This design comes from an exercise in tuning for small area on the open sky130 flow, not from production work.
Function was checked by simulation only, so behaviour that the tests miss may differ from the original.
Some runs may be left out. An edit can pass the tests and still lose a function that they never use.
The flow treats the clock pin as an ideal source. Dropping or thinning the clock tree relies on that and would not hold on a real chip.

### flow/run.sh
#!/bin/bash
# synth_recipe.tcl (not shown) runs the flow's synth.tcl, then flattens the netlist and writes it again
# the make line also repeats each setting of config.mk as NAME=value (left out here)
make -C /OpenROAD-flow-scripts/flow DESIGN_CONFIG=/design/flow/config.mk WORK_HOME=/design/flow/orfs CLKGATE_MAP_FILE= SYNTH_SCRIPT=/design/flow/synth_recipe.tcl finish
### flow/config.mk
export PLATFORM = sky130hd
export DESIGN_NAME = top
export DESIGN_NICKNAME = top
export VERILOG_FILES = /design/flow/design.v
export SDC_FILE = /design/flow/constraint.sdc
export NUM_CORES = 4
export LEC_CHECK = 0
export CAP_MARGIN = 20
export CORE_MARGIN = 2
export CORE_UTILIZATION = 40
export SLEW_MARGIN = 20
### flow/design.v
`timescale 1ns/1ps
module top(clk, por, master, slave, led, an, seg, reset, switch, resume);
    input clk, por, reset, switch, resume;
    input [6:0] slave;
    output reg [5:0] led;
    output reg[3:0] an;
    output reg[7:0] seg;
    output [9:0] master;
    wire rst_db, rst_op, switch_db, switch_op, resume_db, resume_op;
    wire clk17, clk22;
    wire [9:0] player0_score, player1_score;
    wire [5:0] led_tmp;  
    wire [23:0] out_0, out_1;  
    reg [1:0]count;
    reg player;  
    clk_div #(.n(2**4-1)) clk_17 (clk, rst_op | por, clk17);
    clk_div #(.n(2**7-1)) clk_22 (clk, rst_op | por, clk22);
    debounce rstdb(clk, por, clk17, reset, rst_db);
    onepulse rstop(clk, por, clk22, rst_db, rst_op);
    debounce switchdb(clk, por, clk17, switch, switch_db);
    onepulse switchop(clk, por, clk22, switch_db, switch_op);
    debounce resumedb(clk, por, clk17, resume, resume_db);
    onepulse resumeop(clk, por, clk22, resume_db, resume_op);
    dartboard player_0( .clk(clk), .por(por), .clk_board(clk22), .reset(rst_op), .switch(switch_op), .resume(resume_op), .slave(slave), .player(player),
                            .player_score(player0_score), .remain_times(led_tmp[2:0]) );
    dartboard player_1( .clk(clk), .por(por), .clk_board(clk22), .reset(rst_op), .switch(switch_op), .resume(resume_op), .slave(slave), .player(~player),
                            .player_score(player1_score), .remain_times(led_tmp[5:3]) );
    segmentDisplay dis_0(.score(player0_score), .out(out_0));
    segmentDisplay dis_1(.score(player1_score), .out(out_1)); 
    assign master = 10'b0;
    always@(posedge clk) begin
        if(por) begin
            player <= 1'b1;
        end
        else if(clk22) begin
            if(rst_op) begin
                player <= 1'b1;
            end
            else begin
                if(switch_op) player <= ~player;
                else    player <= player;
            end
        end
    end
    always@(*) begin
        if(player) begin
            led[2:0] = led_tmp[2:0];
            led[5:3] = 3'b000;
        end
        else begin
            led[2:0] = 3'b000;
            led[5:3] = led_tmp[5:3];
        end
    end
    always @(posedge clk) begin
        if(por) begin
            count <= 2'b0;
        end
        else if(clk17) begin
            if(rst_op) begin
                count <= 2'b0;
            end
            else begin
                count <= count+1'b1;
            end
        end
        else begin
        end
    end
    always @(*)begin
        if(player) begin
            case(count)
                2'b00:begin
                    seg = (player0_score==10'd0)? 8'b11110101 : out_0[7:0];  
                    an = 4'b1110;
                end
                2'b01:begin
                    if(player0_score<10'd10 && player0_score>10'd0) seg = 8'b11111111;
                    else if (player0_score==8'd0) seg = 8'b11110011;  
                    else seg = out_0[15:8];
                    an = 4'b1101;
                end
                2'b10:begin
                    seg = (player0_score==10'd0)? 8'b11100101 : out_0[23:16];  
                    an = 4'b1011;
                end
                2'b11:begin
                    seg = 8'b11111111;
                    an = 4'b0111;
                end
                default:begin
                    seg = 8'b11111111;
                    an = 4'b1111;
                end
            endcase
        end
        else begin
            case(count)
                2'b00:begin
                    seg = (player1_score==10'd0)? 8'b11110101 : out_1[7:0];
                    an = 4'b1110;
                end
                2'b01:begin
                    if(player1_score<10'd10 && player1_score>10'd0) seg = 8'b11111111;
                    else if (player1_score==10'd0) seg = 8'b11110011;
                    else seg = out_1[15:8];
                    an = 4'b1101;
                end
                2'b10:begin
                    seg = (player1_score==10'd0)? 8'b11100101 : out_1[23:16];
                    an = 4'b1011;
                end
                2'b11:begin
                    seg = 8'b11111111;
                    an = 4'b0111;
                end
                default:begin
                    seg = 8'b11111111;
                    an = 4'b1111;
                end
            endcase
        end
    end
endmodule
module segmentDisplay(score, out);
    input [9:0] score;
    output [23:0] out;
    wire [3:0] num_hun,num_ten,num_one;
    reg [7:0] hun, ten, one;
    assign num_hun = score/100;
    assign num_ten = score/10%10;
    assign num_one = score%10;
    assign out = {hun, ten, one};
    always @(*) begin
        case (num_hun)
            4'd0 : hun = 8'b11111111;	
            4'd1 : hun = 8'b10011111;                                                   
            4'd2 : hun = 8'b00100101;                                                   
            4'd3 : hun = 8'b00001101;                                                
            4'd4 : hun = 8'b10011001;                                                  
            4'd5 : hun = 8'b01001001; 
            4'd11: hun = 8'b11100101;                                                 
            default : hun = 8'b11111111;
        endcase
    end
    always @(*) begin
        case (num_ten)
            4'd0 : ten = 8'b00000011;	
            4'd1 : ten = 8'b10011111;                                                   
            4'd2 : ten = 8'b00100101;                                                   
            4'd3 : ten = 8'b00001101;                                                
            4'd4 : ten = 8'b10011001;                                                  
            4'd5 : ten = 8'b01001001;                                                  
            4'd6 : ten = 8'b01000001;   
            4'd7 : ten = 8'b00011111;   
            4'd8 : ten = 8'b00000001;   
            4'd9 : ten = 8'b00001001;
            4'd11: ten = 8'b11110011;
            default : ten = 8'b00000011;
        endcase
    end
    always @(*) begin
        case (num_one)
            4'd0 : one = 8'b00000011;	
            4'd1 : one = 8'b10011111;                                                   
            4'd2 : one = 8'b00100101;                                                   
            4'd3 : one = 8'b00001101;                                                
            4'd4 : one = 8'b10011001;                                                  
            4'd5 : one = 8'b01001001;                                                  
            4'd6 : one = 8'b01000001;   
            4'd7 : one = 8'b00011111;   
            4'd8 : one = 8'b00000001;   
            4'd9 : one = 8'b00001001;
            4'd11: one = 8'b11110101;
            default : one = 8'b11111111;
        endcase
    end
endmodule
module dartboard(clk, por, clk_board, reset, switch, resume, slave, player, player_score, remain_times);
    input clk, por, clk_board, reset, switch, resume, player;
    input [6:0] slave;
    output reg [9:0] player_score;
    output reg [2:0] remain_times;
    reg [2:0] state, next_state;
    reg [9:0] score, next_score;
    reg [9:0] dec_score;  
    reg [2:0] next_remain;
    parameter WAIT = 3'b000;
    parameter CNT = 3'b001;
    parameter HOLD = 3'b010;
    parameter SWITCH = 3'b011;
    parameter FINISH = 3'b100;
    always@(posedge clk) begin
        if(por) begin
            state <= WAIT;
            player_score <= 10'd101;
            remain_times <= 3'b111;
            score <= 10'd0;
        end
        else if(clk_board) begin
            if(reset) begin
                state <= WAIT;
                player_score <= 10'd101;
                remain_times <= 3'b111;
                score <= 10'd0;
            end
            else begin
                state <= next_state;
                player_score <= next_score;
                remain_times <= next_remain;
                if(player && state==WAIT) score <= dec_score;
            end
        end
        else begin
        end
    end
    always@(*) begin
        dec_score = 10'd0;
        if(player) begin
            case(state)
            WAIT:begin
                next_score = player_score;
                next_remain = remain_times;
                if(slave==7'b1011111)begin 
                    next_state = CNT;
                    dec_score = 10'd2;
                end
                else if(slave==7'b1111101)begin 
                    next_state = CNT;
                    dec_score = 10'd2;
                end
                else if(slave==7'b1101111)begin 
                    next_state = CNT;
                    dec_score = 10'd1;
                end
                else if(slave==7'b1111011)begin 
                    next_state = CNT;
                    dec_score = 10'd1;
                end
                else if(slave==7'b1110111)begin 
                    next_state = CNT;
                    dec_score = 10'd10;
                end
                else if(slave==7'b0111111)begin 
                    next_state = CNT;
                    dec_score = 10'd3;
                end
                else if(slave==7'b1111110)begin 
                    next_state = CNT;
                    dec_score = 10'd3;
                end 
                else begin
                    next_state = WAIT;
                    dec_score = 10'd0;
                end
            end
            CNT:begin
                next_score = (player_score>=score) ? player_score-score : player_score;
                if((player_score-score)==10'd0)begin
                    next_remain = remain_times;
                    next_state = FINISH;
                end
                else begin 
                    if(remain_times==3'b111) begin
                        next_remain = 3'b011;
                        next_state = HOLD;
                    end
                    else if(remain_times==3'b011) begin
                        next_remain = 3'b001;
                        next_state = HOLD;
                    end
                    else if(remain_times==3'b001) begin
                        next_remain = 3'b000;
                        next_state = SWITCH;
                    end
                    else begin
                        next_remain = 3'b000;
                        next_state = HOLD;
                    end
                end
            end
            HOLD:begin
                next_score = player_score;
                next_remain = remain_times;
                next_state = (resume)?WAIT:HOLD;
            end
            SWITCH:begin 
                if(switch) begin
                    next_remain = 3'b111;
                    next_score = player_score;
                    next_state = WAIT;
                end else begin
                    next_remain = remain_times;
                    next_score = player_score;
                    next_state = SWITCH;
                end
            end
            FINISH:begin
                if(player_score==10'd0) next_remain = 3'b111;
                else    next_remain = 3'b111;
                next_score = player_score;
                next_state = FINISH;
            end
            default:begin
                next_remain = remain_times;
                next_score = player_score;
                next_state = state;
            end
            endcase
        end
        else begin
            next_remain = remain_times;
            next_score = player_score;
            next_state = state;
        end
    end
endmodule
module clk_div #(parameter n=(10**7-1)) (clk, rst, new_clk);
input clk, rst;
output new_clk;
reg [32-1:0] cnt;
wire [32-1:0] next_cnt;
    always@(posedge clk)begin
        if(rst) begin
            cnt <= 0;
        end
        else begin
            cnt <= next_cnt;
        end
    end
    assign next_cnt = (cnt==n)?0:cnt+1;
    assign new_clk = (cnt==0)?1'b1:1'b0;
endmodule
module debounce (clk, por, clk_db, btn, btn_debounced);
input clk, por, clk_db, btn;
output btn_debounced;
reg [2:0] dff;
    always@(posedge clk) begin
        if(por) begin
            dff <= 3'b000;
        end
        else if(clk_db) begin
            dff[2:1] <= dff[1:0];
            dff[0] <= btn;
        end
    end
    assign btn_debounced = (dff==3'b111) ? 1'b1 : 1'b0;
endmodule
module onepulse (clk, por, clk_op, btn_debounced, btn_onepulse);
input clk, por, clk_op, btn_debounced;
output reg btn_onepulse;
reg debounced_delay;
    always@(posedge clk) begin
        if(por) begin
            btn_onepulse <= 1'b0;
            debounced_delay <= 1'b0;
        end
        else if(clk_op) begin
            btn_onepulse <= btn_debounced & (!debounced_delay);
            debounced_delay <= btn_debounced;
        end
    end
endmodule
### flow/constraint.sdc
create_clock -name core_clock -period 11.0 [get_ports {clk}]
set_input_delay 2.2000 -clock core_clock [delete_from_list [all_inputs] [get_ports {clk}]]
set_output_delay 2.2000 -clock core_clock [all_outputs]
set_load 0.01 [all_outputs]
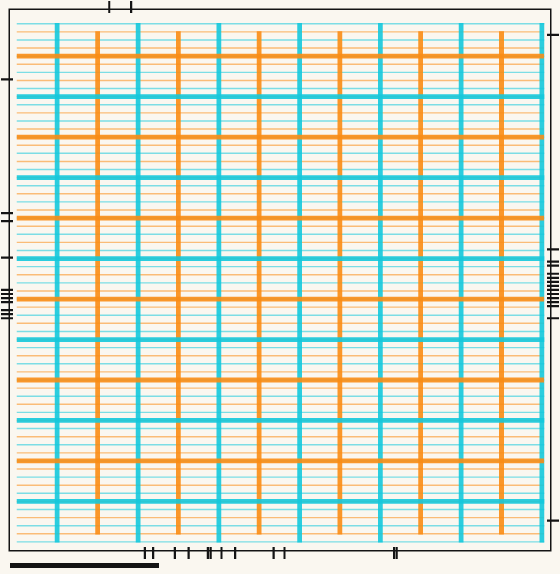
Figure 1: run 1, floorplan with the power grid.
Scale bar: 50 µm. Pins as bars on the die edge.
colour	net
cyan	VSS
orange	VDD
rows	64
met4 straps	13
met1 rails	65
signal pins	40
met5 straps	12
Die H: 181.4 µm
Die Wd: 181.4 µm
core area: 30830 µm²

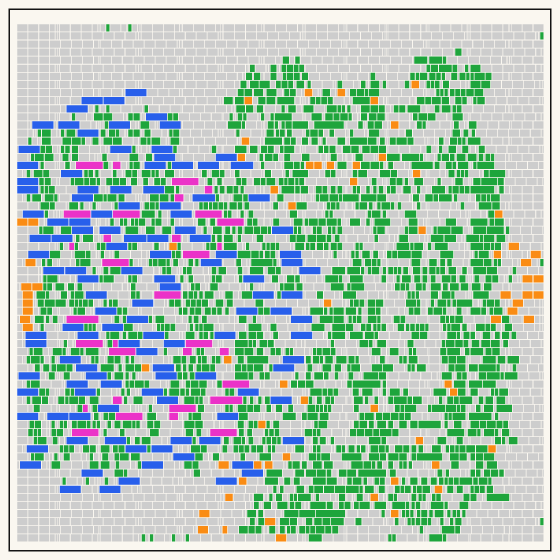
Figure 2: run 1, cells coloured by class.
Fill, decap, tap and diode cells in grey.
colour	class	cells	share of their area
green	combinational and other logic	1560	74%
magenta	clock drivers and dummy loads	32	4.3%
blue	sequential cells	120	18%
orange	remaining buffers and delay cells	70	4.4%
fin util: 45.55%
cell area after layout: 14040 µm²
row cnt: 64
Seq area share: 17.13%

==> flow_summary.toml, run 1 <==
[status]
status = "complete, no violations"

[yosys]
yosysWarnings = 7
synth_compound_area_share_pct = 28.19
synthCells = 1773
async_flop_share_pct = 0
synthTopCellsByCount = "239 x nor2_1, 147 x nand2_1, 124 x a21oi_1"
synth_adder_area_share_pct = 6.478
synth_edf_count = 0
synth_ff_type = "dfxtp_1"
yosysMostFrequentCell = "nor2_1"
synth_top_family_by_area = "simple AND/OR/NAND/NOR gates"
synth_xor_area_share_pct = 6.249
ys_top_cells_by_area = "dfxtp_1 19%, nor2_1 7.1%, ha_1 5.7%"
synth_top_area_share_pct = 19.08
synth_seq_cells = 120
synthMuxAreaShare_pct = 3.020
syn_area_um2 = 12590
synthDistinctLibCells = 116
yosys.area_share.simple_pct = 30.37
synth_top_area_cell = "dfxtp_1"
ys_seq_area_share_pct = 19.08
syn_area_per_cell_um2 = 7.103

[detailed_routing]
wl_met1_um = 16650
wl_per_cell_um = 16.08
dr.max_layer_used = "met4"
vias = 13120
ant_nets = 0
wl_met2_um = 15700
drtIter0Drc = 1239
firstDrtPassIters = 5
drc = 0
drt_wl_total_um = 35020
wl_met3_um = 2048
vias_per_cell = 6.024

[cts]
cts.htree.levels = 4
cts_buffers = 17
path_clk_slew_ps = 60
hold_buffers = 0
ctsRootBufferMaster = "clkbuf_16"
clock_sinks = 120
cts_tree = "done"
cts_buffer_depth = 2

[finish]
layout.nets = 1840
fin_cells = 2178
n_antenna_cell = 0
area_growth_pct = 11.52
fillCellCount = 3078
drive_gt1_share_pct = 10.61

[setup_path]
worst_path_largest_cell_delay_ps = 600
start_kind = "flip-flop"
cp_data_arrival_time_ps = 8350
crit_type = "flip-flop to output pin"
cp-end-kind = "output pin"
crit_buf_inv = 3
slowest_stage = "clkdlybuf4s50_1"
worstPathRequired_ps = 8800
cp_max_fo = 11
path_delay_family = "compound AO/OA/AOI/OAI gates"

[placed_design]
place_ws_ps = 338.2
io_buffer_count = 28
place.gp.congestion = 0.9111
dpl.cell_count = 2134
dp_hpwl_um = 25480
post_dp_cell_area_um2 = 13110

[grt]
first_global_vias = 11840
grt_first_pass_wirelength_um = 57600
grt_antenna_before_repair = 0
grt_max_degree = 48
grt.total_usage_pct = 20.40
grt_overflow = 0

[sta]
setup_viol = 0
tns_ps = 0
period_minus_slack_ps = 10550
min_period_over_period_pct = 95.95
holdWs_ps = 484.8
clock.fmax_mhz = 94.75
maxSlewViolCount = 0
hold_viol_final = 0
worst_slew_pin_slew_ps = 988.3
finalWorstSetupSlack_ps = 445.8
max_slew_margin_pct = 34.11

[die]
initial_core_util_pct = 40.85
io_pins = 40
dieArea_um2 = 32920

[job]
drv_cap = 0

[worst_hold_path]
hold_path_class = "flip-flop to flip-flop"
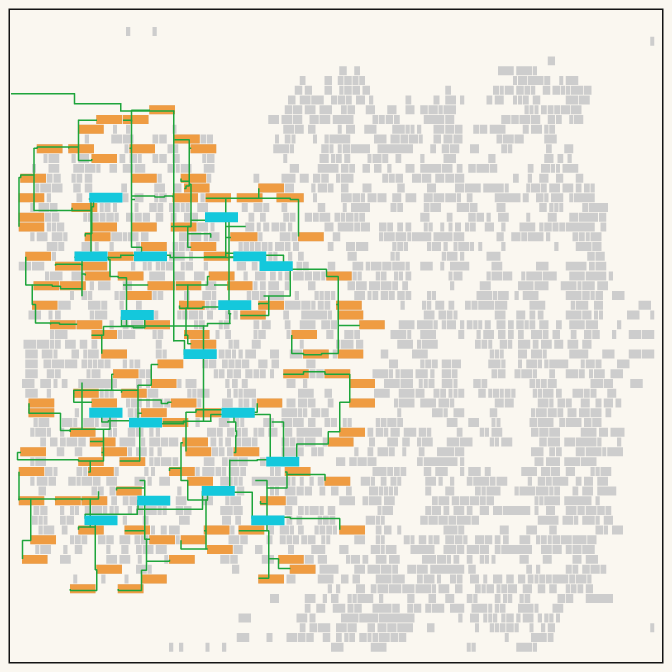
Figure 3: run 1, routed clock nets over the placement.
[orange] flip-flops | count: 120
[cyan] clock drivers | count: 17
[green] clock wires | length: 1680 µm
routed clock nets	18
Setup Skew: 9.623 ps
Clock Latency Late Sink: 420 ps

run 1: flip-flops by register name, summed over array words and instances (netlist names), 10 cells and up:
name / cells
clk_17.cnt: 32
player_1.player_score: 10
clk_22.cnt: 32
player_0.player_score: 10
run 1: what timing repair did:
action / 4_1_cts / 5_1_grt
cloned: 0 / 2
resized for setup: 3 / 50
setup endpoints to repair: 3 / 7
pin swaps: 0 / 9
buffers inserted: 0 / 10
run 1: worst register-to-register path, delay by kind of cell (launching register included):
family,cells,cell delay (ps)
AOI/OAI and AO/OA,6,1430
xor gates and xnor gates,1,110
adders and majority gates,1,320
buffers and inverters,1,140
DFF,1,560
and+or+nand+nor,3,1090
run 1: final cells by class:
| class | count | area (µm²) | area share [%] |
|---|---|---|---|
| clock buffers | 17 | 425.4 | 3.029 |
| clock inverters | 15 | 155.1 | 1.105 |
| inverters | 80 | 302.8 | 2.156 |
| multi-input cells | 1480 | 9668 | 68.84 |
| repair buffers | 70 | 590.6 | 4.205 |
| flip-flops and latches | 120 | 2406 | 17.13 |
| well taps | 396 | 495.5 | 3.528 |
run 1: final timing paths:
path	depth (start not counted)	from	slack, ps	to
hold / removal	1	clk_17.cnt[0]	480	clk_17.cnt[0]
hold reg to reg	1	clk_17.cnt[0]	480	clk_17.cnt[0]
setup reg to reg	12	player_0.player_score[1]	7240	player_0.remain_times[2]
setup / recovery	31	player_0.player_score[7]	450	seg[5]
run 1: cells in the final DEF (no fill, tap or decap), types with 37 or more instances in the layout:
cell,Yosys,final
nor3_1,56,56
nand4_1,41,41
o21ai_0,109,107
a21oi_1,124,119
buf_4,21,42
nand3_1,68,67
xnor2_1,42,37
ha_1,57,56
nor2_1,239,237
dfxtp_1,120,117
xor2_1,46,46
nand2_1,147,145
inv_1,67,67
run 1: logic make-up after synthesis:
family / Yosys count
adder cells (fa/ha/maj): 65
buffers and inverters: 184
flip-flops: 120
multiplexers: 37
other: 2
AND/OR/NAND/NOR: 760
XOR/XNOR: 89
AO/OA/AOI/OAI: 516
run 1: routing by layer:
metal	GRT usage, %	vias to the layer above
met1	28.54	6134
met5	0	-
met4	5.236	0
met3	3.209	56
met2	32.67	455
li1	-	6475
Figure 4. Full-chip view from the flow's report step (run 1).
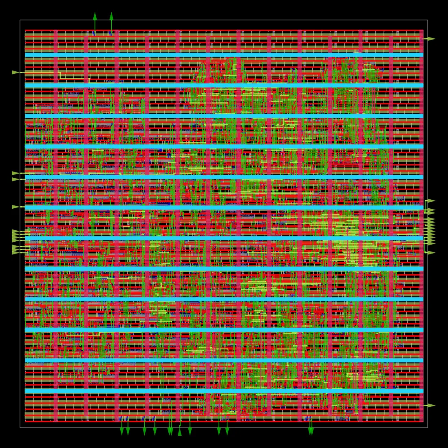

--- run 2 (changed files replaced; the others as in run 1) ---
==> flow/design.v <==
`timescale 1ns/1ps
module top(clk, por, master, slave, led, an, seg, reset, switch, resume);
    input clk, por, reset, switch, resume;
    input [6:0] slave;
    output reg [5:0] led;
    output reg [3:0] an;
    output reg [7:0] seg;
    output [9:0] master;
    assign master = 10'b0;
    localparam DB = 4;       
    localparam GB = 7;       
    reg [GB-1:0] k;
    reg rst_op, rst_dl, sw_op, sw_dl, rs_op, rs_dl;
    reg [1:0] rst_c, sw_c, rs_c;
    wire e17 = &k[DB-1:0];
    wire e22 = e17 & ~(|k[GB-1:DB]);
    always @(posedge clk) begin
        if (por | rst_op) k <= (1 << DB) - 1;
        else k <= k + 1'b1;
    end
    always @(posedge clk) begin
        if (por) begin
            rst_c <= 2'b00; sw_c <= 2'b00; rs_c <= 2'b00;
        end else if (e17) begin
            rst_c <= reset  ? {rst_c[1] | rst_c[0], rst_c[1] | ~rst_c[0]} : 2'b00;
            sw_c  <= switch ? {sw_c[1]  | sw_c[0],  sw_c[1]  | ~sw_c[0]}  : 2'b00;
            rs_c  <= resume ? {rs_c[1]  | rs_c[0],  rs_c[1]  | ~rs_c[0]}  : 2'b00;
        end
    end
    always @(posedge clk) begin
        if (por) begin
            rst_op <= 1'b0; rst_dl <= 1'b0;
            sw_op <= 1'b0; sw_dl <= 1'b0;
            rs_op <= 1'b0; rs_dl <= 1'b0;
        end else if (e22) begin
            rst_op <= (&rst_c) & ~rst_dl; rst_dl <= &rst_c;
            sw_op  <= (&sw_c)  & ~sw_dl;  sw_dl  <= &sw_c;
            rs_op  <= (&rs_c)  & ~rs_dl;  rs_dl  <= &rs_c;
        end
    end
    localparam [2:0] P_WAIT = 3'b000, P_HOLD = 3'b001, P_FIN = 3'b010;
    reg player;
    reg [3:0] t_a, t_b, o_a, o_b;    
    reg [1:0] r_a, r_b;
    reg [2:0] ph_a, ph_b;
    reg hit;
    reg [1:0] dv;
    always @(*) begin
        hit = 1'b1;
        case (slave)
            7'b1011111, 7'b1111101: dv = 2'b01;
            7'b1101111, 7'b1111011: dv = 2'b00;
            7'b1110111:             dv = 2'b11;
            7'b0111111, 7'b1111110: dv = 2'b10;
            default: begin dv = 2'b00; hit = 1'b0; end
        endcase
    end
    wire ten = (ph_a[1:0] == 2'b11);
    wire [1:0] sv = ph_a[1:0] + 2'd1;
    wire [4:0] od = {1'b0, o_a} - {3'b000, ten ? 2'b00 : sv};
    wire ob = od[4];                         
    wire [3:0] o_n = ob ? od[3:0] + 4'd10 : od[3:0];
    wire tdec = ten | ob;
    wire t0 = (t_a == 4'd0);
    wire bust = t0 & tdec;
    wire [3:0] t_n = t_a - {3'b000, tdec};
    wire fin = (t_n == 4'd0) & (o_n == 4'd0) & ~bust;
    reg [3:0] n_t, n_o;
    reg [1:0] n_r;
    reg [2:0] n_ph;
    always @(*) begin
        n_t = t_a; n_o = o_a; n_r = r_a; n_ph = ph_a;
        if (ph_a[2]) begin
            if (!bust) begin n_t = t_n; n_o = o_n; end
            if (fin) n_ph = P_FIN;
            else begin
                n_ph = P_HOLD;
                n_r = r_a - 1'b1;
            end
        end else begin
            case (ph_a[1:0])
                2'b00: if (hit) n_ph = {1'b1, dv};
                2'b01: begin
                    if (r_a == 2'd0) begin
                        if (sw_op) begin n_ph = P_WAIT; n_r = 2'd3; end
                    end else if (rs_op) n_ph = P_WAIT;
                end
                default: n_r = 2'd3;
            endcase
        end
    end
    always @(posedge clk) begin
        if (por) begin
            player <= 1'b1;
            t_a <= 4'd10; o_a <= 4'd1; r_a <= 2'd3; ph_a <= P_WAIT;
            t_b <= 4'd10; o_b <= 4'd1; r_b <= 2'd3; ph_b <= P_WAIT;
        end else if (e22) begin
            if (rst_op) begin
                player <= 1'b1;
                t_a <= 4'd10; o_a <= 4'd1; r_a <= 2'd3; ph_a <= P_WAIT;
                t_b <= 4'd10; o_b <= 4'd1; r_b <= 2'd3; ph_b <= P_WAIT;
            end else if (sw_op) begin
                player <= ~player;
                t_a <= t_b; o_a <= o_b; r_a <= r_b; ph_a <= ph_b;
                t_b <= n_t; o_b <= n_o; r_b <= n_r; ph_b <= n_ph;
            end else begin
                t_a <= n_t; o_a <= n_o; r_a <= n_r; ph_a <= n_ph;
            end
        end
    end
    wire [2:0] lt = {r_a[1] & r_a[0], r_a[1], r_a[1] | r_a[0]};
    always @(*) led = player ? {3'b000, lt} : {lt, 3'b000};
    wire [1:0] count = {k[DB+1], k[DB] | (rst_op & e22)};
    wire zero = (t_a == 4'd0) & (o_a == 4'd0);
    wire hun = (t_a == 4'd10);
    function [7:0] digit;
        input [3:0] d;
        case (d)
            4'd0: digit = 8'b00000011;
            4'd1: digit = 8'b10011111;
            4'd2: digit = 8'b00100101;
            4'd3: digit = 8'b00001101;
            4'd4: digit = 8'b10011001;
            4'd5: digit = 8'b01001001;
            4'd6: digit = 8'b01000001;
            4'd7: digit = 8'b00011111;
            4'd8: digit = 8'b00000001;
            4'd9: digit = 8'b00001001;
            default: digit = 8'b11111111;
        endcase
    endfunction
    wire [3:0] dsel = count[0] ? (hun ? 4'd0 : t_a) : o_a;
    wire [7:0] dpat = digit(dsel);
    always @(*) begin
        case (count)
            2'b00: begin
                seg = zero ? 8'b11110101 : dpat;
                an = 4'b1110;
            end
            2'b01: begin
                if (zero) seg = 8'b11110011;
                else if (t_a == 4'd0) seg = 8'b11111111;
                else seg = dpat;
                an = 4'b1101;
            end
            2'b10: begin
                seg = zero ? 8'b11100101 : (hun ? 8'b10011111 : 8'b11111111);
                an = 4'b1011;
            end
            default: begin
                seg = 8'b11111111;
                an = 4'b0111;
            end
        endcase
    end
endmodule
==> flow/config.mk <==
export PLATFORM = sky130hd
export DESIGN_NAME = top
export DESIGN_NICKNAME = top
export VERILOG_FILES = /design/flow/design.v
export SDC_FILE = /design/flow/constraint.sdc
export NUM_CORES = 4
export LEC_CHECK = 0
export ABC_AREA = 1
export CAP_MARGIN = 20
export CORE_MARGIN = 2
export CORE_UTILIZATION = 40
export SLEW_MARGIN = 20
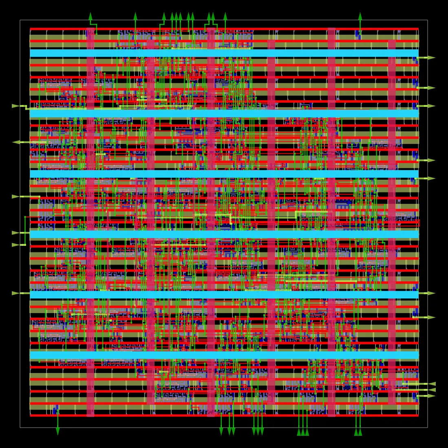
Figure 5: run 2, full-chip view from the flow's report step.
Die H: 91.78 µm
Die ar.: 8423 µm²
cell area after layout: 3498 µm²
fin util: 45.99%

==> run 2 against run 1 <==
Effect of this change:
- still clean
- die area fell by 74%
- core utilization increased by 0.43 points
- global-route usage decreased by 3.3 points
- register-to-register slack better by 610 ps
- worst hold slack worse by 67 ps
- via count is 78% lower
- clock-buffer cell count fell by 12
==> flow_summary.toml, run 2 <==
[cts]
clock_sinks = 46
cts.htree.levels = 2
ctsRootBufferMaster = "clkbuf_8"
cts_buffers = 5
cts_resized = 0
cts_buffer_depth = 2
path_clk_slew_ps = 80
hold_buffers = 0
post-cts-setup-buffers = 0
cts_tree = "done"
clkLatencyLatePin_ps = 300

[setup_path]
path_delay_family = "simple AND/OR/NAND/NOR gates"
endpoint = "seg[3]"
worstPathRequired_ps = 8800
crit_cells = 17
worst_path_largest_cell_delay_ps = 540
reg2reg_from = "ph_a[0]"
r2r_end = "r_a[1]"
r2r_cells = 22
slowest_stage = "nor2_4"
crit_type = "flip-flop to output pin"
crit_start = "k[0]"
crit_buf_inv = 4
start_kind = "flip-flop"
cp_data_arrival_time_ps = 3640
cp_max_fo = 21
reg2reg_slack_ps = 7850

[finish]
layout.nets = 528
layout_commonest_cell = "nand2_1"
fillCellCount = 798
largest_register_ffs = 7
most-common-layout-cells = "131 x nand2_1, 58 x inv_1, 48 x nor2_1"
regMostFlops = "k"
drive_gt1_share_pct = 6.387

[grt]
grt_antenna_before_repair = 0
grt_max_degree = 25
grt_first_pass_wirelength_um = 11900
first_global_vias = 2678
grt.total_usage_pct = 17.07
grt_overflow = 0

[detailed_routing]
drt_wl_total_um = 6822
wl_per_cell_um = 11.31
vias = 2920
firstDrtPassIters = 4
ant_nets = 0
vias_per_cell = 4.842

[sta]
holdWs_ps = 417.6
hold_viol_final = 0
tns_ps = 0
min_period_over_period_pct = 53.06
clock.fmax_mhz = 171.3
max_slew_margin_pct = 39.01
fin_skew_ps = 8.562
setup_viol = 0
finalWorstSetupSlack_ps = 5164
period_minus_slack_ps = 5836
maxSlewViolCount = 0
worst_slew_pin_slew_ps = 912.0

[yosys]
synthTopCellsByCount = "131 x nand2_1, 58 x inv_1, 48 x nor2_1"
synthCells = 477
synthDistinctLibCells = 38
synth_top_area_cell = "dfxtp_1"
yosysWarnings = 1
syn_area_um2 = 3082
synth_top_area_share_pct = 29.88
synth_edf_count = 0
ys_seq_area_share_pct = 29.88
yosysMostFrequentCell = "nand2_1"

[placed_design]
place.gp.congestion = 0.8291
io_buffer_count = 28
dpl.cell_count = 595

[worst_hold_path]
hold_path_class = "flip-flop to flip-flop"

[die]
io_pins = 40
initial_core_util_pct = 40.51
die_w_um = 91.78

[job]
drv_cap = 0

[status]
status = "complete, no violations"
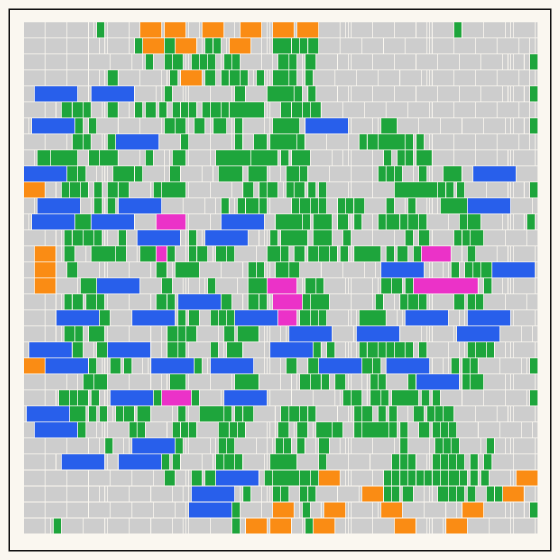
Figure 6: run 2, cells coloured by class.
Fill, decap, tap and diode cells in grey.
colour	class	cells	share of their area
magenta	clock drivers and dummy loads	8	3.3%
orange	remaining buffers and delay cells	28	8.3%
blue	sequential cells	46	27%
green	combinational and other logic	419	61%
row cnt: 32
core area: 7607 µm²
Seq area share: 26.32%

==> run 2: worst reg2reg max path: cells and delay by family (launching register included) <==
family | cells | cell delay, ps
and+or+nand+nor | 14 | 1220
xor gates and xnor gates | 1 | 190
DFF | 1 | 350
adders and majority gates | 5 | 1090
buffers and inverters | 2 | 190
==> run 2: how the worst min path moves through the flow <==
stage               start    to  slack (ps)
floorplan            k[0]  k[0]         380
global placement     k[0]  k[0]         390
detailed placement   k[0]  k[0]         400
CTS                  k[0]  k[0]         420
global route         k[0]  k[0]         440
finish               k[0]  k[0]         420
==> run 2: cell families after synthesis <==
logic type | after synthesis | share of synthesized area, %
DFF | 46 | 29.88
xor gates and xnor gates | 4 | 1.137
adders and majority gates | 16 | 6.740
other | 2 | 0.2437
and+or+nand+nor | 228 | 31.75
buffers and inverters | 85 | 12.34
AOI/OAI and AO/OA | 96 | 17.91
==> run 2: final cells by class <==
cell class / count / area [µm²] / area share [%]
Timing Repair Buffer: 28 / 280.3 / 8.011
Inverter: 64 / 242.7 / 6.938
Tap cell: 102 / 127.6 / 3.648
Sequential cell: 46 / 920.9 / 26.32
Multi-Input combinational cell: 355 / 1814 / 51.86
Clock buffer: 5 / 68.82 / 1.967
Clock inverter: 3 / 43.79 / 1.252
==> run 2: layer usage <==
metal / track usage, % / share of wire [%] / up-vias
met5: 0 / 0 / -
met2: 28.55 / 45 / 46
li1: - / - / 1557
met3: 3.369 / 3.5 / 9
met1: 22.17 / 50 / 1308
met4: 5.348 / 1.7 / 0
Figure 7. Metal layers overlaid (run 2).
Only two layers are drawn.
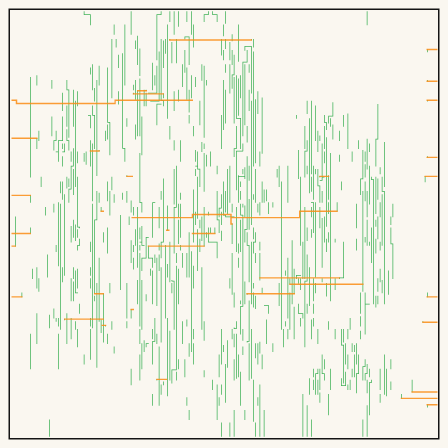

==> run 3: changes to the inputs <==
==> flow/flow/run.sh (new file) <==
#!/bin/bash
set -euo pipefail
H=$(pwd)
sed "s#SYNTH_SCRIPT=[^ ]*#SYNTH_SCRIPT=$H/flow/synth.tcl#" standard.sh > my_standard.sh
export MY_ABC_SCRIPT=$H/flow/area.abc
bash my_standard.sh ADDER_MAP_FILE= SYNTH_OPERATIONS_ARGS=-nofsm \
  "BUFFER_PORTS_ARGS=-buffer_cell sky130_fd_sc_hd__buf_1" \
  "CTS_ARGS=-sink_clustering_enable -repair_clock_nets -dont_use_dummy_load -root_buf sky130_fd_sc_hd__clkbuf_8 -buf_list sky130_fd_sc_hd__clkbuf_8 -sink_clustering_size 50 -sink_clustering_max_diameter 500" \
  finish > make.log 2>&1
==> flow/flow/area.abc (new file) <==
strash
dc2
balance; rewrite; refactor; balance; rewrite; rewrite -z; balance; refactor -z; rewrite -z; balance
&get -n
&dch -f
&nf -R 1000
&put
topo
==> flow/flow/synth.tcl (new file) <==
# synth_recipe.tcl with an area-oriented ABC script in place of ORFS's
set ::my_abc_script $::env(MY_ABC_SCRIPT)
proc synth {args} { yosys synth -nofsm -noshare {*}$args }
proc abc {args} {
  set i [lsearch -exact $args -script]
  if {$i >= 0} { lset args [expr {$i + 1}] $::my_abc_script }
  yosys abc {*}$args
}
source $::env(SCRIPTS_DIR)/synth.tcl
# left out here: clear keep_hierarchy, flatten, clean up, hide names made inside functions, write 1_2_yosys.v
==> flow/standard.sh (new file) <==
#!/bin/bash
# synth_recipe.tcl (not shown) runs the flow's synth.tcl, then flattens the netlist and writes it again
# the make line also repeats each setting of config.mk as NAME=value (left out here)
make -C /OpenROAD-flow-scripts/flow DESIGN_CONFIG=/design/flow/config.mk WORK_HOME=/design/flow/orfs CLKGATE_MAP_FILE= SYNTH_SCRIPT=/design/flow/synth_recipe.tcl "${@:-finish}"
removed: flow/run.sh
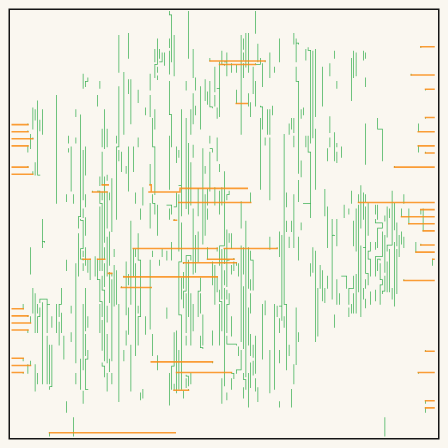
Figure 8: run 3, metal layers overlaid.
Only two layers are drawn.
colour	layer	wire length
orange	metal 3	290 µm
green	metal 2	2460 µm
vias post-DR: 2434
mean routed wirelength per cell: 12.98 µm
all-layer global routing usage: 17.86%
WL final: 5739 µm

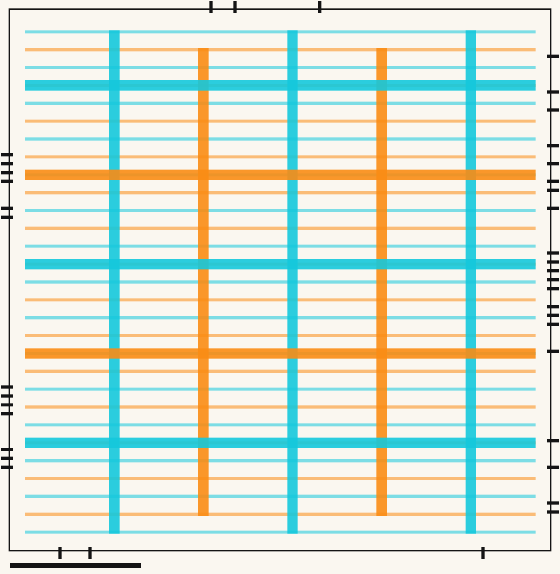
Figure 9: run 3, floorplan with the power grid.
Scale bar: 20 µm. Pins as bars on the die edge.
colour	net
cyan	VSS
orange	VDD
met1 rails	29
rows	28
met5 straps	5
signal pins	40
Die H: 82.20 µm
Die Wd: 82.20 µm

==> run 3 against run 2 <==
Effect of this change:
- wire length down 16%
- clock skew up 13 ps
- critical path type unchanged
- highest routed layer unchanged
- area after synthesis down 21%
- register-to-register slack worse by 350 ps
- via count down 17%
- still clean
- fmax up 12%
==> flow_summary.toml, run 3 <==
[status]
status = "complete, no violations"

[finish]
layout_commonest_cell = "nor2_1"
largest_register_ffs = 7
most-common-layout-cells = "56 x nor2_1, 46 x dfxtp_1, 44 x a21oi_1"
fin_area_um2 = 2688
fin_cells = 442
final_util_pct = 45.39
multi_input_area_um2 = 1454
area_growth_pct = 9.872
drive_gt1_share_pct = 2.180
fillCellCount = 601
regMostFlops = "k"
seq_area_um2 = 920.9

[placed_design]
io_buffer_count = 28
dp_hpwl_um = 3945
place_ws_ps = 6158
post_dp_cell_area_um2 = 2619
place.gp.congestion = 0.8230
dpl.cell_count = 437

[detailed_routing]
drc = 0
ant_nets = 0
drtIter0Drc = 124
firstDrtPassIters = 4
vias_per_cell = 5.507

[yosys]
synth_top_family_by_area = "compound AO/OA/AOI/OAI gates"
synth_xor_area_share_pct = 2.864
synth_top_area_share_pct = 37.65
synthMuxAreaShare_pct = 0
synthDistinctLibCells = 37
synth_compound_area_share_pct = 27.47
synth_top_area_cell = "dfxtp_1"
async_flop_share_pct = 0
yosys.area_share.simple_pct = 27.42
synthCells = 333
synthTopCellsByCount = "56 x nor2_1, 46 x dfxtp_1, 44 x a21oi_1"
synth_adder_area_share_pct = 0
syn_area_per_cell_um2 = 7.346
synth_ff_type = "dfxtp_1"
synth_seq_cells = 46
yosysWarnings = 1
yosysMostFrequentCell = "nor2_1"
synth_edf_count = 0
syn_area_um2 = 2446
ys_top_cells_by_area = "dfxtp_1 38%, a21oi_1 9.0%, nor2_1 8.6%"
ys_seq_area_share_pct = 37.65

[setup_path]
crit_buf_inv = 1
cp-end-kind = "output pin"
path_delay_family = "simple AND/OR/NAND/NOR gates"
worstPathRequired_ps = 8800
slowest_stage = "o21ai_0"
worst_path_largest_cell_delay_ps = 470
cp_data_arrival_time_ps = 3020
cp_max_fo = 11

[cts]
cts_resized = 0
clkLatencyLatePin_ps = 310
path_clk_slew_ps = 90
cts_tree = "done"
cts.htree.levels = 2
cts_buffers = 5
cts_buffer_depth = 2
clock_sinks = 46
hold_buffers = 0
ctsRootBufferMaster = "clkbuf_8"

[die]
initial_core_util_pct = 41.31
core_um2 = 5921
num_rows = 28
io_pins = 40
dieArea_um2 = 6757

[grt]
grt_max_degree = 32
grt_antenna_before_repair = 0
grt_overflow = 0
grt_first_pass_wirelength_um = 9466
first_global_vias = 2062

[sta]
setup_viol = 0
rsz0062_at_grt = "false"
finalWorstSetupSlack_ps = 5785
worst_slew_pin_slew_ps = 1068
period_minus_slack_ps = 5215
maxSlewViolCount = 0
clock.fmax_mhz = 191.7
max_slew_margin_pct = 28.55
fin_skew_ps = 21.18
tns_ps = 0
hold_viol_final = 0
holdWs_ps = 426.8
min_period_over_period_pct = 47.41

[job]
drv_cap = 0

[worst_hold_path]
hold_path_class = "flip-flop to flip-flop"
## run 3: path summary, 6_finish.rpt
kind | startpoint | cells past startpoint | slack [ps] | to
min | k[0] | 1 | 430 | k[0]
min reg2reg | k[0] | 1 | 430 | k[0]
max reg2reg | ph_a[0] | 16 | 7500 | r_a[0]
max | k[0] | 10 | 5780 | seg[2]
## run 3: kinds of logic after synthesis
family,Yosys count
AOI/OAI and AO/OA,112
DFF,46
buffers and inverters,17
and+or+nand+nor,148
xor gates and xnor gates,8
other,2
## run 3: area by class of cell
| type | instances | share of cell area (%) |
|---|---|---|
| Multi-Input combinational cell | 279 | 54.10 |
| Sequential cell | 46 | 34.26 |
| Timing Repair Buffer | 31 | 4.749 |
| Tap cell | 75 | 3.492 |
| Clock buffer | 5 | 2.561 |
| Inverter | 6 | 0.8380 |
## run 3: per-layer routing
| layer | global-route usage [%] | routed length [µm] | up-vias |
|---|---|---|---|
| met1 | 24.66 | 2879 | 1096 |
| met2 | 27.34 | 2463 | 71 |
| met5 | 0 | 0 | - |
| li1 | - | - | 1258 |
| met4 | 7.667 | 106 | 0 |
| met3 | 3.043 | 290 | 9 |
==> run 4: changes to the inputs <==
==> flow/flow/run.sh (replaced) <==
#!/bin/bash
set -euo pipefail
H=$(pwd)
sed "s#SYNTH_SCRIPT=[^ ]*#SYNTH_SCRIPT=$H/flow/synth.tcl#" standard.sh > my_standard.sh
export MY_ABC_SCRIPT=$H/flow/area.abc
bash my_standard.sh ADDER_MAP_FILE= SYNTH_OPERATIONS_ARGS=-nofsm \
  "BUFFER_PORTS_ARGS=-buffer_cell sky130_fd_sc_hd__buf_1" \
  "CTS_ARGS=-sink_clustering_enable -repair_clock_nets -dont_use_dummy_load" \
  finish > make.log 2>&1
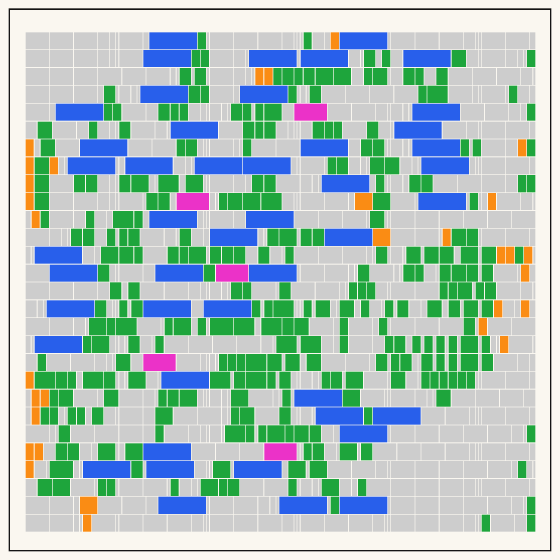
Figure 10: run 4, cells coloured by class.
Fill, decap, tap and diode cells in grey.
colour	class	cells	share of their area
magenta	clock drivers	5	2.7%
orange	remaining buffers and delay cells	31	4.9%
green	combinational and other logic	285	57%
blue	sequential cells	46	36%
cell area after layout: 2688 µm²
core area: 5921 µm²
row cnt: 28
Seq area share: 34.26%

==> run 4 against run 3 <==
Effect of this change:
- critical endpoint unchanged
- worst hold slack unchanged
- critical path depth is the same
- clock-buffer cell count stayed put
- critical path type unchanged
- highest routed layer unchanged
==> flow_summary.toml, run 4 <==
[status]
status = "complete, no violations"

[sta]
worst_slew_pin_slew_ps = 1068
clock.fmax_mhz = 191.7
period_minus_slack_ps = 5215
max_slew_margin_pct = 28.55
hold_viol_final = 0
setup_viol = 0
tns_ps = 0
maxSlewViolCount = 0
holdWs_ps = 426.8
rsz0062_at_grt = "false"

[detailed_routing]
vias = 2434
ant_nets = 0
firstDrtPassIters = 4
vias_per_cell = 5.507
wl_met1_um = 2879
drc = 0
drt_wl_total_um = 5739
wl_met2_um = 2463
wl_per_cell_um = 12.98
wl_met3_um = 290
drtIter0Drc = 124

[die]
die_h_um = 82.20
die_w_um = 82.20
dieArea_um2 = 6757

[finish]
regMostFlops = "k"
fillCellCount = 601

[cts]
cts_tree = "done"
path_clk_slew_ps = 90
ctsRootBufferMaster = "clkbuf_8"
post-cts-setup-buffers = 0
clkLatencyLatePin_ps = 310
cts_buffer_depth = 2
cts_resized = 0

[grt]
grt_overflow = 0
grt_max_degree = 32
grt_antenna_before_repair = 0
grt.total_usage_pct = 17.86

[setup_path]
path_delay_family = "simple AND/OR/NAND/NOR gates"
reg2reg_slack_ps = 7500
worst_path_largest_cell_delay_ps = 470
start_kind = "flip-flop"
r2r_cells = 16
cp_data_arrival_time_ps = 3020
r2r_end = "r_a[0]"
worstPathRequired_ps = 8800
crit_buf_inv = 1

[yosys]
synth_top_area_share_pct = 37.65
synth_top_area_cell = "dfxtp_1"
synth_seq_cells = 46
synth_edf_count = 0
syn_area_um2 = 2446
ys_top_cells_by_area = "dfxtp_1 38%, a21oi_1 9.0%, nor2_1 8.6%"
syn_area_per_cell_um2 = 7.346
async_flop_share_pct = 0
synthDistinctLibCells = 37
synthCells = 333

[job]
drv_cap = 0

[worst_hold_path]
hold_path_class = "flip-flop to flip-flop"
worstHoldPathCells = 1
whs_endpoint = "k[0]"

[placed_design]
place.gp.congestion = 0.8230
dpl.cell_count = 437
dp_hpwl_um = 3945
io_buffer_count = 28
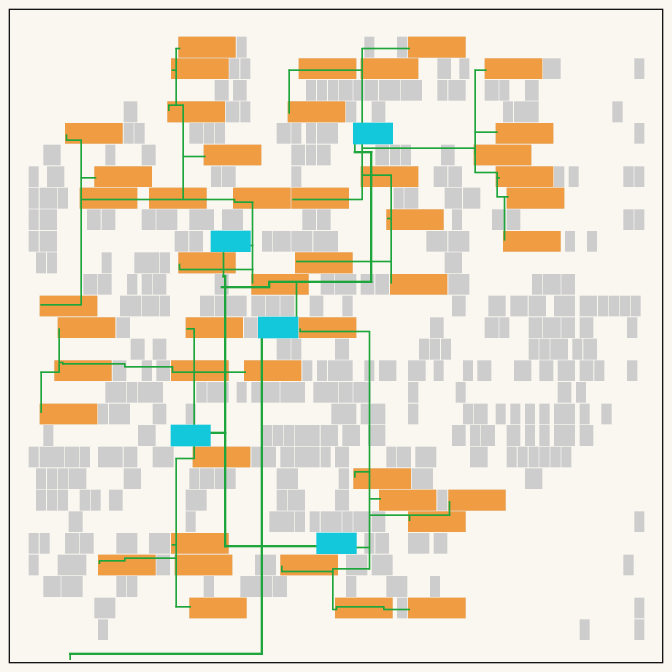
Figure 11: run 4, routed clock nets over the placement.
[orange] flip-flops | count: 46
[green] clock wires | length: 569 µm
[cyan] clock drivers | count: 5
routed clock nets	6
flops lie	all over the die

==> run 4: worst max path at each step <==
stage	endpoint	slack, ps	cells after the start
6_report	seg[2]	5780	10
3_3_place_gp	seg[3]	6270	12
5_1_grt	seg[2]	5370	10
2_1_floorplan	seg[4]	6080	9
4_1_cts	seg[2]	5790	10
3_5_place_dp	seg[4]	6160	10
==> run 4: kinds of logic (layout without fill, tap and decap cells) <==
family	Yosys count	after routing	synth area share (%)
simple gates	148	148	27.42
compound gates	112	112	27.47
flops	46	46	37.65
buf+inv	17	42	4.297
xor+xnor	8	8	2.865
other cells	2	11	0.3070
==> run 4: layout make-up <==
cell class | count | area, µm² | area share [%]
Clock buffer | 5 | 68.82 | 2.561
Inverter | 6 | 22.52 | 0.8380
Multi-Input combinational cell | 279 | 1454 | 54.10
Sequential cell | 46 | 920.9 | 34.26
Tap cell | 75 | 93.84 | 3.492
Timing Repair Buffer | 31 | 127.6 | 4.749
==> run 4: layer usage <==
metal | vias to the layer above | track usage, %
li1 | 1258 | -
met1 | 1096 | 24.66
met2 | 71 | 27.34
met3 | 9 | 3.043
met4 | 0 | 7.667
met5 | - | 0
==> run 4: metrics by stage <==
step	area [µm²]	worst slack (ps)	utilization [%]
3_5_place_dp	2619	6158	44.23
6_report	2688	5785	45.39
5_1_grt	2688	5372	45.39
3_3_place_gp	2619	6267	44.23
2_1_floorplan	2480	6077	-
4_1_cts	2688	5788	45.39
Figure 12. Full-chip view from the flow's report step (run 4).
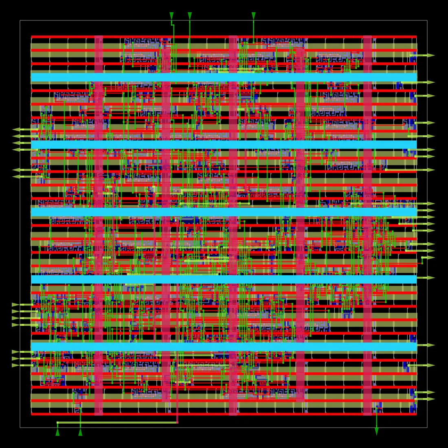

==> run 5: changes to the inputs <==
--- a/flow/design.v
+++ b/flow/design.v
@@ -43,18 +43,13 @@
     reg [3:0] t_a, t_b, o_a, o_b;    
     reg [1:0] r_a, r_b;
     reg [2:0] ph_a, ph_b;
-    reg hit;
-    reg [1:0] dv;
-    always @(*) begin
-        hit = 1'b1;
-        case (slave)
-            7'b1011111, 7'b1111101: dv = 2'b01;
-            7'b1101111, 7'b1111011: dv = 2'b00;
-            7'b1110111:             dv = 2'b11;
-            7'b0111111, 7'b1111110: dv = 2'b10;
-            default: begin dv = 2'b00; hit = 1'b0; end
-        endcase
-    end
+    wire [6:0] z = ~slave;
+    wire lo = z[0] | z[1] | z[2];
+    wire hi = z[3] | z[4] | z[5] | z[6];
+    wire lo2 = (z[0] & z[1]) | (z[0] & z[2]) | (z[1] & z[2]);
+    wire hi2 = (z[3] & (z[4] | z[5] | z[6])) | (z[4] & (z[5] | z[6])) | (z[5] & z[6]);
+    wire hit = (lo ^ hi) & ~lo2 & ~hi2;
+    wire [1:0] dv = {z[6] | z[0] | z[3], z[5] | z[1] | z[3]};
     wire ten = (ph_a[1:0] == 2'b11);
     wire [1:0] sv = ph_a[1:0] + 2'd1;
     wire [4:0] od = {1'b0, o_a} - {3'b000, ten ? 2'b00 : sv};
@@ -64,7 +59,7 @@
     wire t0 = (t_a == 4'd0);
     wire bust = t0 & tdec;
     wire [3:0] t_n = t_a - {3'b000, tdec};
-    wire fin = (t_n == 4'd0) & (o_n == 4'd0) & ~bust;
+    wire fin = ten ? (t_a == 4'd1) & (o_a == 4'd0) : t0 & (o_a == {2'b00, sv});
     reg [3:0] n_t, n_o;
     reg [1:0] n_r;
     reg [2:0] n_ph;
@@ -126,10 +121,11 @@
             4'd7: digit = 8'b00011111;
             4'd8: digit = 8'b00000001;
             4'd9: digit = 8'b00001001;
+4'd10: digit = 8'b00000011;
             default: digit = 8'b11111111;
         endcase
     endfunction
-    wire [3:0] dsel = count[0] ? (hun ? 4'd0 : t_a) : o_a;
+    wire [3:0] dsel = count[0] ? t_a : o_a;
     wire [7:0] dpat = digit(dsel);
     always @(*) begin
         case (count)
==> flow/flow/run.sh (replaced) <==
#!/bin/bash
set -euo pipefail
H=$(pwd)
sed "s#SYNTH_SCRIPT=[^ ]*#SYNTH_SCRIPT=$H/flow/synth.tcl#" standard.sh > my_standard.sh
export MY_ABC_SCRIPT=$H/flow/area.abc
export ABC_SEEDS="3"
bash my_standard.sh ADDER_MAP_FILE= SYNTH_OPERATIONS_ARGS=-nofsm \
  "BUFFER_PORTS_ARGS=-buffer_cell sky130_fd_sc_hd__buf_1" \
  "CTS_ARGS=-sink_clustering_enable -repair_clock_nets -dont_use_dummy_load -root_buf sky130_fd_sc_hd__clkbuf_16 -buf_list sky130_fd_sc_hd__clkbuf_16 -sink_clustering_size 30 -sink_clustering_max_diameter 300" \
  finish > make.log 2>&1
==> flow/flow/area.abc (replaced) <==
&get -n
&deepsyn -T 30 -S @SEED@
&put
&get -n
&dch -f
&nf -R 1000 -F 8 -A 8 -C 32
&put
==> flow/flow/synth.tcl (replaced) <==
# synth_recipe.tcl, except that the combinational logic is mapped by the ABC
# script flow/area.abc, run once for each deepsyn seed in ABC_SEEDS; the
# smallest result is kept. Registers are mapped before ABC runs and ABC
# does not see them, so they are exactly those of the standard synthesis.
set ::my_abc_script $::env(MY_ABC_SCRIPT)
set ::my_seeds $::env(ABC_SEEDS)
proc synth {args} { yosys synth -nofsm -noshare {*}$args }
proc abc {args} {
  set i [lsearch -exact $args -script]
  set libs {}
  foreach lib $::env(LIB_FILES) { lappend libs -liberty $lib }
  yosys design -save pre_abc
  set best_area {}
  set best_seed {}
  foreach seed $::my_seeds {
    yosys design -load pre_abc
    set f [open $::my_abc_script r]
    set body [string map [list @SEED@ $seed] [read $f]]
    close $f
    set scr $::env(OBJECTS_DIR)/area_$seed.abc
    set f [open $scr w]
    puts $f $body
    close $f
    set a $args
    if {$i >= 0} { lset a [expr {$i + 1}] $scr }
    yosys abc {*}$a
    yosys tee -q -o $::env(OBJECTS_DIR)/area_$seed.txt stat {*}$libs
    set f [open $::env(OBJECTS_DIR)/area_$seed.txt r]
    regexp {Chip area for module[^:]*:\s*([0-9.eE+]+)} [read $f] -> area
    close $f
    puts "ABC seed $seed: area $area"
    if {$best_area eq {} || $area < $best_area} {
      set best_area $area
      set best_seed $seed
      yosys design -save best_abc
    }
  }
  puts "ABC best seed $best_seed: area $best_area"
  yosys design -load best_abc
}
source $::env(SCRIPTS_DIR)/synth.tcl
# left out here: clear keep_hierarchy, flatten, clean up, hide names made inside functions, write 1_2_yosys.v
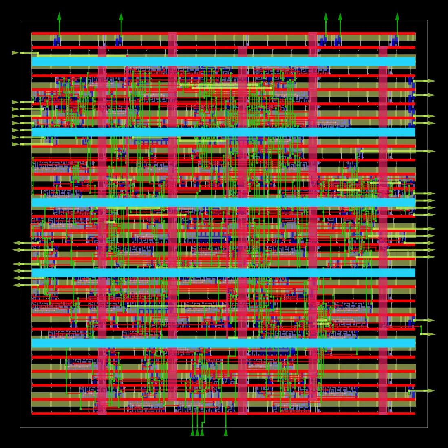
Figure 13: run 5, full-chip view from the flow's report step.
Die H: 78.77 µm
Die ar.: 6204 µm²
cell area after layout: 2517 µm²

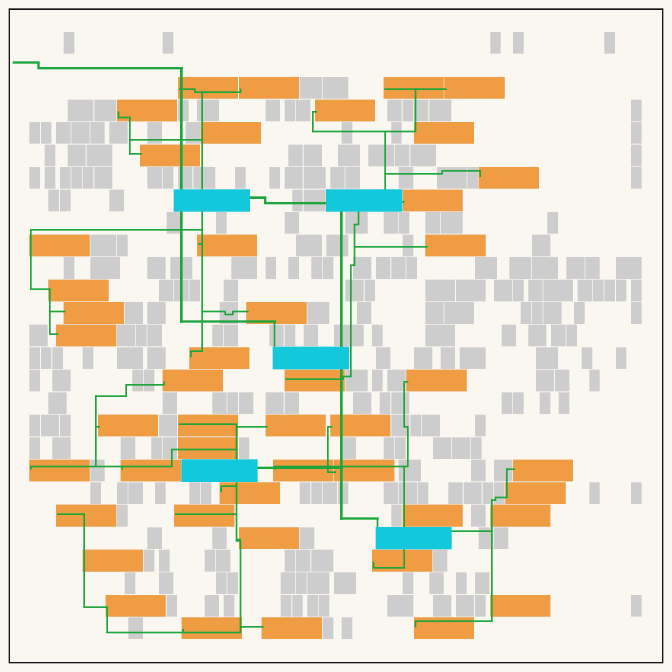
Figure 14: run 5, routed clock nets over the placement.
[green] clock wires | length: 575 µm
[orange] flip-flops | count: 46
[cyan] clock drivers | count: 5
flops lie	all over the die
Clock Latency Late Sink: 290 ps
Setup Skew: 13.49 ps

==> run 5 against run 4 <==
Effect of this change:
- flip-flop and latch count unchanged
- non-clock buffer count fell by 2
- wire length decreased by 11%
- first-iteration DRC count rose by 23%
- via count is 14% lower
- fmax shrank 13%
- sequential share of layout area up 2.3 points
==> flow_summary.toml, run 5 <==
[status]
status = "complete, no violations"

[grt]
grt_overflow = 0
grt.total_usage_pct = 17.36
grt_first_pass_wirelength_um = 8535
first_global_vias = 1821
met3_usage_pct = 3.864
grt_max_degree = 17
busiest_layer = "met2"
grt_antenna_before_repair = 0
gr-usage-met2_pct = 26.41

[yosys]
synth_compound_area_share_pct = 24.96
ys_top_cells_by_area = "dfxtp_1 41%, nand2_1 7.2%, o21ai_0 5.8%"
yosysMostFrequentCell = "dfxtp_1"
syn_area_um2 = 2236
synth_ff_type = "dfxtp_1"
ys_seq_area_share_pct = 41.19
synthTopCellsByCount = "46 x dfxtp_1, 43 x nand2_1, 32 x nor2_1"
synth_top_area_share_pct = 41.19
synth_top_family_by_area = "compound AO/OA/AOI/OAI gates"
synth_seq_cells = 46
syn_area_per_cell_um2 = 7.818
yosys.area_share.simple_pct = 24.79
synthMuxAreaShare_pct = 2.238
synth_edf_count = 0
synth_top_area_cell = "dfxtp_1"
synth_xor_area_share_pct = 1.959
synthDistinctLibCells = 38
async_flop_share_pct = 0
synthCells = 286
synth_adder_area_share_pct = 0
yosysWarnings = 1

[sta]
max_slew_margin_pct = 48.56
holdWs_ps = 438.5
min_period_over_period_pct = 54.53
rsz0062_at_grt = "false"
worst_slew_pin_slew_ps = 764.5
clock.fmax_mhz = 166.7
finalWorstSetupSlack_ps = 5001
period_minus_slack_ps = 5999
tns_ps = 0
hold_viol_final = 0
setup_viol = 0

[setup_path]
start_kind = "flip-flop"
cp_data_arrival_time_ps = 3800
endpoint = "seg[6]"
crit_type = "flip-flop to output pin"
worstPathRequired_ps = 8800
reg2reg_from = "k[0]"
slowest_stage = "nor4_1"
r2r_end = "r_a[1]"
path_delay_family = "simple AND/OR/NAND/NOR gates"
reg2reg_slack_ps = 7810
r2r_cells = 8
crit_cells = 12
crit_start = "k[0]"
worst_path_largest_cell_delay_ps = 620
cp_max_fo = 7
cp-end-kind = "output pin"

[cts]
cts_resized = 0
cts_buffer_depth = 2
post-cts-setup-buffers = 0
clock_sinks = 46
path_clk_slew_ps = 60
ctsRootBufferMaster = "clkbuf_16"
hold_buffers = 0
cts_buffers = 5
cts_tree = "done"
cts.htree.levels = 2

[placed_design]
place.gp.congestion = 0.8092
dp_hpwl_um = 3615
post_dp_cell_area_um2 = 2392
place_ws_ps = 5309
io_buffer_count = 28

[die]
initial_core_util_pct = 41.11
io_pins = 40
num_rows = 27
die_w_um = 78.77
core_um2 = 5439

[finish]
regMostFlops = "k"
fillCellCount = 559
area_growth_pct = 12.59
layout.nets = 332
drive_gt1_share_pct = 2.201
largest_register_ffs = 7
multi_input_area_um2 = 1250
seq_area_um2 = 920.9
layout_commonest_cell = "dfxtp_1"
most-common-layout-cells = "46 x dfxtp_1, 43 x nand2_1, 31 x nor2_1"

[detailed_routing]
vias = 2083
drc = 0
drtIter0Drc = 153
ant_nets = 0
wl_per_cell_um = 13.12
drt_wl_total_um = 5118

[worst_hold_path]
hold_path_class = "flip-flop to flip-flop"

[job]
drv_cap = 0
[run 5: cell types whose count changed after synthesis, sizes merged, moves of 4 or more]
cell,change
nor2,-24
a21oi,-20
and3,-4
mux2i,+5
a22o,+4
a22oi,-9
or2,+4
a31oi,+6
[run 5: through the flow]
stage | instances | utilization [%]
2_1_floorplan | 295 | -
3_3_place_gp | 385 | 43.94
3_5_place_dp | 385 | 43.98
4_1_cts | 390 | 46.28
5_1_grt | 390 | 46.28
6_report | 390 | 46.28
[run 5: cell type report]
| type | count | share of cell area, % |
|---|---|---|
| well taps | 72 | 3.579 |
| inverters | 5 | 0.7455 |
| flip-flops and latches | 46 | 36.58 |
| multi-input cells | 233 | 49.65 |
| repair buffers | 29 | 4.473 |
| clock buffers | 5 | 4.970 |
[run 5: cells by family (layout without fill, tap and decap cells)]
logic type | after synthesis | count (layout)
xor+xnor | 5 | 5
flops | 46 | 46
simple gates | 121 | 121
buf+inv | 16 | 39
other cells | 2 | 11
compound gates | 91 | 91
mux | 5 | 5
[run 5: worst reg2reg max path, cell delays in order (launching register included)]
cell and delay (ps):
dfxtp_1 400, and3_1 230, nand2_1 160, nor4_1 620, nor2_2 320, nor2_1 510, nand3_1 500, o22ai_1 250
a31oi_1 60
[run 5: worst min path at each step]
stage               startpoint      to  depth (start not counted)
floorplan                rs_dl   rs_dl                          2
global placement         sw_dl   sw_dl                          2
detailed placement      rst_dl  rst_dl                          2
CTS                     rst_dl  rst_dl                          2
global route             sw_dl   sw_dl                          2
finish                  rst_dl  rst_dl                          2
[run 5: layer usage]
| layer | share of wire [%] | vias to the layer above | routed length [µm] |
|---|---|---|---|
| met1 | 50 | 938 | 2541 |
| li1 | - | 1079 | - |
| met3 | 5.7 | 6 | 290 |
| met4 | 1.3 | 0 | 68 |
| met5 | 0 | - | 0 |
| met2 | 43 | 60 | 2217 |
Figure 15. Metal layers overlaid (run 5).
Only two layers are drawn.
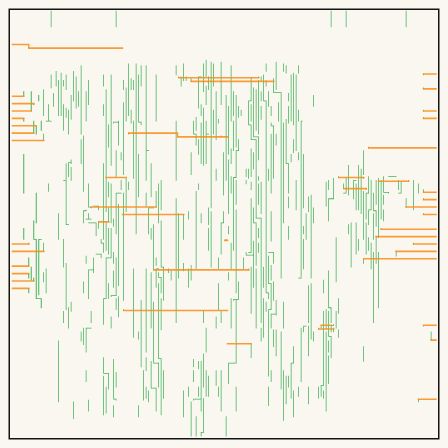

==> run 6: changes to the inputs <==
==> flow/flow/run.sh (replaced) <==
#!/bin/bash
set -euo pipefail
H=$(pwd)
sed "s#SYNTH_SCRIPT=[^ ]*#SYNTH_SCRIPT=$H/flow/synth.tcl#" standard.sh > my_standard.sh
export MY_ABC_SCRIPT=$H/flow/area.abc
export ABC_SEEDS="3"
bash my_standard.sh ADDER_MAP_FILE= SYNTH_OPERATIONS_ARGS=-nofsm \
  "BUFFER_PORTS_ARGS=-buffer_cell sky130_fd_sc_hd__buf_1" \
  "CTS_ARGS=-sink_clustering_enable -repair_clock_nets -dont_use_dummy_load -root_buf sky130_fd_sc_hd__clkbuf_8 -buf_list sky130_fd_sc_hd__clkbuf_4 -sink_clustering_size 12" \
  finish > make.log 2>&1
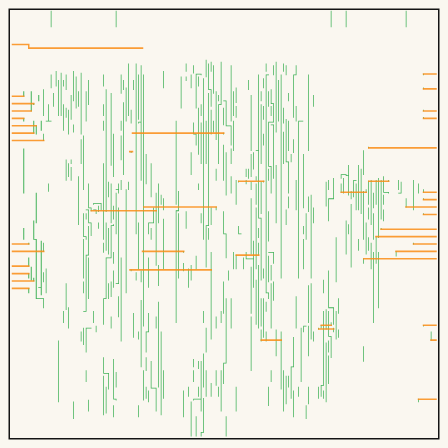
Figure 16: run 6, metal layers overlaid.
Only two layers are drawn.
colour	layer	wire length
orange	metal 3	247 µm
green	metal 2	2190 µm
WL final: 5018 µm
mean routed wirelength per cell: 12.87 µm

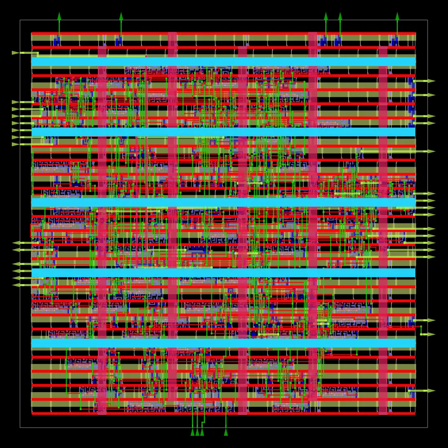
Figure 17: run 6, full-chip view from the flow's report step.
fin util: 45.25%
row cnt: 27
IO Count: 40
cell area after layout: 2461 µm²
Die Wd: 78.77 µm

==> run 6 against run 5 <==
Effect of this change:
- still clean on timing, DRC and antenna
- register-to-register slack is essentially flat
- non-clock buffer count is the same
- global-route usage shrank 0.29 points
- clock skew grew 9.0 ps
- final area shrank 2.2%
- area after synthesis is the same
- flip-flop and latch count is the same
- critical endpoint unchanged
- largest cell class unchanged
==> flow_summary.toml, run 6 <==
[setup_path]
cp-end-kind = "output pin"
r2r_end = "o_a[0]"
crit_cells = 12
path_delay_family = "simple AND/OR/NAND/NOR gates"
crit_type = "flip-flop to output pin"
slowest_stage = "nor4_1"
endpoint = "seg[6]"
reg2reg_from = "k[0]"
cp_data_arrival_time_ps = 3820
worstPathRequired_ps = 8800
cp_max_fo = 7
reg2reg_slack_ps = 7820
crit_start = "k[0]"

[finish]
area_growth_pct = 10.07
layout.nets = 332
n_antenna_cell = 0
drive_gt1_share_pct = 2.201
layout_commonest_cell = "dfxtp_1"
largest_register_ffs = 7
regMostFlops = "k"
fillCellCount = 571
fin_cells = 390
most-common-layout-cells = "46 x dfxtp_1, 43 x nand2_1, 31 x nor2_1"

[grt]
grt_max_degree = 17
grt_antenna_before_repair = 0
grt_first_pass_wirelength_um = 8418
grt.total_usage_pct = 17.06
first_global_vias = 1808
grt_overflow = 0

[placed_design]
dp_hpwl_um = 3615
place.gp.congestion = 0.8092
dpl.cell_count = 385
io_buffer_count = 28

[worst_hold_path]
hold_path_class = "flip-flop to flip-flop"

[yosys]
synthCells = 286
yosysMostFrequentCell = "dfxtp_1"
syn_area_per_cell_um2 = 7.818
synth_seq_cells = 46
async_flop_share_pct = 0
ys_top_cells_by_area = "dfxtp_1 41%, nand2_1 7.2%, o21ai_0 5.8%"
yosysWarnings = 1
synthTopCellsByCount = "46 x dfxtp_1, 43 x nand2_1, 32 x nor2_1"
synth_edf_count = 0
synth_ff_type = "dfxtp_1"

[sta]
maxSlewViolCount = 0
rsz0062_at_grt = "false"
worst_slew_pin_slew_ps = 765.1
holdWs_ps = 441.2
setup_viol = 0
max_slew_margin_pct = 48.53
tns_ps = 0
min_period_over_period_pct = 54.69

[cts]
cts_tree = "done"
clock_sinks = 46
path_clk_slew_ps = 70
cts_resized = 0
ctsRootBufferMaster = "clkbuf_8"
cts.htree.levels = 2
hold_buffers = 0
cts_buffers = 5
cts_buffer_depth = 2
clkLatencyLatePin_ps = 300

[die]
initial_core_util_pct = 41.11
dieArea_um2 = 6204

[detailed_routing]
vias = 2069
ant_nets = 0
firstDrtPassIters = 4
drc = 0

[job]
drv_cap = 0

[status]
status = "complete, no violations"
run 6: cell counts after synthesis:
Identical to the previous run, type by type.
run 6: cell type report:
type	instances	area [µm²]	share of cell area (%)
clock buffers	5	68.82	2.796
repair buffers	29	112.6	4.575
flip-flops and latches	46	920.9	37.42
well taps	72	90.09	3.660
inverters	5	18.77	0.7626
multi-input cells	233	1250	50.79
run 6: metrics by stage:
stage,area [µm²],setup WS (ps)
after floorplan,2270,5891
after global placement,2390,5584
after detailed placement,2392,5309
after CTS,2461,4958
after global routing,2461,4380
final,2461,4984
run 6: logic make-up (layout without fill, tap and decap cells):
| group | Yosys count | after routing | share of synthesized area [%] |
|---|---|---|---|
| compound gates | 91 | 91 | 24.96 |
| other cells | 2 | 11 | 0.3359 |
| buf+inv | 16 | 39 | 4.533 |
| mux | 5 | 5 | 2.238 |
| simple gates | 121 | 121 | 24.79 |
| xor+xnor | 5 | 5 | 1.959 |
| flops | 46 | 46 | 41.19 |
run 6: routing by layer:
layer,wire length [µm],up-vias,global-route usage (%)
met5,0,-,0
met1,2520,932,23.89
met4,62,0,7.018
met3,247,5,3.523
met2,2188,54,25.56
li1,-,1078,-
run 6: worst min-delay path by stage:
stage	start	end	cells past startpoint
global placement	sw_dl	sw_dl	2
finish	rst_dl	rst_dl	2
floorplan	rs_dl	rs_dl	2
detailed placement	rst_dl	rst_dl	2
CTS	rst_dl	rst_dl	2
global route	sw_dl	sw_dl	2
run 6: worst min-delay path, delay by kind of cell (launching register included):
family        cells  cell delay, ps
simple gates      2              90
flops             1             310
==> run 7: changes to the inputs <==
==> flow/flow/run.sh (replaced) <==
#!/bin/bash
set -euo pipefail
H=$(pwd)
sed "s#SYNTH_SCRIPT=[^ ]*#SYNTH_SCRIPT=$H/flow/synth.tcl#" standard.sh > my_standard.sh
export MY_ABC_SCRIPT=$H/flow/area.abc
export ABC_SEEDS="1 3 7 8"
bash my_standard.sh ADDER_MAP_FILE= SYNTH_OPERATIONS_ARGS=-nofsm \
  "BUFFER_PORTS_ARGS=-buffer_cell sky130_fd_sc_hd__buf_1" \
  "CTS_ARGS=-sink_clustering_enable -repair_clock_nets -dont_use_dummy_load" \
  finish > make.log 2>&1
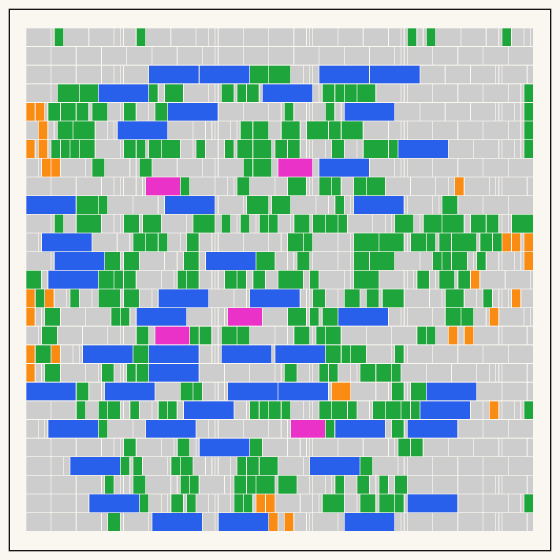
Figure 18: run 7, cells coloured by class.
Fill, decap, tap and diode cells in grey.
colour	class	cells	share of their area
orange	remaining buffers and delay cells	29	4.7%
green	combinational and other logic	238	54%
magenta	clock drivers	5	2.9%
blue	sequential cells	46	39%
Seq area share: 37.42%
core area: 5439 µm²

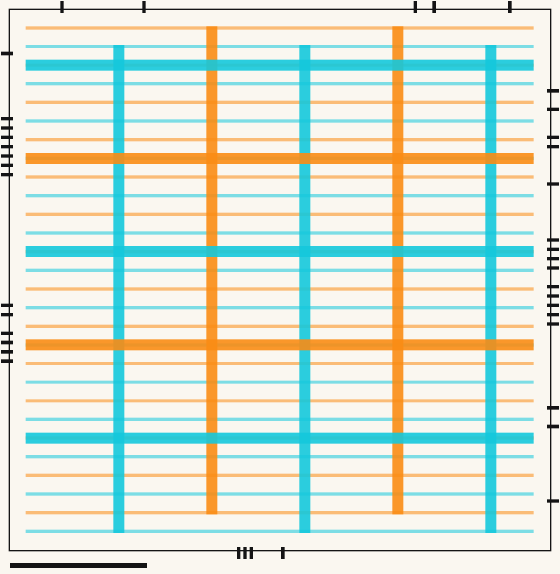
Figure 19: run 7, floorplan with the power grid.
Scale bar: 20 µm. Pins as bars on the die edge.
colour	net
cyan	VSS
orange	VDD
met5 straps	5
signal pins	40
met4 straps	5
met1 rails	28
rows	27

==> run 7 against run 6 <==
Effect of this change:
- worst hold slack did not move
- fmax did not move
- critical path depth unchanged
- critical path type unchanged
- via count is the same
- synthesized cell count is the same
- global-route usage is the same
- flip-flop and latch count unchanged
- first-iteration DRC count did not move
==> flow_summary.toml, run 7 <==
[finish]
n_antenna_cell = 0
most-common-layout-cells = "46 x dfxtp_1, 43 x nand2_1, 31 x nor2_1"
drive_gt1_share_pct = 2.201
multi_input_area_um2 = 1250
fillCellCount = 571
layout_commonest_cell = "dfxtp_1"
fin_cells = 390
area_growth_pct = 10.07
fin_area_um2 = 2461
regMostFlops = "k"

[detailed_routing]
drc = 0
vias_per_cell = 5.305
ant_nets = 0
wl_met1_um = 2520
wl_met2_um = 2188
vias = 2069
drt_wl_total_um = 5018
wl_per_cell_um = 12.87
firstDrtPassIters = 4

[yosys]
synthCells = 286
ys_seq_area_share_pct = 41.19
syn_area_per_cell_um2 = 7.818
synth_ff_type = "dfxtp_1"
synth_top_area_cell = "dfxtp_1"
synthDistinctLibCells = 38
synth_edf_count = 0
synth_top_area_share_pct = 41.19
synth_seq_cells = 46
syn_area_um2 = 2236
synthTopCellsByCount = "46 x dfxtp_1, 43 x nand2_1, 32 x nor2_1"

[cts]
hold_buffers = 0
clkLatencyLatePin_ps = 300
cts_buffers = 5
path_clk_slew_ps = 70
cts_resized = 0
ctsRootBufferMaster = "clkbuf_8"
cts.htree.levels = 2
cts_tree = "done"

[setup_path]
worstPathRequired_ps = 8800
worst_path_largest_cell_delay_ps = 620
reg2reg_slack_ps = 7820
cp_max_fo = 7
start_kind = "flip-flop"
cp-end-kind = "output pin"
crit_type = "flip-flop to output pin"

[sta]
hold_viol_final = 0
setup_viol = 0
rsz0062_at_grt = "false"
tns_ps = 0
period_minus_slack_ps = 6016
maxSlewViolCount = 0
fin_skew_ps = 22.45
max_slew_margin_pct = 48.53
clock.fmax_mhz = 166.2

[die]
die_h_um = 78.77
initial_core_util_pct = 41.11
num_rows = 27

[grt]
grt.total_usage_pct = 17.06
grt_max_degree = 17
grt_first_pass_wirelength_um = 8418

[placed_design]
post_dp_cell_area_um2 = 2392
place.gp.congestion = 0.8092
dp_hpwl_um = 3615
dpl.cell_count = 385

[job]
drv_cap = 0

[status]
status = "complete, no violations"

[worst_hold_path]
hold_path_class = "flip-flop to flip-flop"
## run 7: critical path: cells and delay by family (launching register included)
| family | cells | cell delay (ps) |
|---|---|---|
| and+or+nand+nor | 7 | 1820 |
| buffers and inverters | 1 | 130 |
| muxes | 1 | 430 |
| DFF | 1 | 410 |
| AOI/OAI and AO/OA | 3 | 760 |
## run 7: kinds of logic after synthesis
group,share of synthesized area (%)
buf+inv,4.533
simple gates,24.79
compound gates,24.96
other cells,0.3359
mux,2.238
flops,41.19
xor+xnor,1.959
## run 7: area by class of cell
class | count | area share [%]
repair buffers | 29 | 4.575
clock buffers | 5 | 2.796
flip-flops and latches | 46 | 37.42
well taps | 72 | 3.660
multi-input cells | 233 | 50.79
inverters | 5 | 0.7626
## run 7: final timing paths
kind          start  endpoint  cells past startpoint
max reg2reg    k[0]    o_a[0]                      8
min reg2reg  rst_dl    rst_dl                      2
max            k[0]    seg[6]                     12
min          rst_dl    rst_dl                      2
## run 7: through the flow
step | hold WS (ps) | worst slack [ps] | utilization (%)
final | 441.2 | 4984 | 45.25
after global routing | 470.3 | 4380 | 45.25
after CTS | 443.9 | 4958 | 45.25
after detailed placement | 431.7 | 5309 | 43.98
after global placement | 427.5 | 5584 | 43.94
after floorplan | 418.2 | 5891 | -
## run 7: routing by layer
layer  up-vias  track usage (%)
met4         0            7.018
li1       1078                -
met2        54            25.56
met1       932            23.89
met5         -                0
met3         5            3.523
Figure 20. Routed clock nets over the placement (run 7).
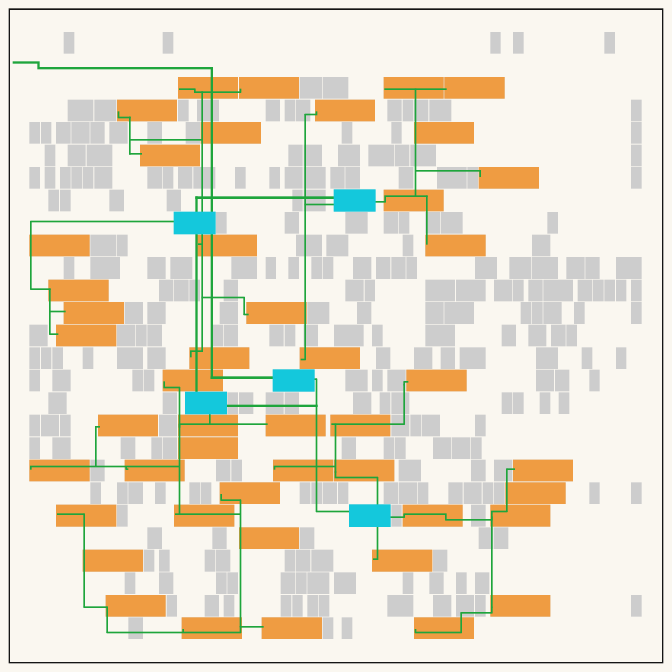

==> run 8: changes to the inputs <==
--- a/flow/design.v
+++ b/flow/design.v
@@ -9,33 +9,42 @@
     assign master = 10'b0;
     localparam DB = 4;       
     localparam GB = 7;       
-    reg [GB-1:0] k;
+    reg [DB-1:0] q;
+    reg [GB-DB-1:0] h;
     reg rst_op, rst_dl, sw_op, sw_dl, rs_op, rs_dl;
     reg [1:0] rst_c, sw_c, rs_c;
-    wire e17 = &k[DB-1:0];
-    wire e22 = e17 & ~(|k[GB-1:DB]);
+    wire e17 = &q;
+    wire e22 = e17 & ~(|h);
     always @(posedge clk) begin
-        if (por | rst_op) k <= (1 << DB) - 1;
-        else k <= k + 1'b1;
+        if (por | rst_op) begin
+            q <= {DB{1'b1}};
+            h <= 0;
+        end else begin
+            q <= {q[DB-2:0], ~(q[DB-1] ^ q[DB-2]) ^ (&q[DB-2:0])};
+            h <= h + e17;
+        end
     end
     always @(posedge clk) begin
         if (por) begin
             rst_c <= 2'b00; sw_c <= 2'b00; rs_c <= 2'b00;
         end else if (e17) begin
-            rst_c <= reset  ? {rst_c[1] | rst_c[0], rst_c[1] | ~rst_c[0]} : 2'b00;
-            sw_c  <= switch ? {sw_c[1]  | sw_c[0],  sw_c[1]  | ~sw_c[0]}  : 2'b00;
-            rs_c  <= resume ? {rs_c[1]  | rs_c[0],  rs_c[1]  | ~rs_c[0]}  : 2'b00;
+            rst_c <= reset  ? {rst_c[1] | rst_c[0], ~rst_c[1]} : 2'b00;
+            sw_c  <= switch ? {sw_c[1]  | sw_c[0],  ~sw_c[1]}  : 2'b00;
+            rs_c  <= resume ? {rs_c[1]  | rs_c[0],  ~rs_c[1]}  : 2'b00;
         end
     end
+    wire rst_db = rst_c[1] & ~rst_c[0];
+    wire sw_db  = sw_c[1]  & ~sw_c[0];
+    wire rs_db  = rs_c[1]  & ~rs_c[0];
     always @(posedge clk) begin
         if (por) begin
             rst_op <= 1'b0; rst_dl <= 1'b0;
             sw_op <= 1'b0; sw_dl <= 1'b0;
             rs_op <= 1'b0; rs_dl <= 1'b0;
         end else if (e22) begin
-            rst_op <= (&rst_c) & ~rst_dl; rst_dl <= &rst_c;
-            sw_op  <= (&sw_c)  & ~sw_dl;  sw_dl  <= &sw_c;
-            rs_op  <= (&rs_c)  & ~rs_dl;  rs_dl  <= &rs_c;
+            rst_op <= rst_db & ~rst_dl; rst_dl <= rst_db;
+            sw_op  <= sw_db  & ~sw_dl;  sw_dl  <= sw_db;
+            rs_op  <= rs_db  & ~rs_dl;  rs_dl  <= rs_db;
         end
     end
     localparam [2:0] P_WAIT = 3'b000, P_HOLD = 3'b001, P_FIN = 3'b010;
@@ -105,25 +114,21 @@
     end
     wire [2:0] lt = {r_a[1] & r_a[0], r_a[1], r_a[1] | r_a[0]};
     always @(*) led = player ? {3'b000, lt} : {lt, 3'b000};
-    wire [1:0] count = {k[DB+1], k[DB] | (rst_op & e22)};
+    wire [1:0] count = {h[1], h[0] | (rst_op & e22)};
     wire zero = (t_a == 4'd0) & (o_a == 4'd0);
-    wire hun = (t_a == 4'd10);
+    wire hun = t_a[3] & t_a[1];      
     function [7:0] digit;
         input [3:0] d;
-        case (d)
-            4'd0: digit = 8'b00000011;
-            4'd1: digit = 8'b10011111;
-            4'd2: digit = 8'b00100101;
-            4'd3: digit = 8'b00001101;
-            4'd4: digit = 8'b10011001;
-            4'd5: digit = 8'b01001001;
-            4'd6: digit = 8'b01000001;
-            4'd7: digit = 8'b00011111;
-            4'd8: digit = 8'b00000001;
-            4'd9: digit = 8'b00001001;
-4'd10: digit = 8'b00000011;
-            default: digit = 8'b11111111;
-        endcase
+        begin
+            digit[7] = (~d[3] & ~d[2] & ~d[1] & d[0]) | (d[2] & ~d[1] & ~d[0]);
+            digit[6] = (d[2] & d[1] & ~d[0]) | (d[2] & ~d[1] & d[0]);
+            digit[5] = ~d[3] & ~d[2] & d[1] & ~d[0];
+            digit[4] = (d[2] & ~d[1] & ~d[0]) | (~d[3] & ~d[2] & ~d[1] & d[0]) | (d[2] & d[1] & d[0]);
+            digit[3] = (d[2] & ~d[1]) | d[0];
+            digit[2] = (d[1] & d[0]) | (~d[3] & ~d[2] & d[0]) | (~d[3] & ~d[2] & d[1]);
+            digit[1] = (~d[3] & ~d[2] & ~d[1]) | (d[3] & d[1]) | (d[2] & d[1] & d[0]);
+            digit[0] = 1'b1;
+        end
     endfunction
     wire [3:0] dsel = count[0] ? t_a : o_a;
     wire [7:0] dpat = digit(dsel);
==> flow/flow/run.sh (replaced) <==
#!/bin/bash
set -euo pipefail
H=$(pwd)
sed "s#SYNTH_SCRIPT=[^ ]*#SYNTH_SCRIPT=$H/flow/synth.tcl#" standard.sh > my_standard.sh
export MY_ABC_SCRIPT=$H/flow/area.abc
export ABC_SEEDS="1 2 3 4 5 6 7 8"
export POST_CTS_TCL=$H/flow/post_cts.tcl
bash my_standard.sh ADDER_MAP_FILE= SKIP_REPAIR_TIE_FANOUT=1 SYNTH_OPERATIONS_ARGS=-nofsm \
  "BUFFER_PORTS_ARGS=-buffer_cell sky130_fd_sc_hd__buf_1" \
  "CTS_ARGS=-sink_clustering_enable -repair_clock_nets -dont_use_dummy_load" \
  finish > make.log 2>&1
==> flow/flow/post_cts.tcl (new file) <==
set block [ord::get_db_block]
set clk_net [$block findNet clk]
proc out_net {inst} {
  foreach it [$inst getITerms] {
    if {[$it isOutputSignal]} { return [$it getNet] }
  }
  return NULL
}
proc is_clkbuf {inst} {
  return [string match "sky130_fd_sc_hd__clkbuf_*" [[$inst getMaster] getName]]
}
set roots {}
foreach it [$clk_net getITerms] {
  if {[$it isInputSignal]} { lappend roots $it }
}
if {[llength $roots] == 1 && [is_clkbuf [[lindex $roots 0] getInst]]} {
  set root [[lindex $roots 0] getInst]
  set rnet [out_net $root]
  set loads {}
  set all_bufs 1
  foreach it [$rnet getITerms] {
    if {![$it isInputSignal]} { continue }
    lappend loads $it
    if {![is_clkbuf [$it getInst]]} { set all_bufs 0 }
  }
  if {$all_bufs && [llength $loads] <= 4} {
    puts "post_cts: removing root buffer [$root getName], [llength $loads] buffers now on the clock port"
    foreach it $loads {
      $it disconnect
      $it connect $clk_net
    }
    [lindex $roots 0] disconnect
    odb::dbInst_destroy $root
    odb::dbNet_destroy $rnet
  }
}
foreach inst [$block getInsts] {
  if {![is_clkbuf $inst]} { continue }
  set out [out_net $inst]
  if {$out eq "NULL" || [$out getSigType] ne "CLOCK"} { continue }
  set fo 0
  foreach it [$out getITerms] { if {[$it isInputSignal]} { incr fo } }
  set m [[$inst getMaster] getName]
  if {$fo <= 12} { set new sky130_fd_sc_hd__clkbuf_4 } else { set new sky130_fd_sc_hd__clkbuf_8 }
  puts "post_cts: [$inst getName] $m fanout $fo -> $new"
  if {$new ne $m} { replace_cell [$inst getName] $new }
}
detailed_placement
check_placement -verbose
estimate_parasitics -placement
--- a/flow/config.mk
+++ b/flow/config.mk
@@ -9,4 +9,5 @@
 export CAP_MARGIN = 20
 export CORE_MARGIN = 2
 export CORE_UTILIZATION = 40
+export GPL_TIMING_DRIVEN = 0
 export SLEW_MARGIN = 20
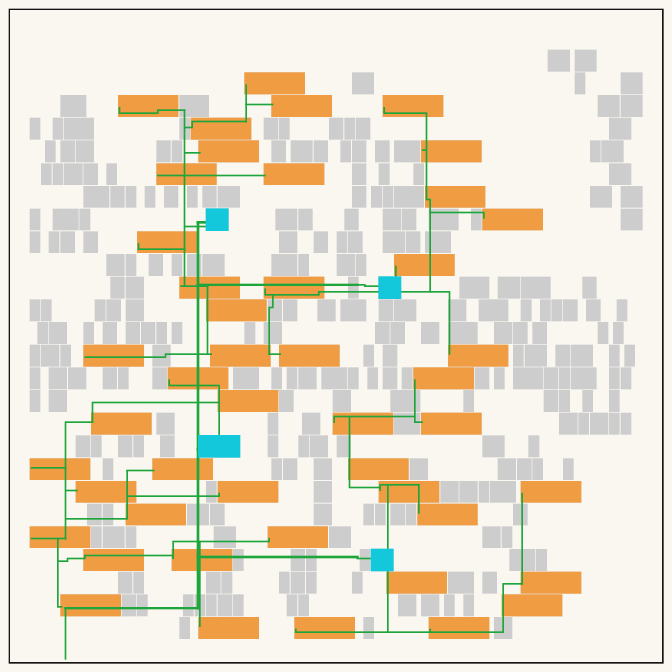
Figure 21: run 8, routed clock nets over the placement.
[cyan] clock drivers | count: 4
[green] clock wires | length: 522 µm
[orange] flip-flops | count: 46
routed clock nets	5
Clock Latency Late Sink: 180 ps
Setup Skew: 29.61 ps

==> run 8 against run 7 <==
Effect of this change:
- first-iteration DRC count rose by 1.9%
- core utilization rose by 1.5 points
- synthesized cell count fell by 1.7%
- die area fell by 1.5%
- largest cell class unchanged
- final area fell by 1.1%
- critical path type unchanged
- critical path depth rose by 2
==> flow_summary.toml, run 8 <==
[finish]
fillCellCount = 540
n_antenna_cell = 0
layout_commonest_cell = "dfxtp_1"
seq_area_um2 = 920.9
multi_input_area_um2 = 1179
most-common-layout-cells = "46 x dfxtp_1, 42 x nand2_1, 35 x o21ai_0"
final_util_pct = 46.75
fin_cells = 383
drive_gt1_share_pct = 5.431
area_growth_pct = 10.64
layout.nets = 327

[yosys]
synthTopCellsByCount = "46 x dfxtp_1, 42 x nand2_1, 36 x o21ai_0"
syn_area_um2 = 2200
synth_seq_cells = 46
synth_xor_area_share_pct = 2.787
ys_seq_area_share_pct = 41.87
synth_top_area_share_pct = 41.87
yosys.area_share.simple_pct = 24.63
async_flop_share_pct = 0
ys_top_cells_by_area = "dfxtp_1 42%, o21ai_0 8.2%, nand2_1 7.2%"
synthMuxAreaShare_pct = 1.820
yosysMostFrequentCell = "dfxtp_1"
synth_compound_area_share_pct = 23.32
synth_edf_count = 0
synthDistinctLibCells = 37
synth_ff_type = "dfxtp_1"
syn_area_per_cell_um2 = 7.828
synthCells = 281
synth_top_area_cell = "dfxtp_1"
synth_adder_area_share_pct = 0.4551
yosysWarnings = 1
synth_top_family_by_area = "simple AND/OR/NAND/NOR gates"

[sta]
max_slew_margin_pct = 33.96
worst_slew_pin_slew_ps = 981.6
maxSlewViolCount = 0
hold_viol_final = 0
clock.fmax_mhz = 177.6
setup_viol = 0
tns_ps = 0
min_period_over_period_pct = 51.19
period_minus_slack_ps = 5631
holdWs_ps = 446.3
rsz0062_at_grt = "false"

[detailed_routing]
drtIter0Drc = 164
firstDrtPassIters = 4
wl_per_cell_um = 12.48
drc = 0
vias_per_cell = 5.324
ant_nets = 0
vias = 2039
drt_wl_total_um = 4778

[grt]
grt_first_pass_wirelength_um = 8362
grt_overflow = 0
grt_max_degree = 17
first_global_vias = 1840
grt_antenna_before_repair = 0
grt.total_usage_pct = 16.72

[status]
status = "complete, no violations"

[setup_path]
crit_buf_inv = 1
reg2reg_slack_ps = 7760
start_kind = "flip-flop"
worst_path_largest_cell_delay_ps = 720
worstPathRequired_ps = 8800
cp_data_arrival_time_ps = 3430
cp-end-kind = "output pin"
crit_chain = "nand2_1 > nand2_1 > nand3_1 > nor4_1 > a21o_1 > mux2i_1 > and2_0 > o211ai_1 > nand3_1 > nand2_1 > nand3_1 > nor3_1 > a21oi_1 > buf_1"
crit_type = "flip-flop to output pin"
cp_max_fo = 9
path_delay_family = "simple AND/OR/NAND/NOR gates"
slowest_stage = "nor4_1"

[cts]
path_clk_slew_ps = 120
clock_sinks = 46

[die]
io_pins = 40
dieArea_um2 = 6108
initial_core_util_pct = 42.26
die_w_um = 78.16
die_h_um = 78.16

[placed_design]
dpl.cell_count = 379
place.gp.congestion = 0.7593
io_buffer_count = 28
dp_hpwl_um = 3403

[job]
drv_cap = 0

[worst_hold_path]
hold_path_class = "flip-flop to flip-flop"
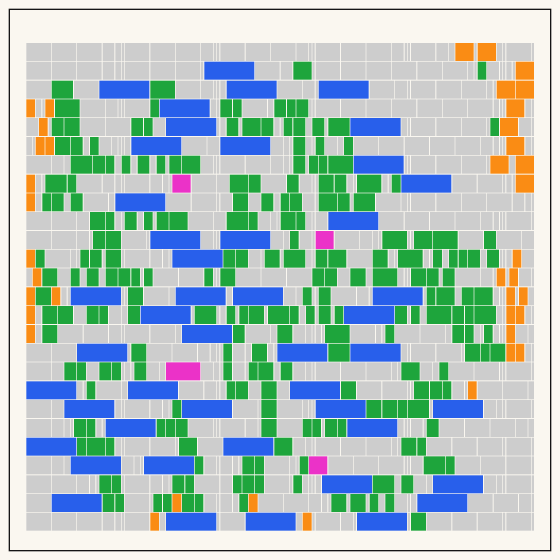
Figure 22: run 8, cells coloured by class.
Fill, decap, tap and diode cells in grey.
colour	class	cells	share of their area
orange	remaining buffers and delay cells	39	8.0%
green	combinational and other logic	224	51%
magenta	clock drivers	4	1.5%
blue	sequential cells	46	39%
row cnt: 26
cell area after layout: 2434 µm²
Seq area share: 37.84%
core area: 5205 µm²

[run 8: final timing paths]
path,startpoint,end,depth (start not counted)
hold reg to reg,sw_dl,sw_op,1
setup / recovery,q[0],seg[2],14
hold / removal,sw_dl,sw_op,1
setup reg to reg,q[0],o_a[1],9
[run 8: final cells by class]
| type | count | area share, % |
|---|---|---|
| plain buffers | 11 | 3.393 |
| multi-input cells | 218 | 48.43 |
| clock buffers | 4 | 1.491 |
| well taps | 70 | 3.599 |
| repair buffers | 28 | 4.319 |
| flip-flops and latches | 46 | 37.84 |
| inverters | 6 | 0.9255 |
[run 8: cell families after synthesis]
family                     after synthesis
other                                    2
adders and majority gates                1
muxes                                    4
and+or+nand+nor                        119
buffers and inverters                   17
AOI/OAI and AO/OA                       85
DFF                                     46
xor gates and xnor gates                 7
[run 8: per-stage QoR]
stage	setup WS (ps)	instance area, µm²
finish	5369	2434
global route	4875	2434
detailed placement	5647	2392
global placement	5673	2392
floorplan	6071	2200
[run 8: layer usage]
layer | part of all wire, % | vias up | global-route usage, %
met5 | 0 | - | 0
met4 | 0.96 | 0 | 6.667
met3 | 5.2 | 5 | 3.678
met2 | 43 | 61 | 25.69
met1 | 51 | 912 | 22.82
li1 | - | 1061 | -
Figure 23. Floorplan with the power grid (run 8).
Scale bar: 20 µm. Pins as bars on the die edge.
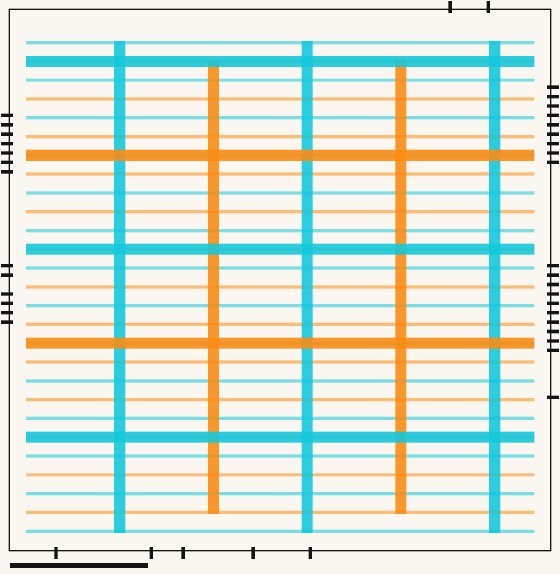

==> run 9: changes to the inputs <==
--- a/flow/design.v
+++ b/flow/design.v
@@ -79,7 +79,7 @@
             if (fin) n_ph = P_FIN;
             else begin
                 n_ph = P_HOLD;
-                n_r = r_a - 1'b1;
+                n_r = {r_a[1] & r_a[0], ~r_a[0]};    
             end
         end else begin
             case (ph_a[1:0])
--- a/flow/config.mk
+++ b/flow/config.mk
@@ -9,5 +9,4 @@
 export CAP_MARGIN = 20
 export CORE_MARGIN = 2
 export CORE_UTILIZATION = 40
-export GPL_TIMING_DRIVEN = 0
 export SLEW_MARGIN = 20
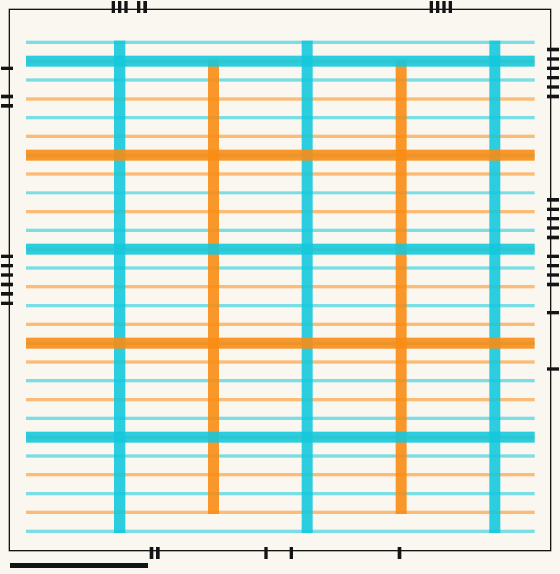
Figure 24: run 9, floorplan with the power grid.
Scale bar: 20 µm. Pins as bars on the die edge.
colour	net
cyan	VSS
orange	VDD
rows	26
signal pins	40
met1 rails	27
met4 straps	5
Die Wd: 78.14 µm
Die H: 78.14 µm

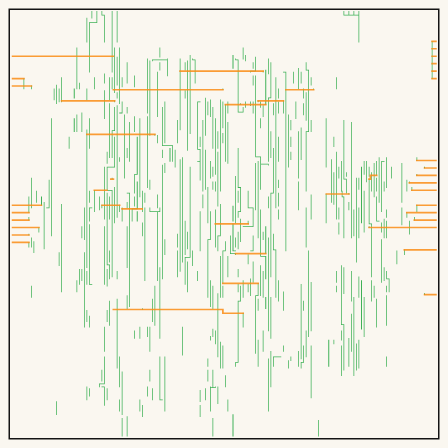
Figure 25: run 9, metal layers overlaid.
Only two layers are drawn.
colour	layer	wire length
orange	metal 3	233 µm
green	metal 2	2180 µm
all-layer global routing usage: 17.30%
WL final: 5034 µm
mean routed wirelength per cell: 13.32 µm
vias post-DR: 2039

==> run 9 against run 8 <==
Effect of this change:
- critical endpoint is now seg[5]
- flip-flop and latch count unchanged
- die area hardly changed
- final cell count shrank 1.3%
==> flow_summary.toml, run 9 <==
[status]
status = "complete, no violations"

[finish]
layout.nets = 322
final_util_pct = 45.46
drive_gt1_share_pct = 1.948
most-common-layout-cells = "46 x dfxtp_1, 45 x nand2_1, 36 x o21ai_0"
n_antenna_cell = 0
fillCellCount = 533
area_growth_pct = 7.627
layout_commonest_cell = "dfxtp_1"

[detailed_routing]
vias_per_cell = 5.394
ant_nets = 0
drc = 0
firstDrtPassIters = 4
drtIter0Drc = 143

[die]
initial_core_util_pct = 42.24
dieArea_um2 = 6105
io_pins = 40
core_um2 = 5205
num_rows = 26

[yosys]
yosysMostFrequentCell = "dfxtp_1"
synthTopCellsByCount = "46 x dfxtp_1, 45 x nand2_1, 36 x o21ai_0"
yosysWarnings = 1
syn_area_per_cell_um2 = 7.714
async_flop_share_pct = 0
synthCells = 285
synth_edf_count = 0
synth_top_area_cell = "dfxtp_1"
synthDistinctLibCells = 36
synth_top_area_share_pct = 41.89
ys_seq_area_share_pct = 41.89
synth_seq_cells = 46
ys_top_cells_by_area = "dfxtp_1 42%, o21ai_0 8.2%, nand2_1 7.7%"
syn_area_um2 = 2198
synth_ff_type = "dfxtp_1"

[grt]
grt_max_degree = 20
grt_first_pass_wirelength_um = 8645
grt_antenna_before_repair = 0
first_global_vias = 1799
grt_overflow = 0

[sta]
worst_slew_pin_slew_ps = 806.5
period_minus_slack_ps = 5171
finalWorstSetupSlack_ps = 5829
maxSlewViolCount = 0
min_period_over_period_pct = 47.01
hold_viol_final = 0
tns_ps = 0
rsz0062_at_grt = "false"
setup_viol = 0
max_slew_margin_pct = 45.74
clock.fmax_mhz = 193.4
fin_skew_ps = 27.25

[placed_design]
place.gp.congestion = 0.7741
dp_hpwl_um = 3608
place_ws_ps = 6032
io_buffer_count = 28

[setup_path]
worstPathRequired_ps = 8800
cp-end-kind = "output pin"
cp_data_arrival_time_ps = 2970
start_kind = "flip-flop"
crit_type = "flip-flop to output pin"
cp_max_fo = 8

[worst_hold_path]
hold_path_class = "flip-flop to flip-flop"

[job]
drv_cap = 0

[cts]
clkLatencyLatePin_ps = 170
path_clk_slew_ps = 80
clock_sinks = 46
## run 9: cell type report
type	instances	area (µm²)	share of cell area, %
sequential	46	920.9	38.92
tap	70	87.58	3.702
timing repair buffer	30	120.1	5.077
clock buffer	4	42.54	1.798
inverter	9	33.78	1.428
multi-input combinational	219	1161	49.07
## run 9: kinds of logic after synthesis
logic type	share of synthesized area, %
simple gates	25.04
compound gates	24.13
flops	41.89
buf+inv	5.293
xor+xnor	2.391
mux	0.9107
other cells	0.3416
## run 9: path summary, 6_finish.rpt
| path | startpoint | to | slack [ps] | depth (start not counted) |
|---|---|---|---|---|
| worst max-delay path | q[0] | seg[5] | 5830 | 14 |
| worst min-delay path | sw_dl | sw_dl | 440 | 2 |
| worst max register to register | q[0] | r_a[1] | 8080 | 9 |
| worst min register to register | sw_dl | sw_dl | 440 | 2 |
## run 9: critical path, cell delays in order (launching register included)
cell	delay [ps]
dfxtp_1	340
nand2_1	60
nand2_1	100
nand3_1	140
nor4_1	640
a21o_1	380
mux2i_1	370
clkinv_1	100
o21ai_0	160
nand2_1	90
nand2_1	90
nand2_1	60
nand3_1	100
o21ai_0	80
buf_1	140
## run 9: routing by layer
| metal | wire (µm) | up-vias | track usage (%) |
|---|---|---|---|
| met3 | 233 | 4 | 3.563 |
| met4 | 46 | 0 | 4.386 |
| met5 | 0 | - | 0 |
| met2 | 2184 | 59 | 26.81 |
| li1 | - | 1059 | - |
| met1 | 2570 | 917 | 24.59 |
## run 9: stage by stage
step | area, µm² | hold slack (ps) | std cells
floorplan | 2198 | 414.3 | 285
global route | 2366 | 461.3 | 378
detailed placement | 2323 | 427.2 | 374
global placement | 2323 | 416.2 | 374
finish | 2366 | 440.0 | 378
Figure 26. Full-chip view from the flow's report step (run 9).
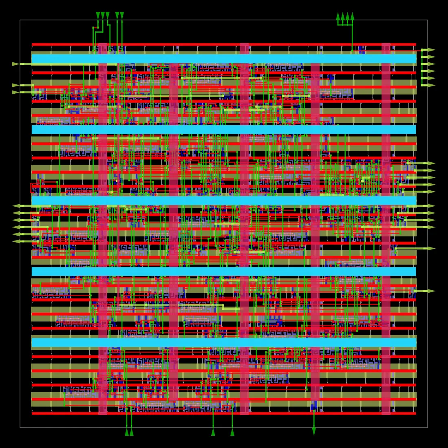

==> run 10: changes to the inputs <==
--- a/flow/design.v
+++ b/flow/design.v
@@ -79,7 +79,7 @@
             if (fin) n_ph = P_FIN;
             else begin
                 n_ph = P_HOLD;
-                n_r = {r_a[1] & r_a[0], ~r_a[0]};    
+                n_r = r_a - 1'b1;
             end
         end else begin
             case (ph_a[1:0])
--- a/flow/flow/run.sh
+++ b/flow/flow/run.sh
@@ -3,7 +3,7 @@
 H=$(pwd)
 sed "s#SYNTH_SCRIPT=[^ ]*#SYNTH_SCRIPT=$H/flow/synth.tcl#" standard.sh > my_standard.sh
 export MY_ABC_SCRIPT=$H/flow/area.abc
-export ABC_SEEDS="1 2 3 4 5 6 7 8"
+export ABC_SEEDS="1 2 3 4 5 6 7 8 9 10 11 12 13 14 15 16"
 export POST_CTS_TCL=$H/flow/post_cts.tcl
 bash my_standard.sh ADDER_MAP_FILE= SKIP_REPAIR_TIE_FANOUT=1 SYNTH_OPERATIONS_ARGS=-nofsm \
   "BUFFER_PORTS_ARGS=-buffer_cell sky130_fd_sc_hd__buf_1" \
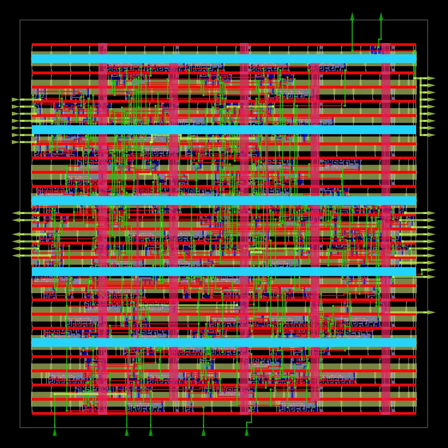
Figure 27: run 10, full-chip view from the flow's report step.
Die ar.: 6108 µm²
cell area after layout: 2351 µm²
Final Non-Filler Cells: 372
WL final: 4786 µm
Die Wd: 78.16 µm

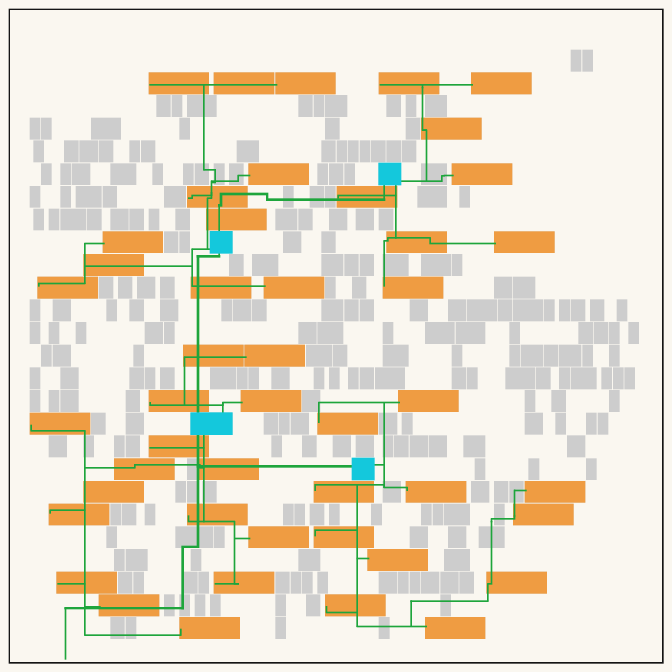
Figure 28: run 10, routed clock nets over the placement.
[orange] flip-flops | count: 46
[cyan] clock drivers | count: 4
[green] clock wires | length: 509 µm
routed clock nets	5
Clock Latency Late Sink: 170 ps

==> run 10 against run 9 <==
Effect of this change:
- core utilization decreased by 0.29 points
- wire length decreased by 4.9%
- fmax decreased by 7.0%
- largest cell class unchanged
- highest routed layer unchanged
- global-route usage decreased by 0.78 points
==> flow_summary.toml, run 10 <==
[status]
status = "complete, no violations"

[detailed_routing]
drc = 0
vias_per_cell = 5.315
ant_nets = 0
wl_per_cell_um = 12.87
firstDrtPassIters = 4
drtIter0Drc = 150
vias = 1977

[finish]
layout_commonest_cell = "dfxtp_1"
drive_gt1_share_pct = 1.987
n_antenna_cell = 0
layout.nets = 316
most-common-layout-cells = "46 x dfxtp_1, 42 x nand2_1, 35 x o21ai_0"
area_growth_pct = 6.883
fillCellCount = 557

[placed_design]
post_dp_cell_area_um2 = 2310
place.gp.congestion = 0.7799
io_buffer_count = 28
dp_hpwl_um = 3369

[yosys]
ys_top_cells_by_area = "dfxtp_1 42%, o21ai_0 8.2%, nand2_1 7.2%"
synth_adder_area_share_pct = 0.4551
ys_seq_area_share_pct = 41.87
synth_edf_count = 0
synthDistinctLibCells = 37
async_flop_share_pct = 0
yosys.area_share.simple_pct = 24.63
synth_top_family_by_area = "simple AND/OR/NAND/NOR gates"
synth_xor_area_share_pct = 2.787
synth_seq_cells = 46
syn_area_um2 = 2200
synthTopCellsByCount = "46 x dfxtp_1, 42 x nand2_1, 36 x o21ai_0"
synth_top_area_cell = "dfxtp_1"
synthMuxAreaShare_pct = 1.820
synthCells = 281
synth_ff_type = "dfxtp_1"
synth_top_area_share_pct = 41.87
synth_compound_area_share_pct = 23.32
yosysMostFrequentCell = "dfxtp_1"
syn_area_per_cell_um2 = 7.828
yosysWarnings = 1

[setup_path]
worst_path_largest_cell_delay_ps = 680
cp_max_fo = 9
crit_chain = "nand2_1 > nand2_1 > nand3_1 > nor4_1 > a21o_1 > mux2i_1 > and2_0 > o211ai_1 > nand3_1 > nand2_1 > nand3_1 > nor3_1 > a21oi_1 > buf_1"
cp-end-kind = "output pin"
start_kind = "flip-flop"
slowest_stage = "nor4_1"
reg2reg_slack_ps = 7810
worstPathRequired_ps = 8800
cp_data_arrival_time_ps = 3360
crit_buf_inv = 1
path_delay_family = "simple AND/OR/NAND/NOR gates"
crit_type = "flip-flop to output pin"

[sta]
period_minus_slack_ps = 5562
clock.fmax_mhz = 179.8
worst_slew_pin_slew_ps = 973.3
max_slew_margin_pct = 34.52
holdWs_ps = 427.4
min_period_over_period_pct = 50.56
rsz0062_at_grt = "false"
setup_viol = 0
maxSlewViolCount = 0
tns_ps = 0
hold_viol_final = 0
fin_skew_ps = 22.97

[grt]
first_global_vias = 1755
grt_antenna_before_repair = 0
grt_max_degree = 17
grt_overflow = 0
grt.total_usage_pct = 16.51
grt_first_pass_wirelength_um = 8307

[die]
io_pins = 40
core_um2 = 5205
initial_core_util_pct = 42.26
num_rows = 26

[worst_hold_path]
hold_path_class = "flip-flop to flip-flop"

[cts]
path_clk_slew_ps = 120
clock_sinks = 46

[job]
drv_cap = 0
[run 10: cell families (layout without fill, tap and decap cells)]
| group | after synthesis | after routing |
|---|---|---|
| xor gates and xnor gates | 7 | 7 |
| muxes | 4 | 4 |
| AOI/OAI and AO/OA | 85 | 85 |
| adders and majority gates | 1 | 1 |
| and+or+nand+nor | 119 | 119 |
| buffers and inverters | 17 | 38 |
| DFF | 46 | 46 |
| other | 2 | 2 |
[run 10: final cells by class]
| type | instances | area, µm² | share of cell area (%) |
|---|---|---|---|
| Multi-Input combinational cell | 218 | 1179 | 50.13 |
| Inverter | 6 | 22.52 | 0.9580 |
| Timing Repair Buffer | 28 | 105.1 | 4.470 |
| Clock buffer | 4 | 36.28 | 1.543 |
| Tap cell | 70 | 87.58 | 3.725 |
| Sequential cell | 46 | 920.9 | 39.17 |
[run 10: worst paths after layout]
path / from / endpoint / cells past startpoint
setup / recovery: q[0] / seg[2] / 14
hold / removal: rst_dl / rst_op / 1
hold reg to reg: rst_dl / rst_op / 1
setup reg to reg: q[0] / o_a[3] / 9
[run 10: routing by layer]
layer,part of all wire [%],routed length (µm),GRT usage [%],vias up
met4,1.6,78,5.263,0
met3,4.0,193,3.103,6
met1,54,2580,24.17,895
met2,40,1935,24.48,41
met5,0,0,0,-
li1,-,-,-,1035
[run 10: stage by stage]
stage | std cells | utilization [%] | setup WS [ps]
2_1_floorplan | 281 | - | 6071
3_3_place_gp | 368 | 44.38 | 5919
3_5_place_dp | 368 | 44.38 | 5738
5_1_grt | 372 | 45.17 | 4886
6_report | 372 | 45.17 | 5438

==> layout pictures side by side <==
Metal layers overlaid.
Only two layers are drawn.
shot_01.png
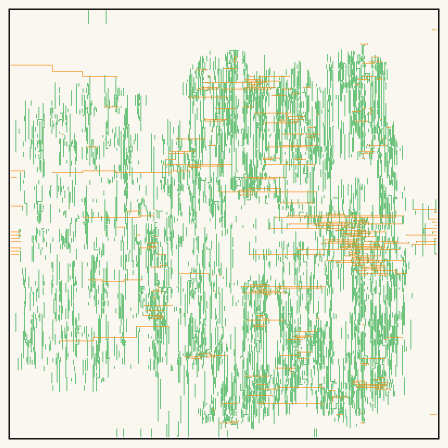
shot_02.png
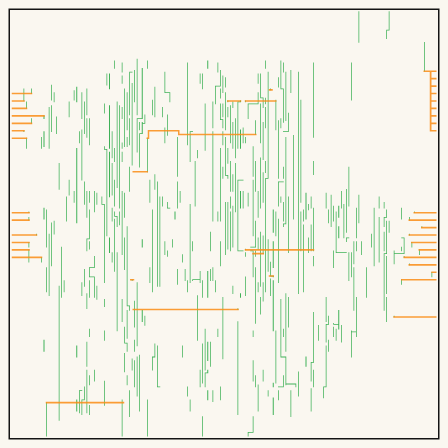
shot_01.png is run 1.
shot_02.png is run 10.
- most wire: shot_01.png

## afterwards: timing with drivers on the ports
No port has a modelled driver above. Below, the same layouts with a new extraction and two added sets of constraints. Step 1 assumes that a clkbuf_16 drives the clock port and a buf_2 every other input. Step 2 moves the port delays by t, midway between the first and last clock arrival at a register: inputs arrive t later, outputs are due t later. That takes back most of the time a late clock gives input paths. Three values: no drivers, after step 1, after step 2; two values: the first two.
run | shift t [ns] | setup slack, ns | hold slack, ns | latest minus earliest clock arrival (ns) | slew at the worst register clock pin (ns)
run 1 | 0.455 | 0.446 / 0.403 / 0.858 | 0.485 / 0.485 / 0.485 | 0.010 / 0.010 | 0.06 / 0.06
run 2 | 0.330 | 5.164 / 5.133 / 5.463 | 0.418 / 0.418 / 0.418 | 0.008 / 0.009 | 0.09 / 0.09
run 3 | 0.324 | 5.785 / 5.757 / 6.080 | 0.427 / 0.427 / 0.427 | 0.021 / 0.021 | 0.09 / 0.09
run 4 | 0.324 | 5.785 / 5.757 / 6.080 | 0.427 / 0.427 / 0.427 | 0.021 / 0.021 | 0.09 / 0.09
run 5 | 0.312 | 5.001 / 4.968 / 5.280 | 0.439 / 0.439 / 0.439 | 0.014 / 0.014 | 0.07 / 0.07
run 6 | 0.317 | 4.984 / 4.956 / 5.273 | 0.441 / 0.441 / 0.441 | 0.024 / 0.024 | 0.09 / 0.09
run 7 | 0.317 | 4.984 / 4.956 / 5.273 | 0.441 / 0.441 / 0.441 | 0.024 / 0.024 | 0.09 / 0.09
run 8 | 0.206 | 5.369 / 5.323 / 5.529 | 0.446 / 0.446 / 0.446 | 0.030 / 0.030 | 0.12 / 0.12
run 9 | 0.204 | 5.829 / 5.780 / 5.984 | 0.440 / 0.440 / 0.440 | 0.027 / 0.027 | 0.11 / 0.11
run 10 | 0.208 | 5.438 / 5.392 / 5.599 | 0.427 / 0.427 / 0.427 | 0.023 / 0.023 | 0.12 / 0.12
After both steps setup and hold are still met in every run listed.
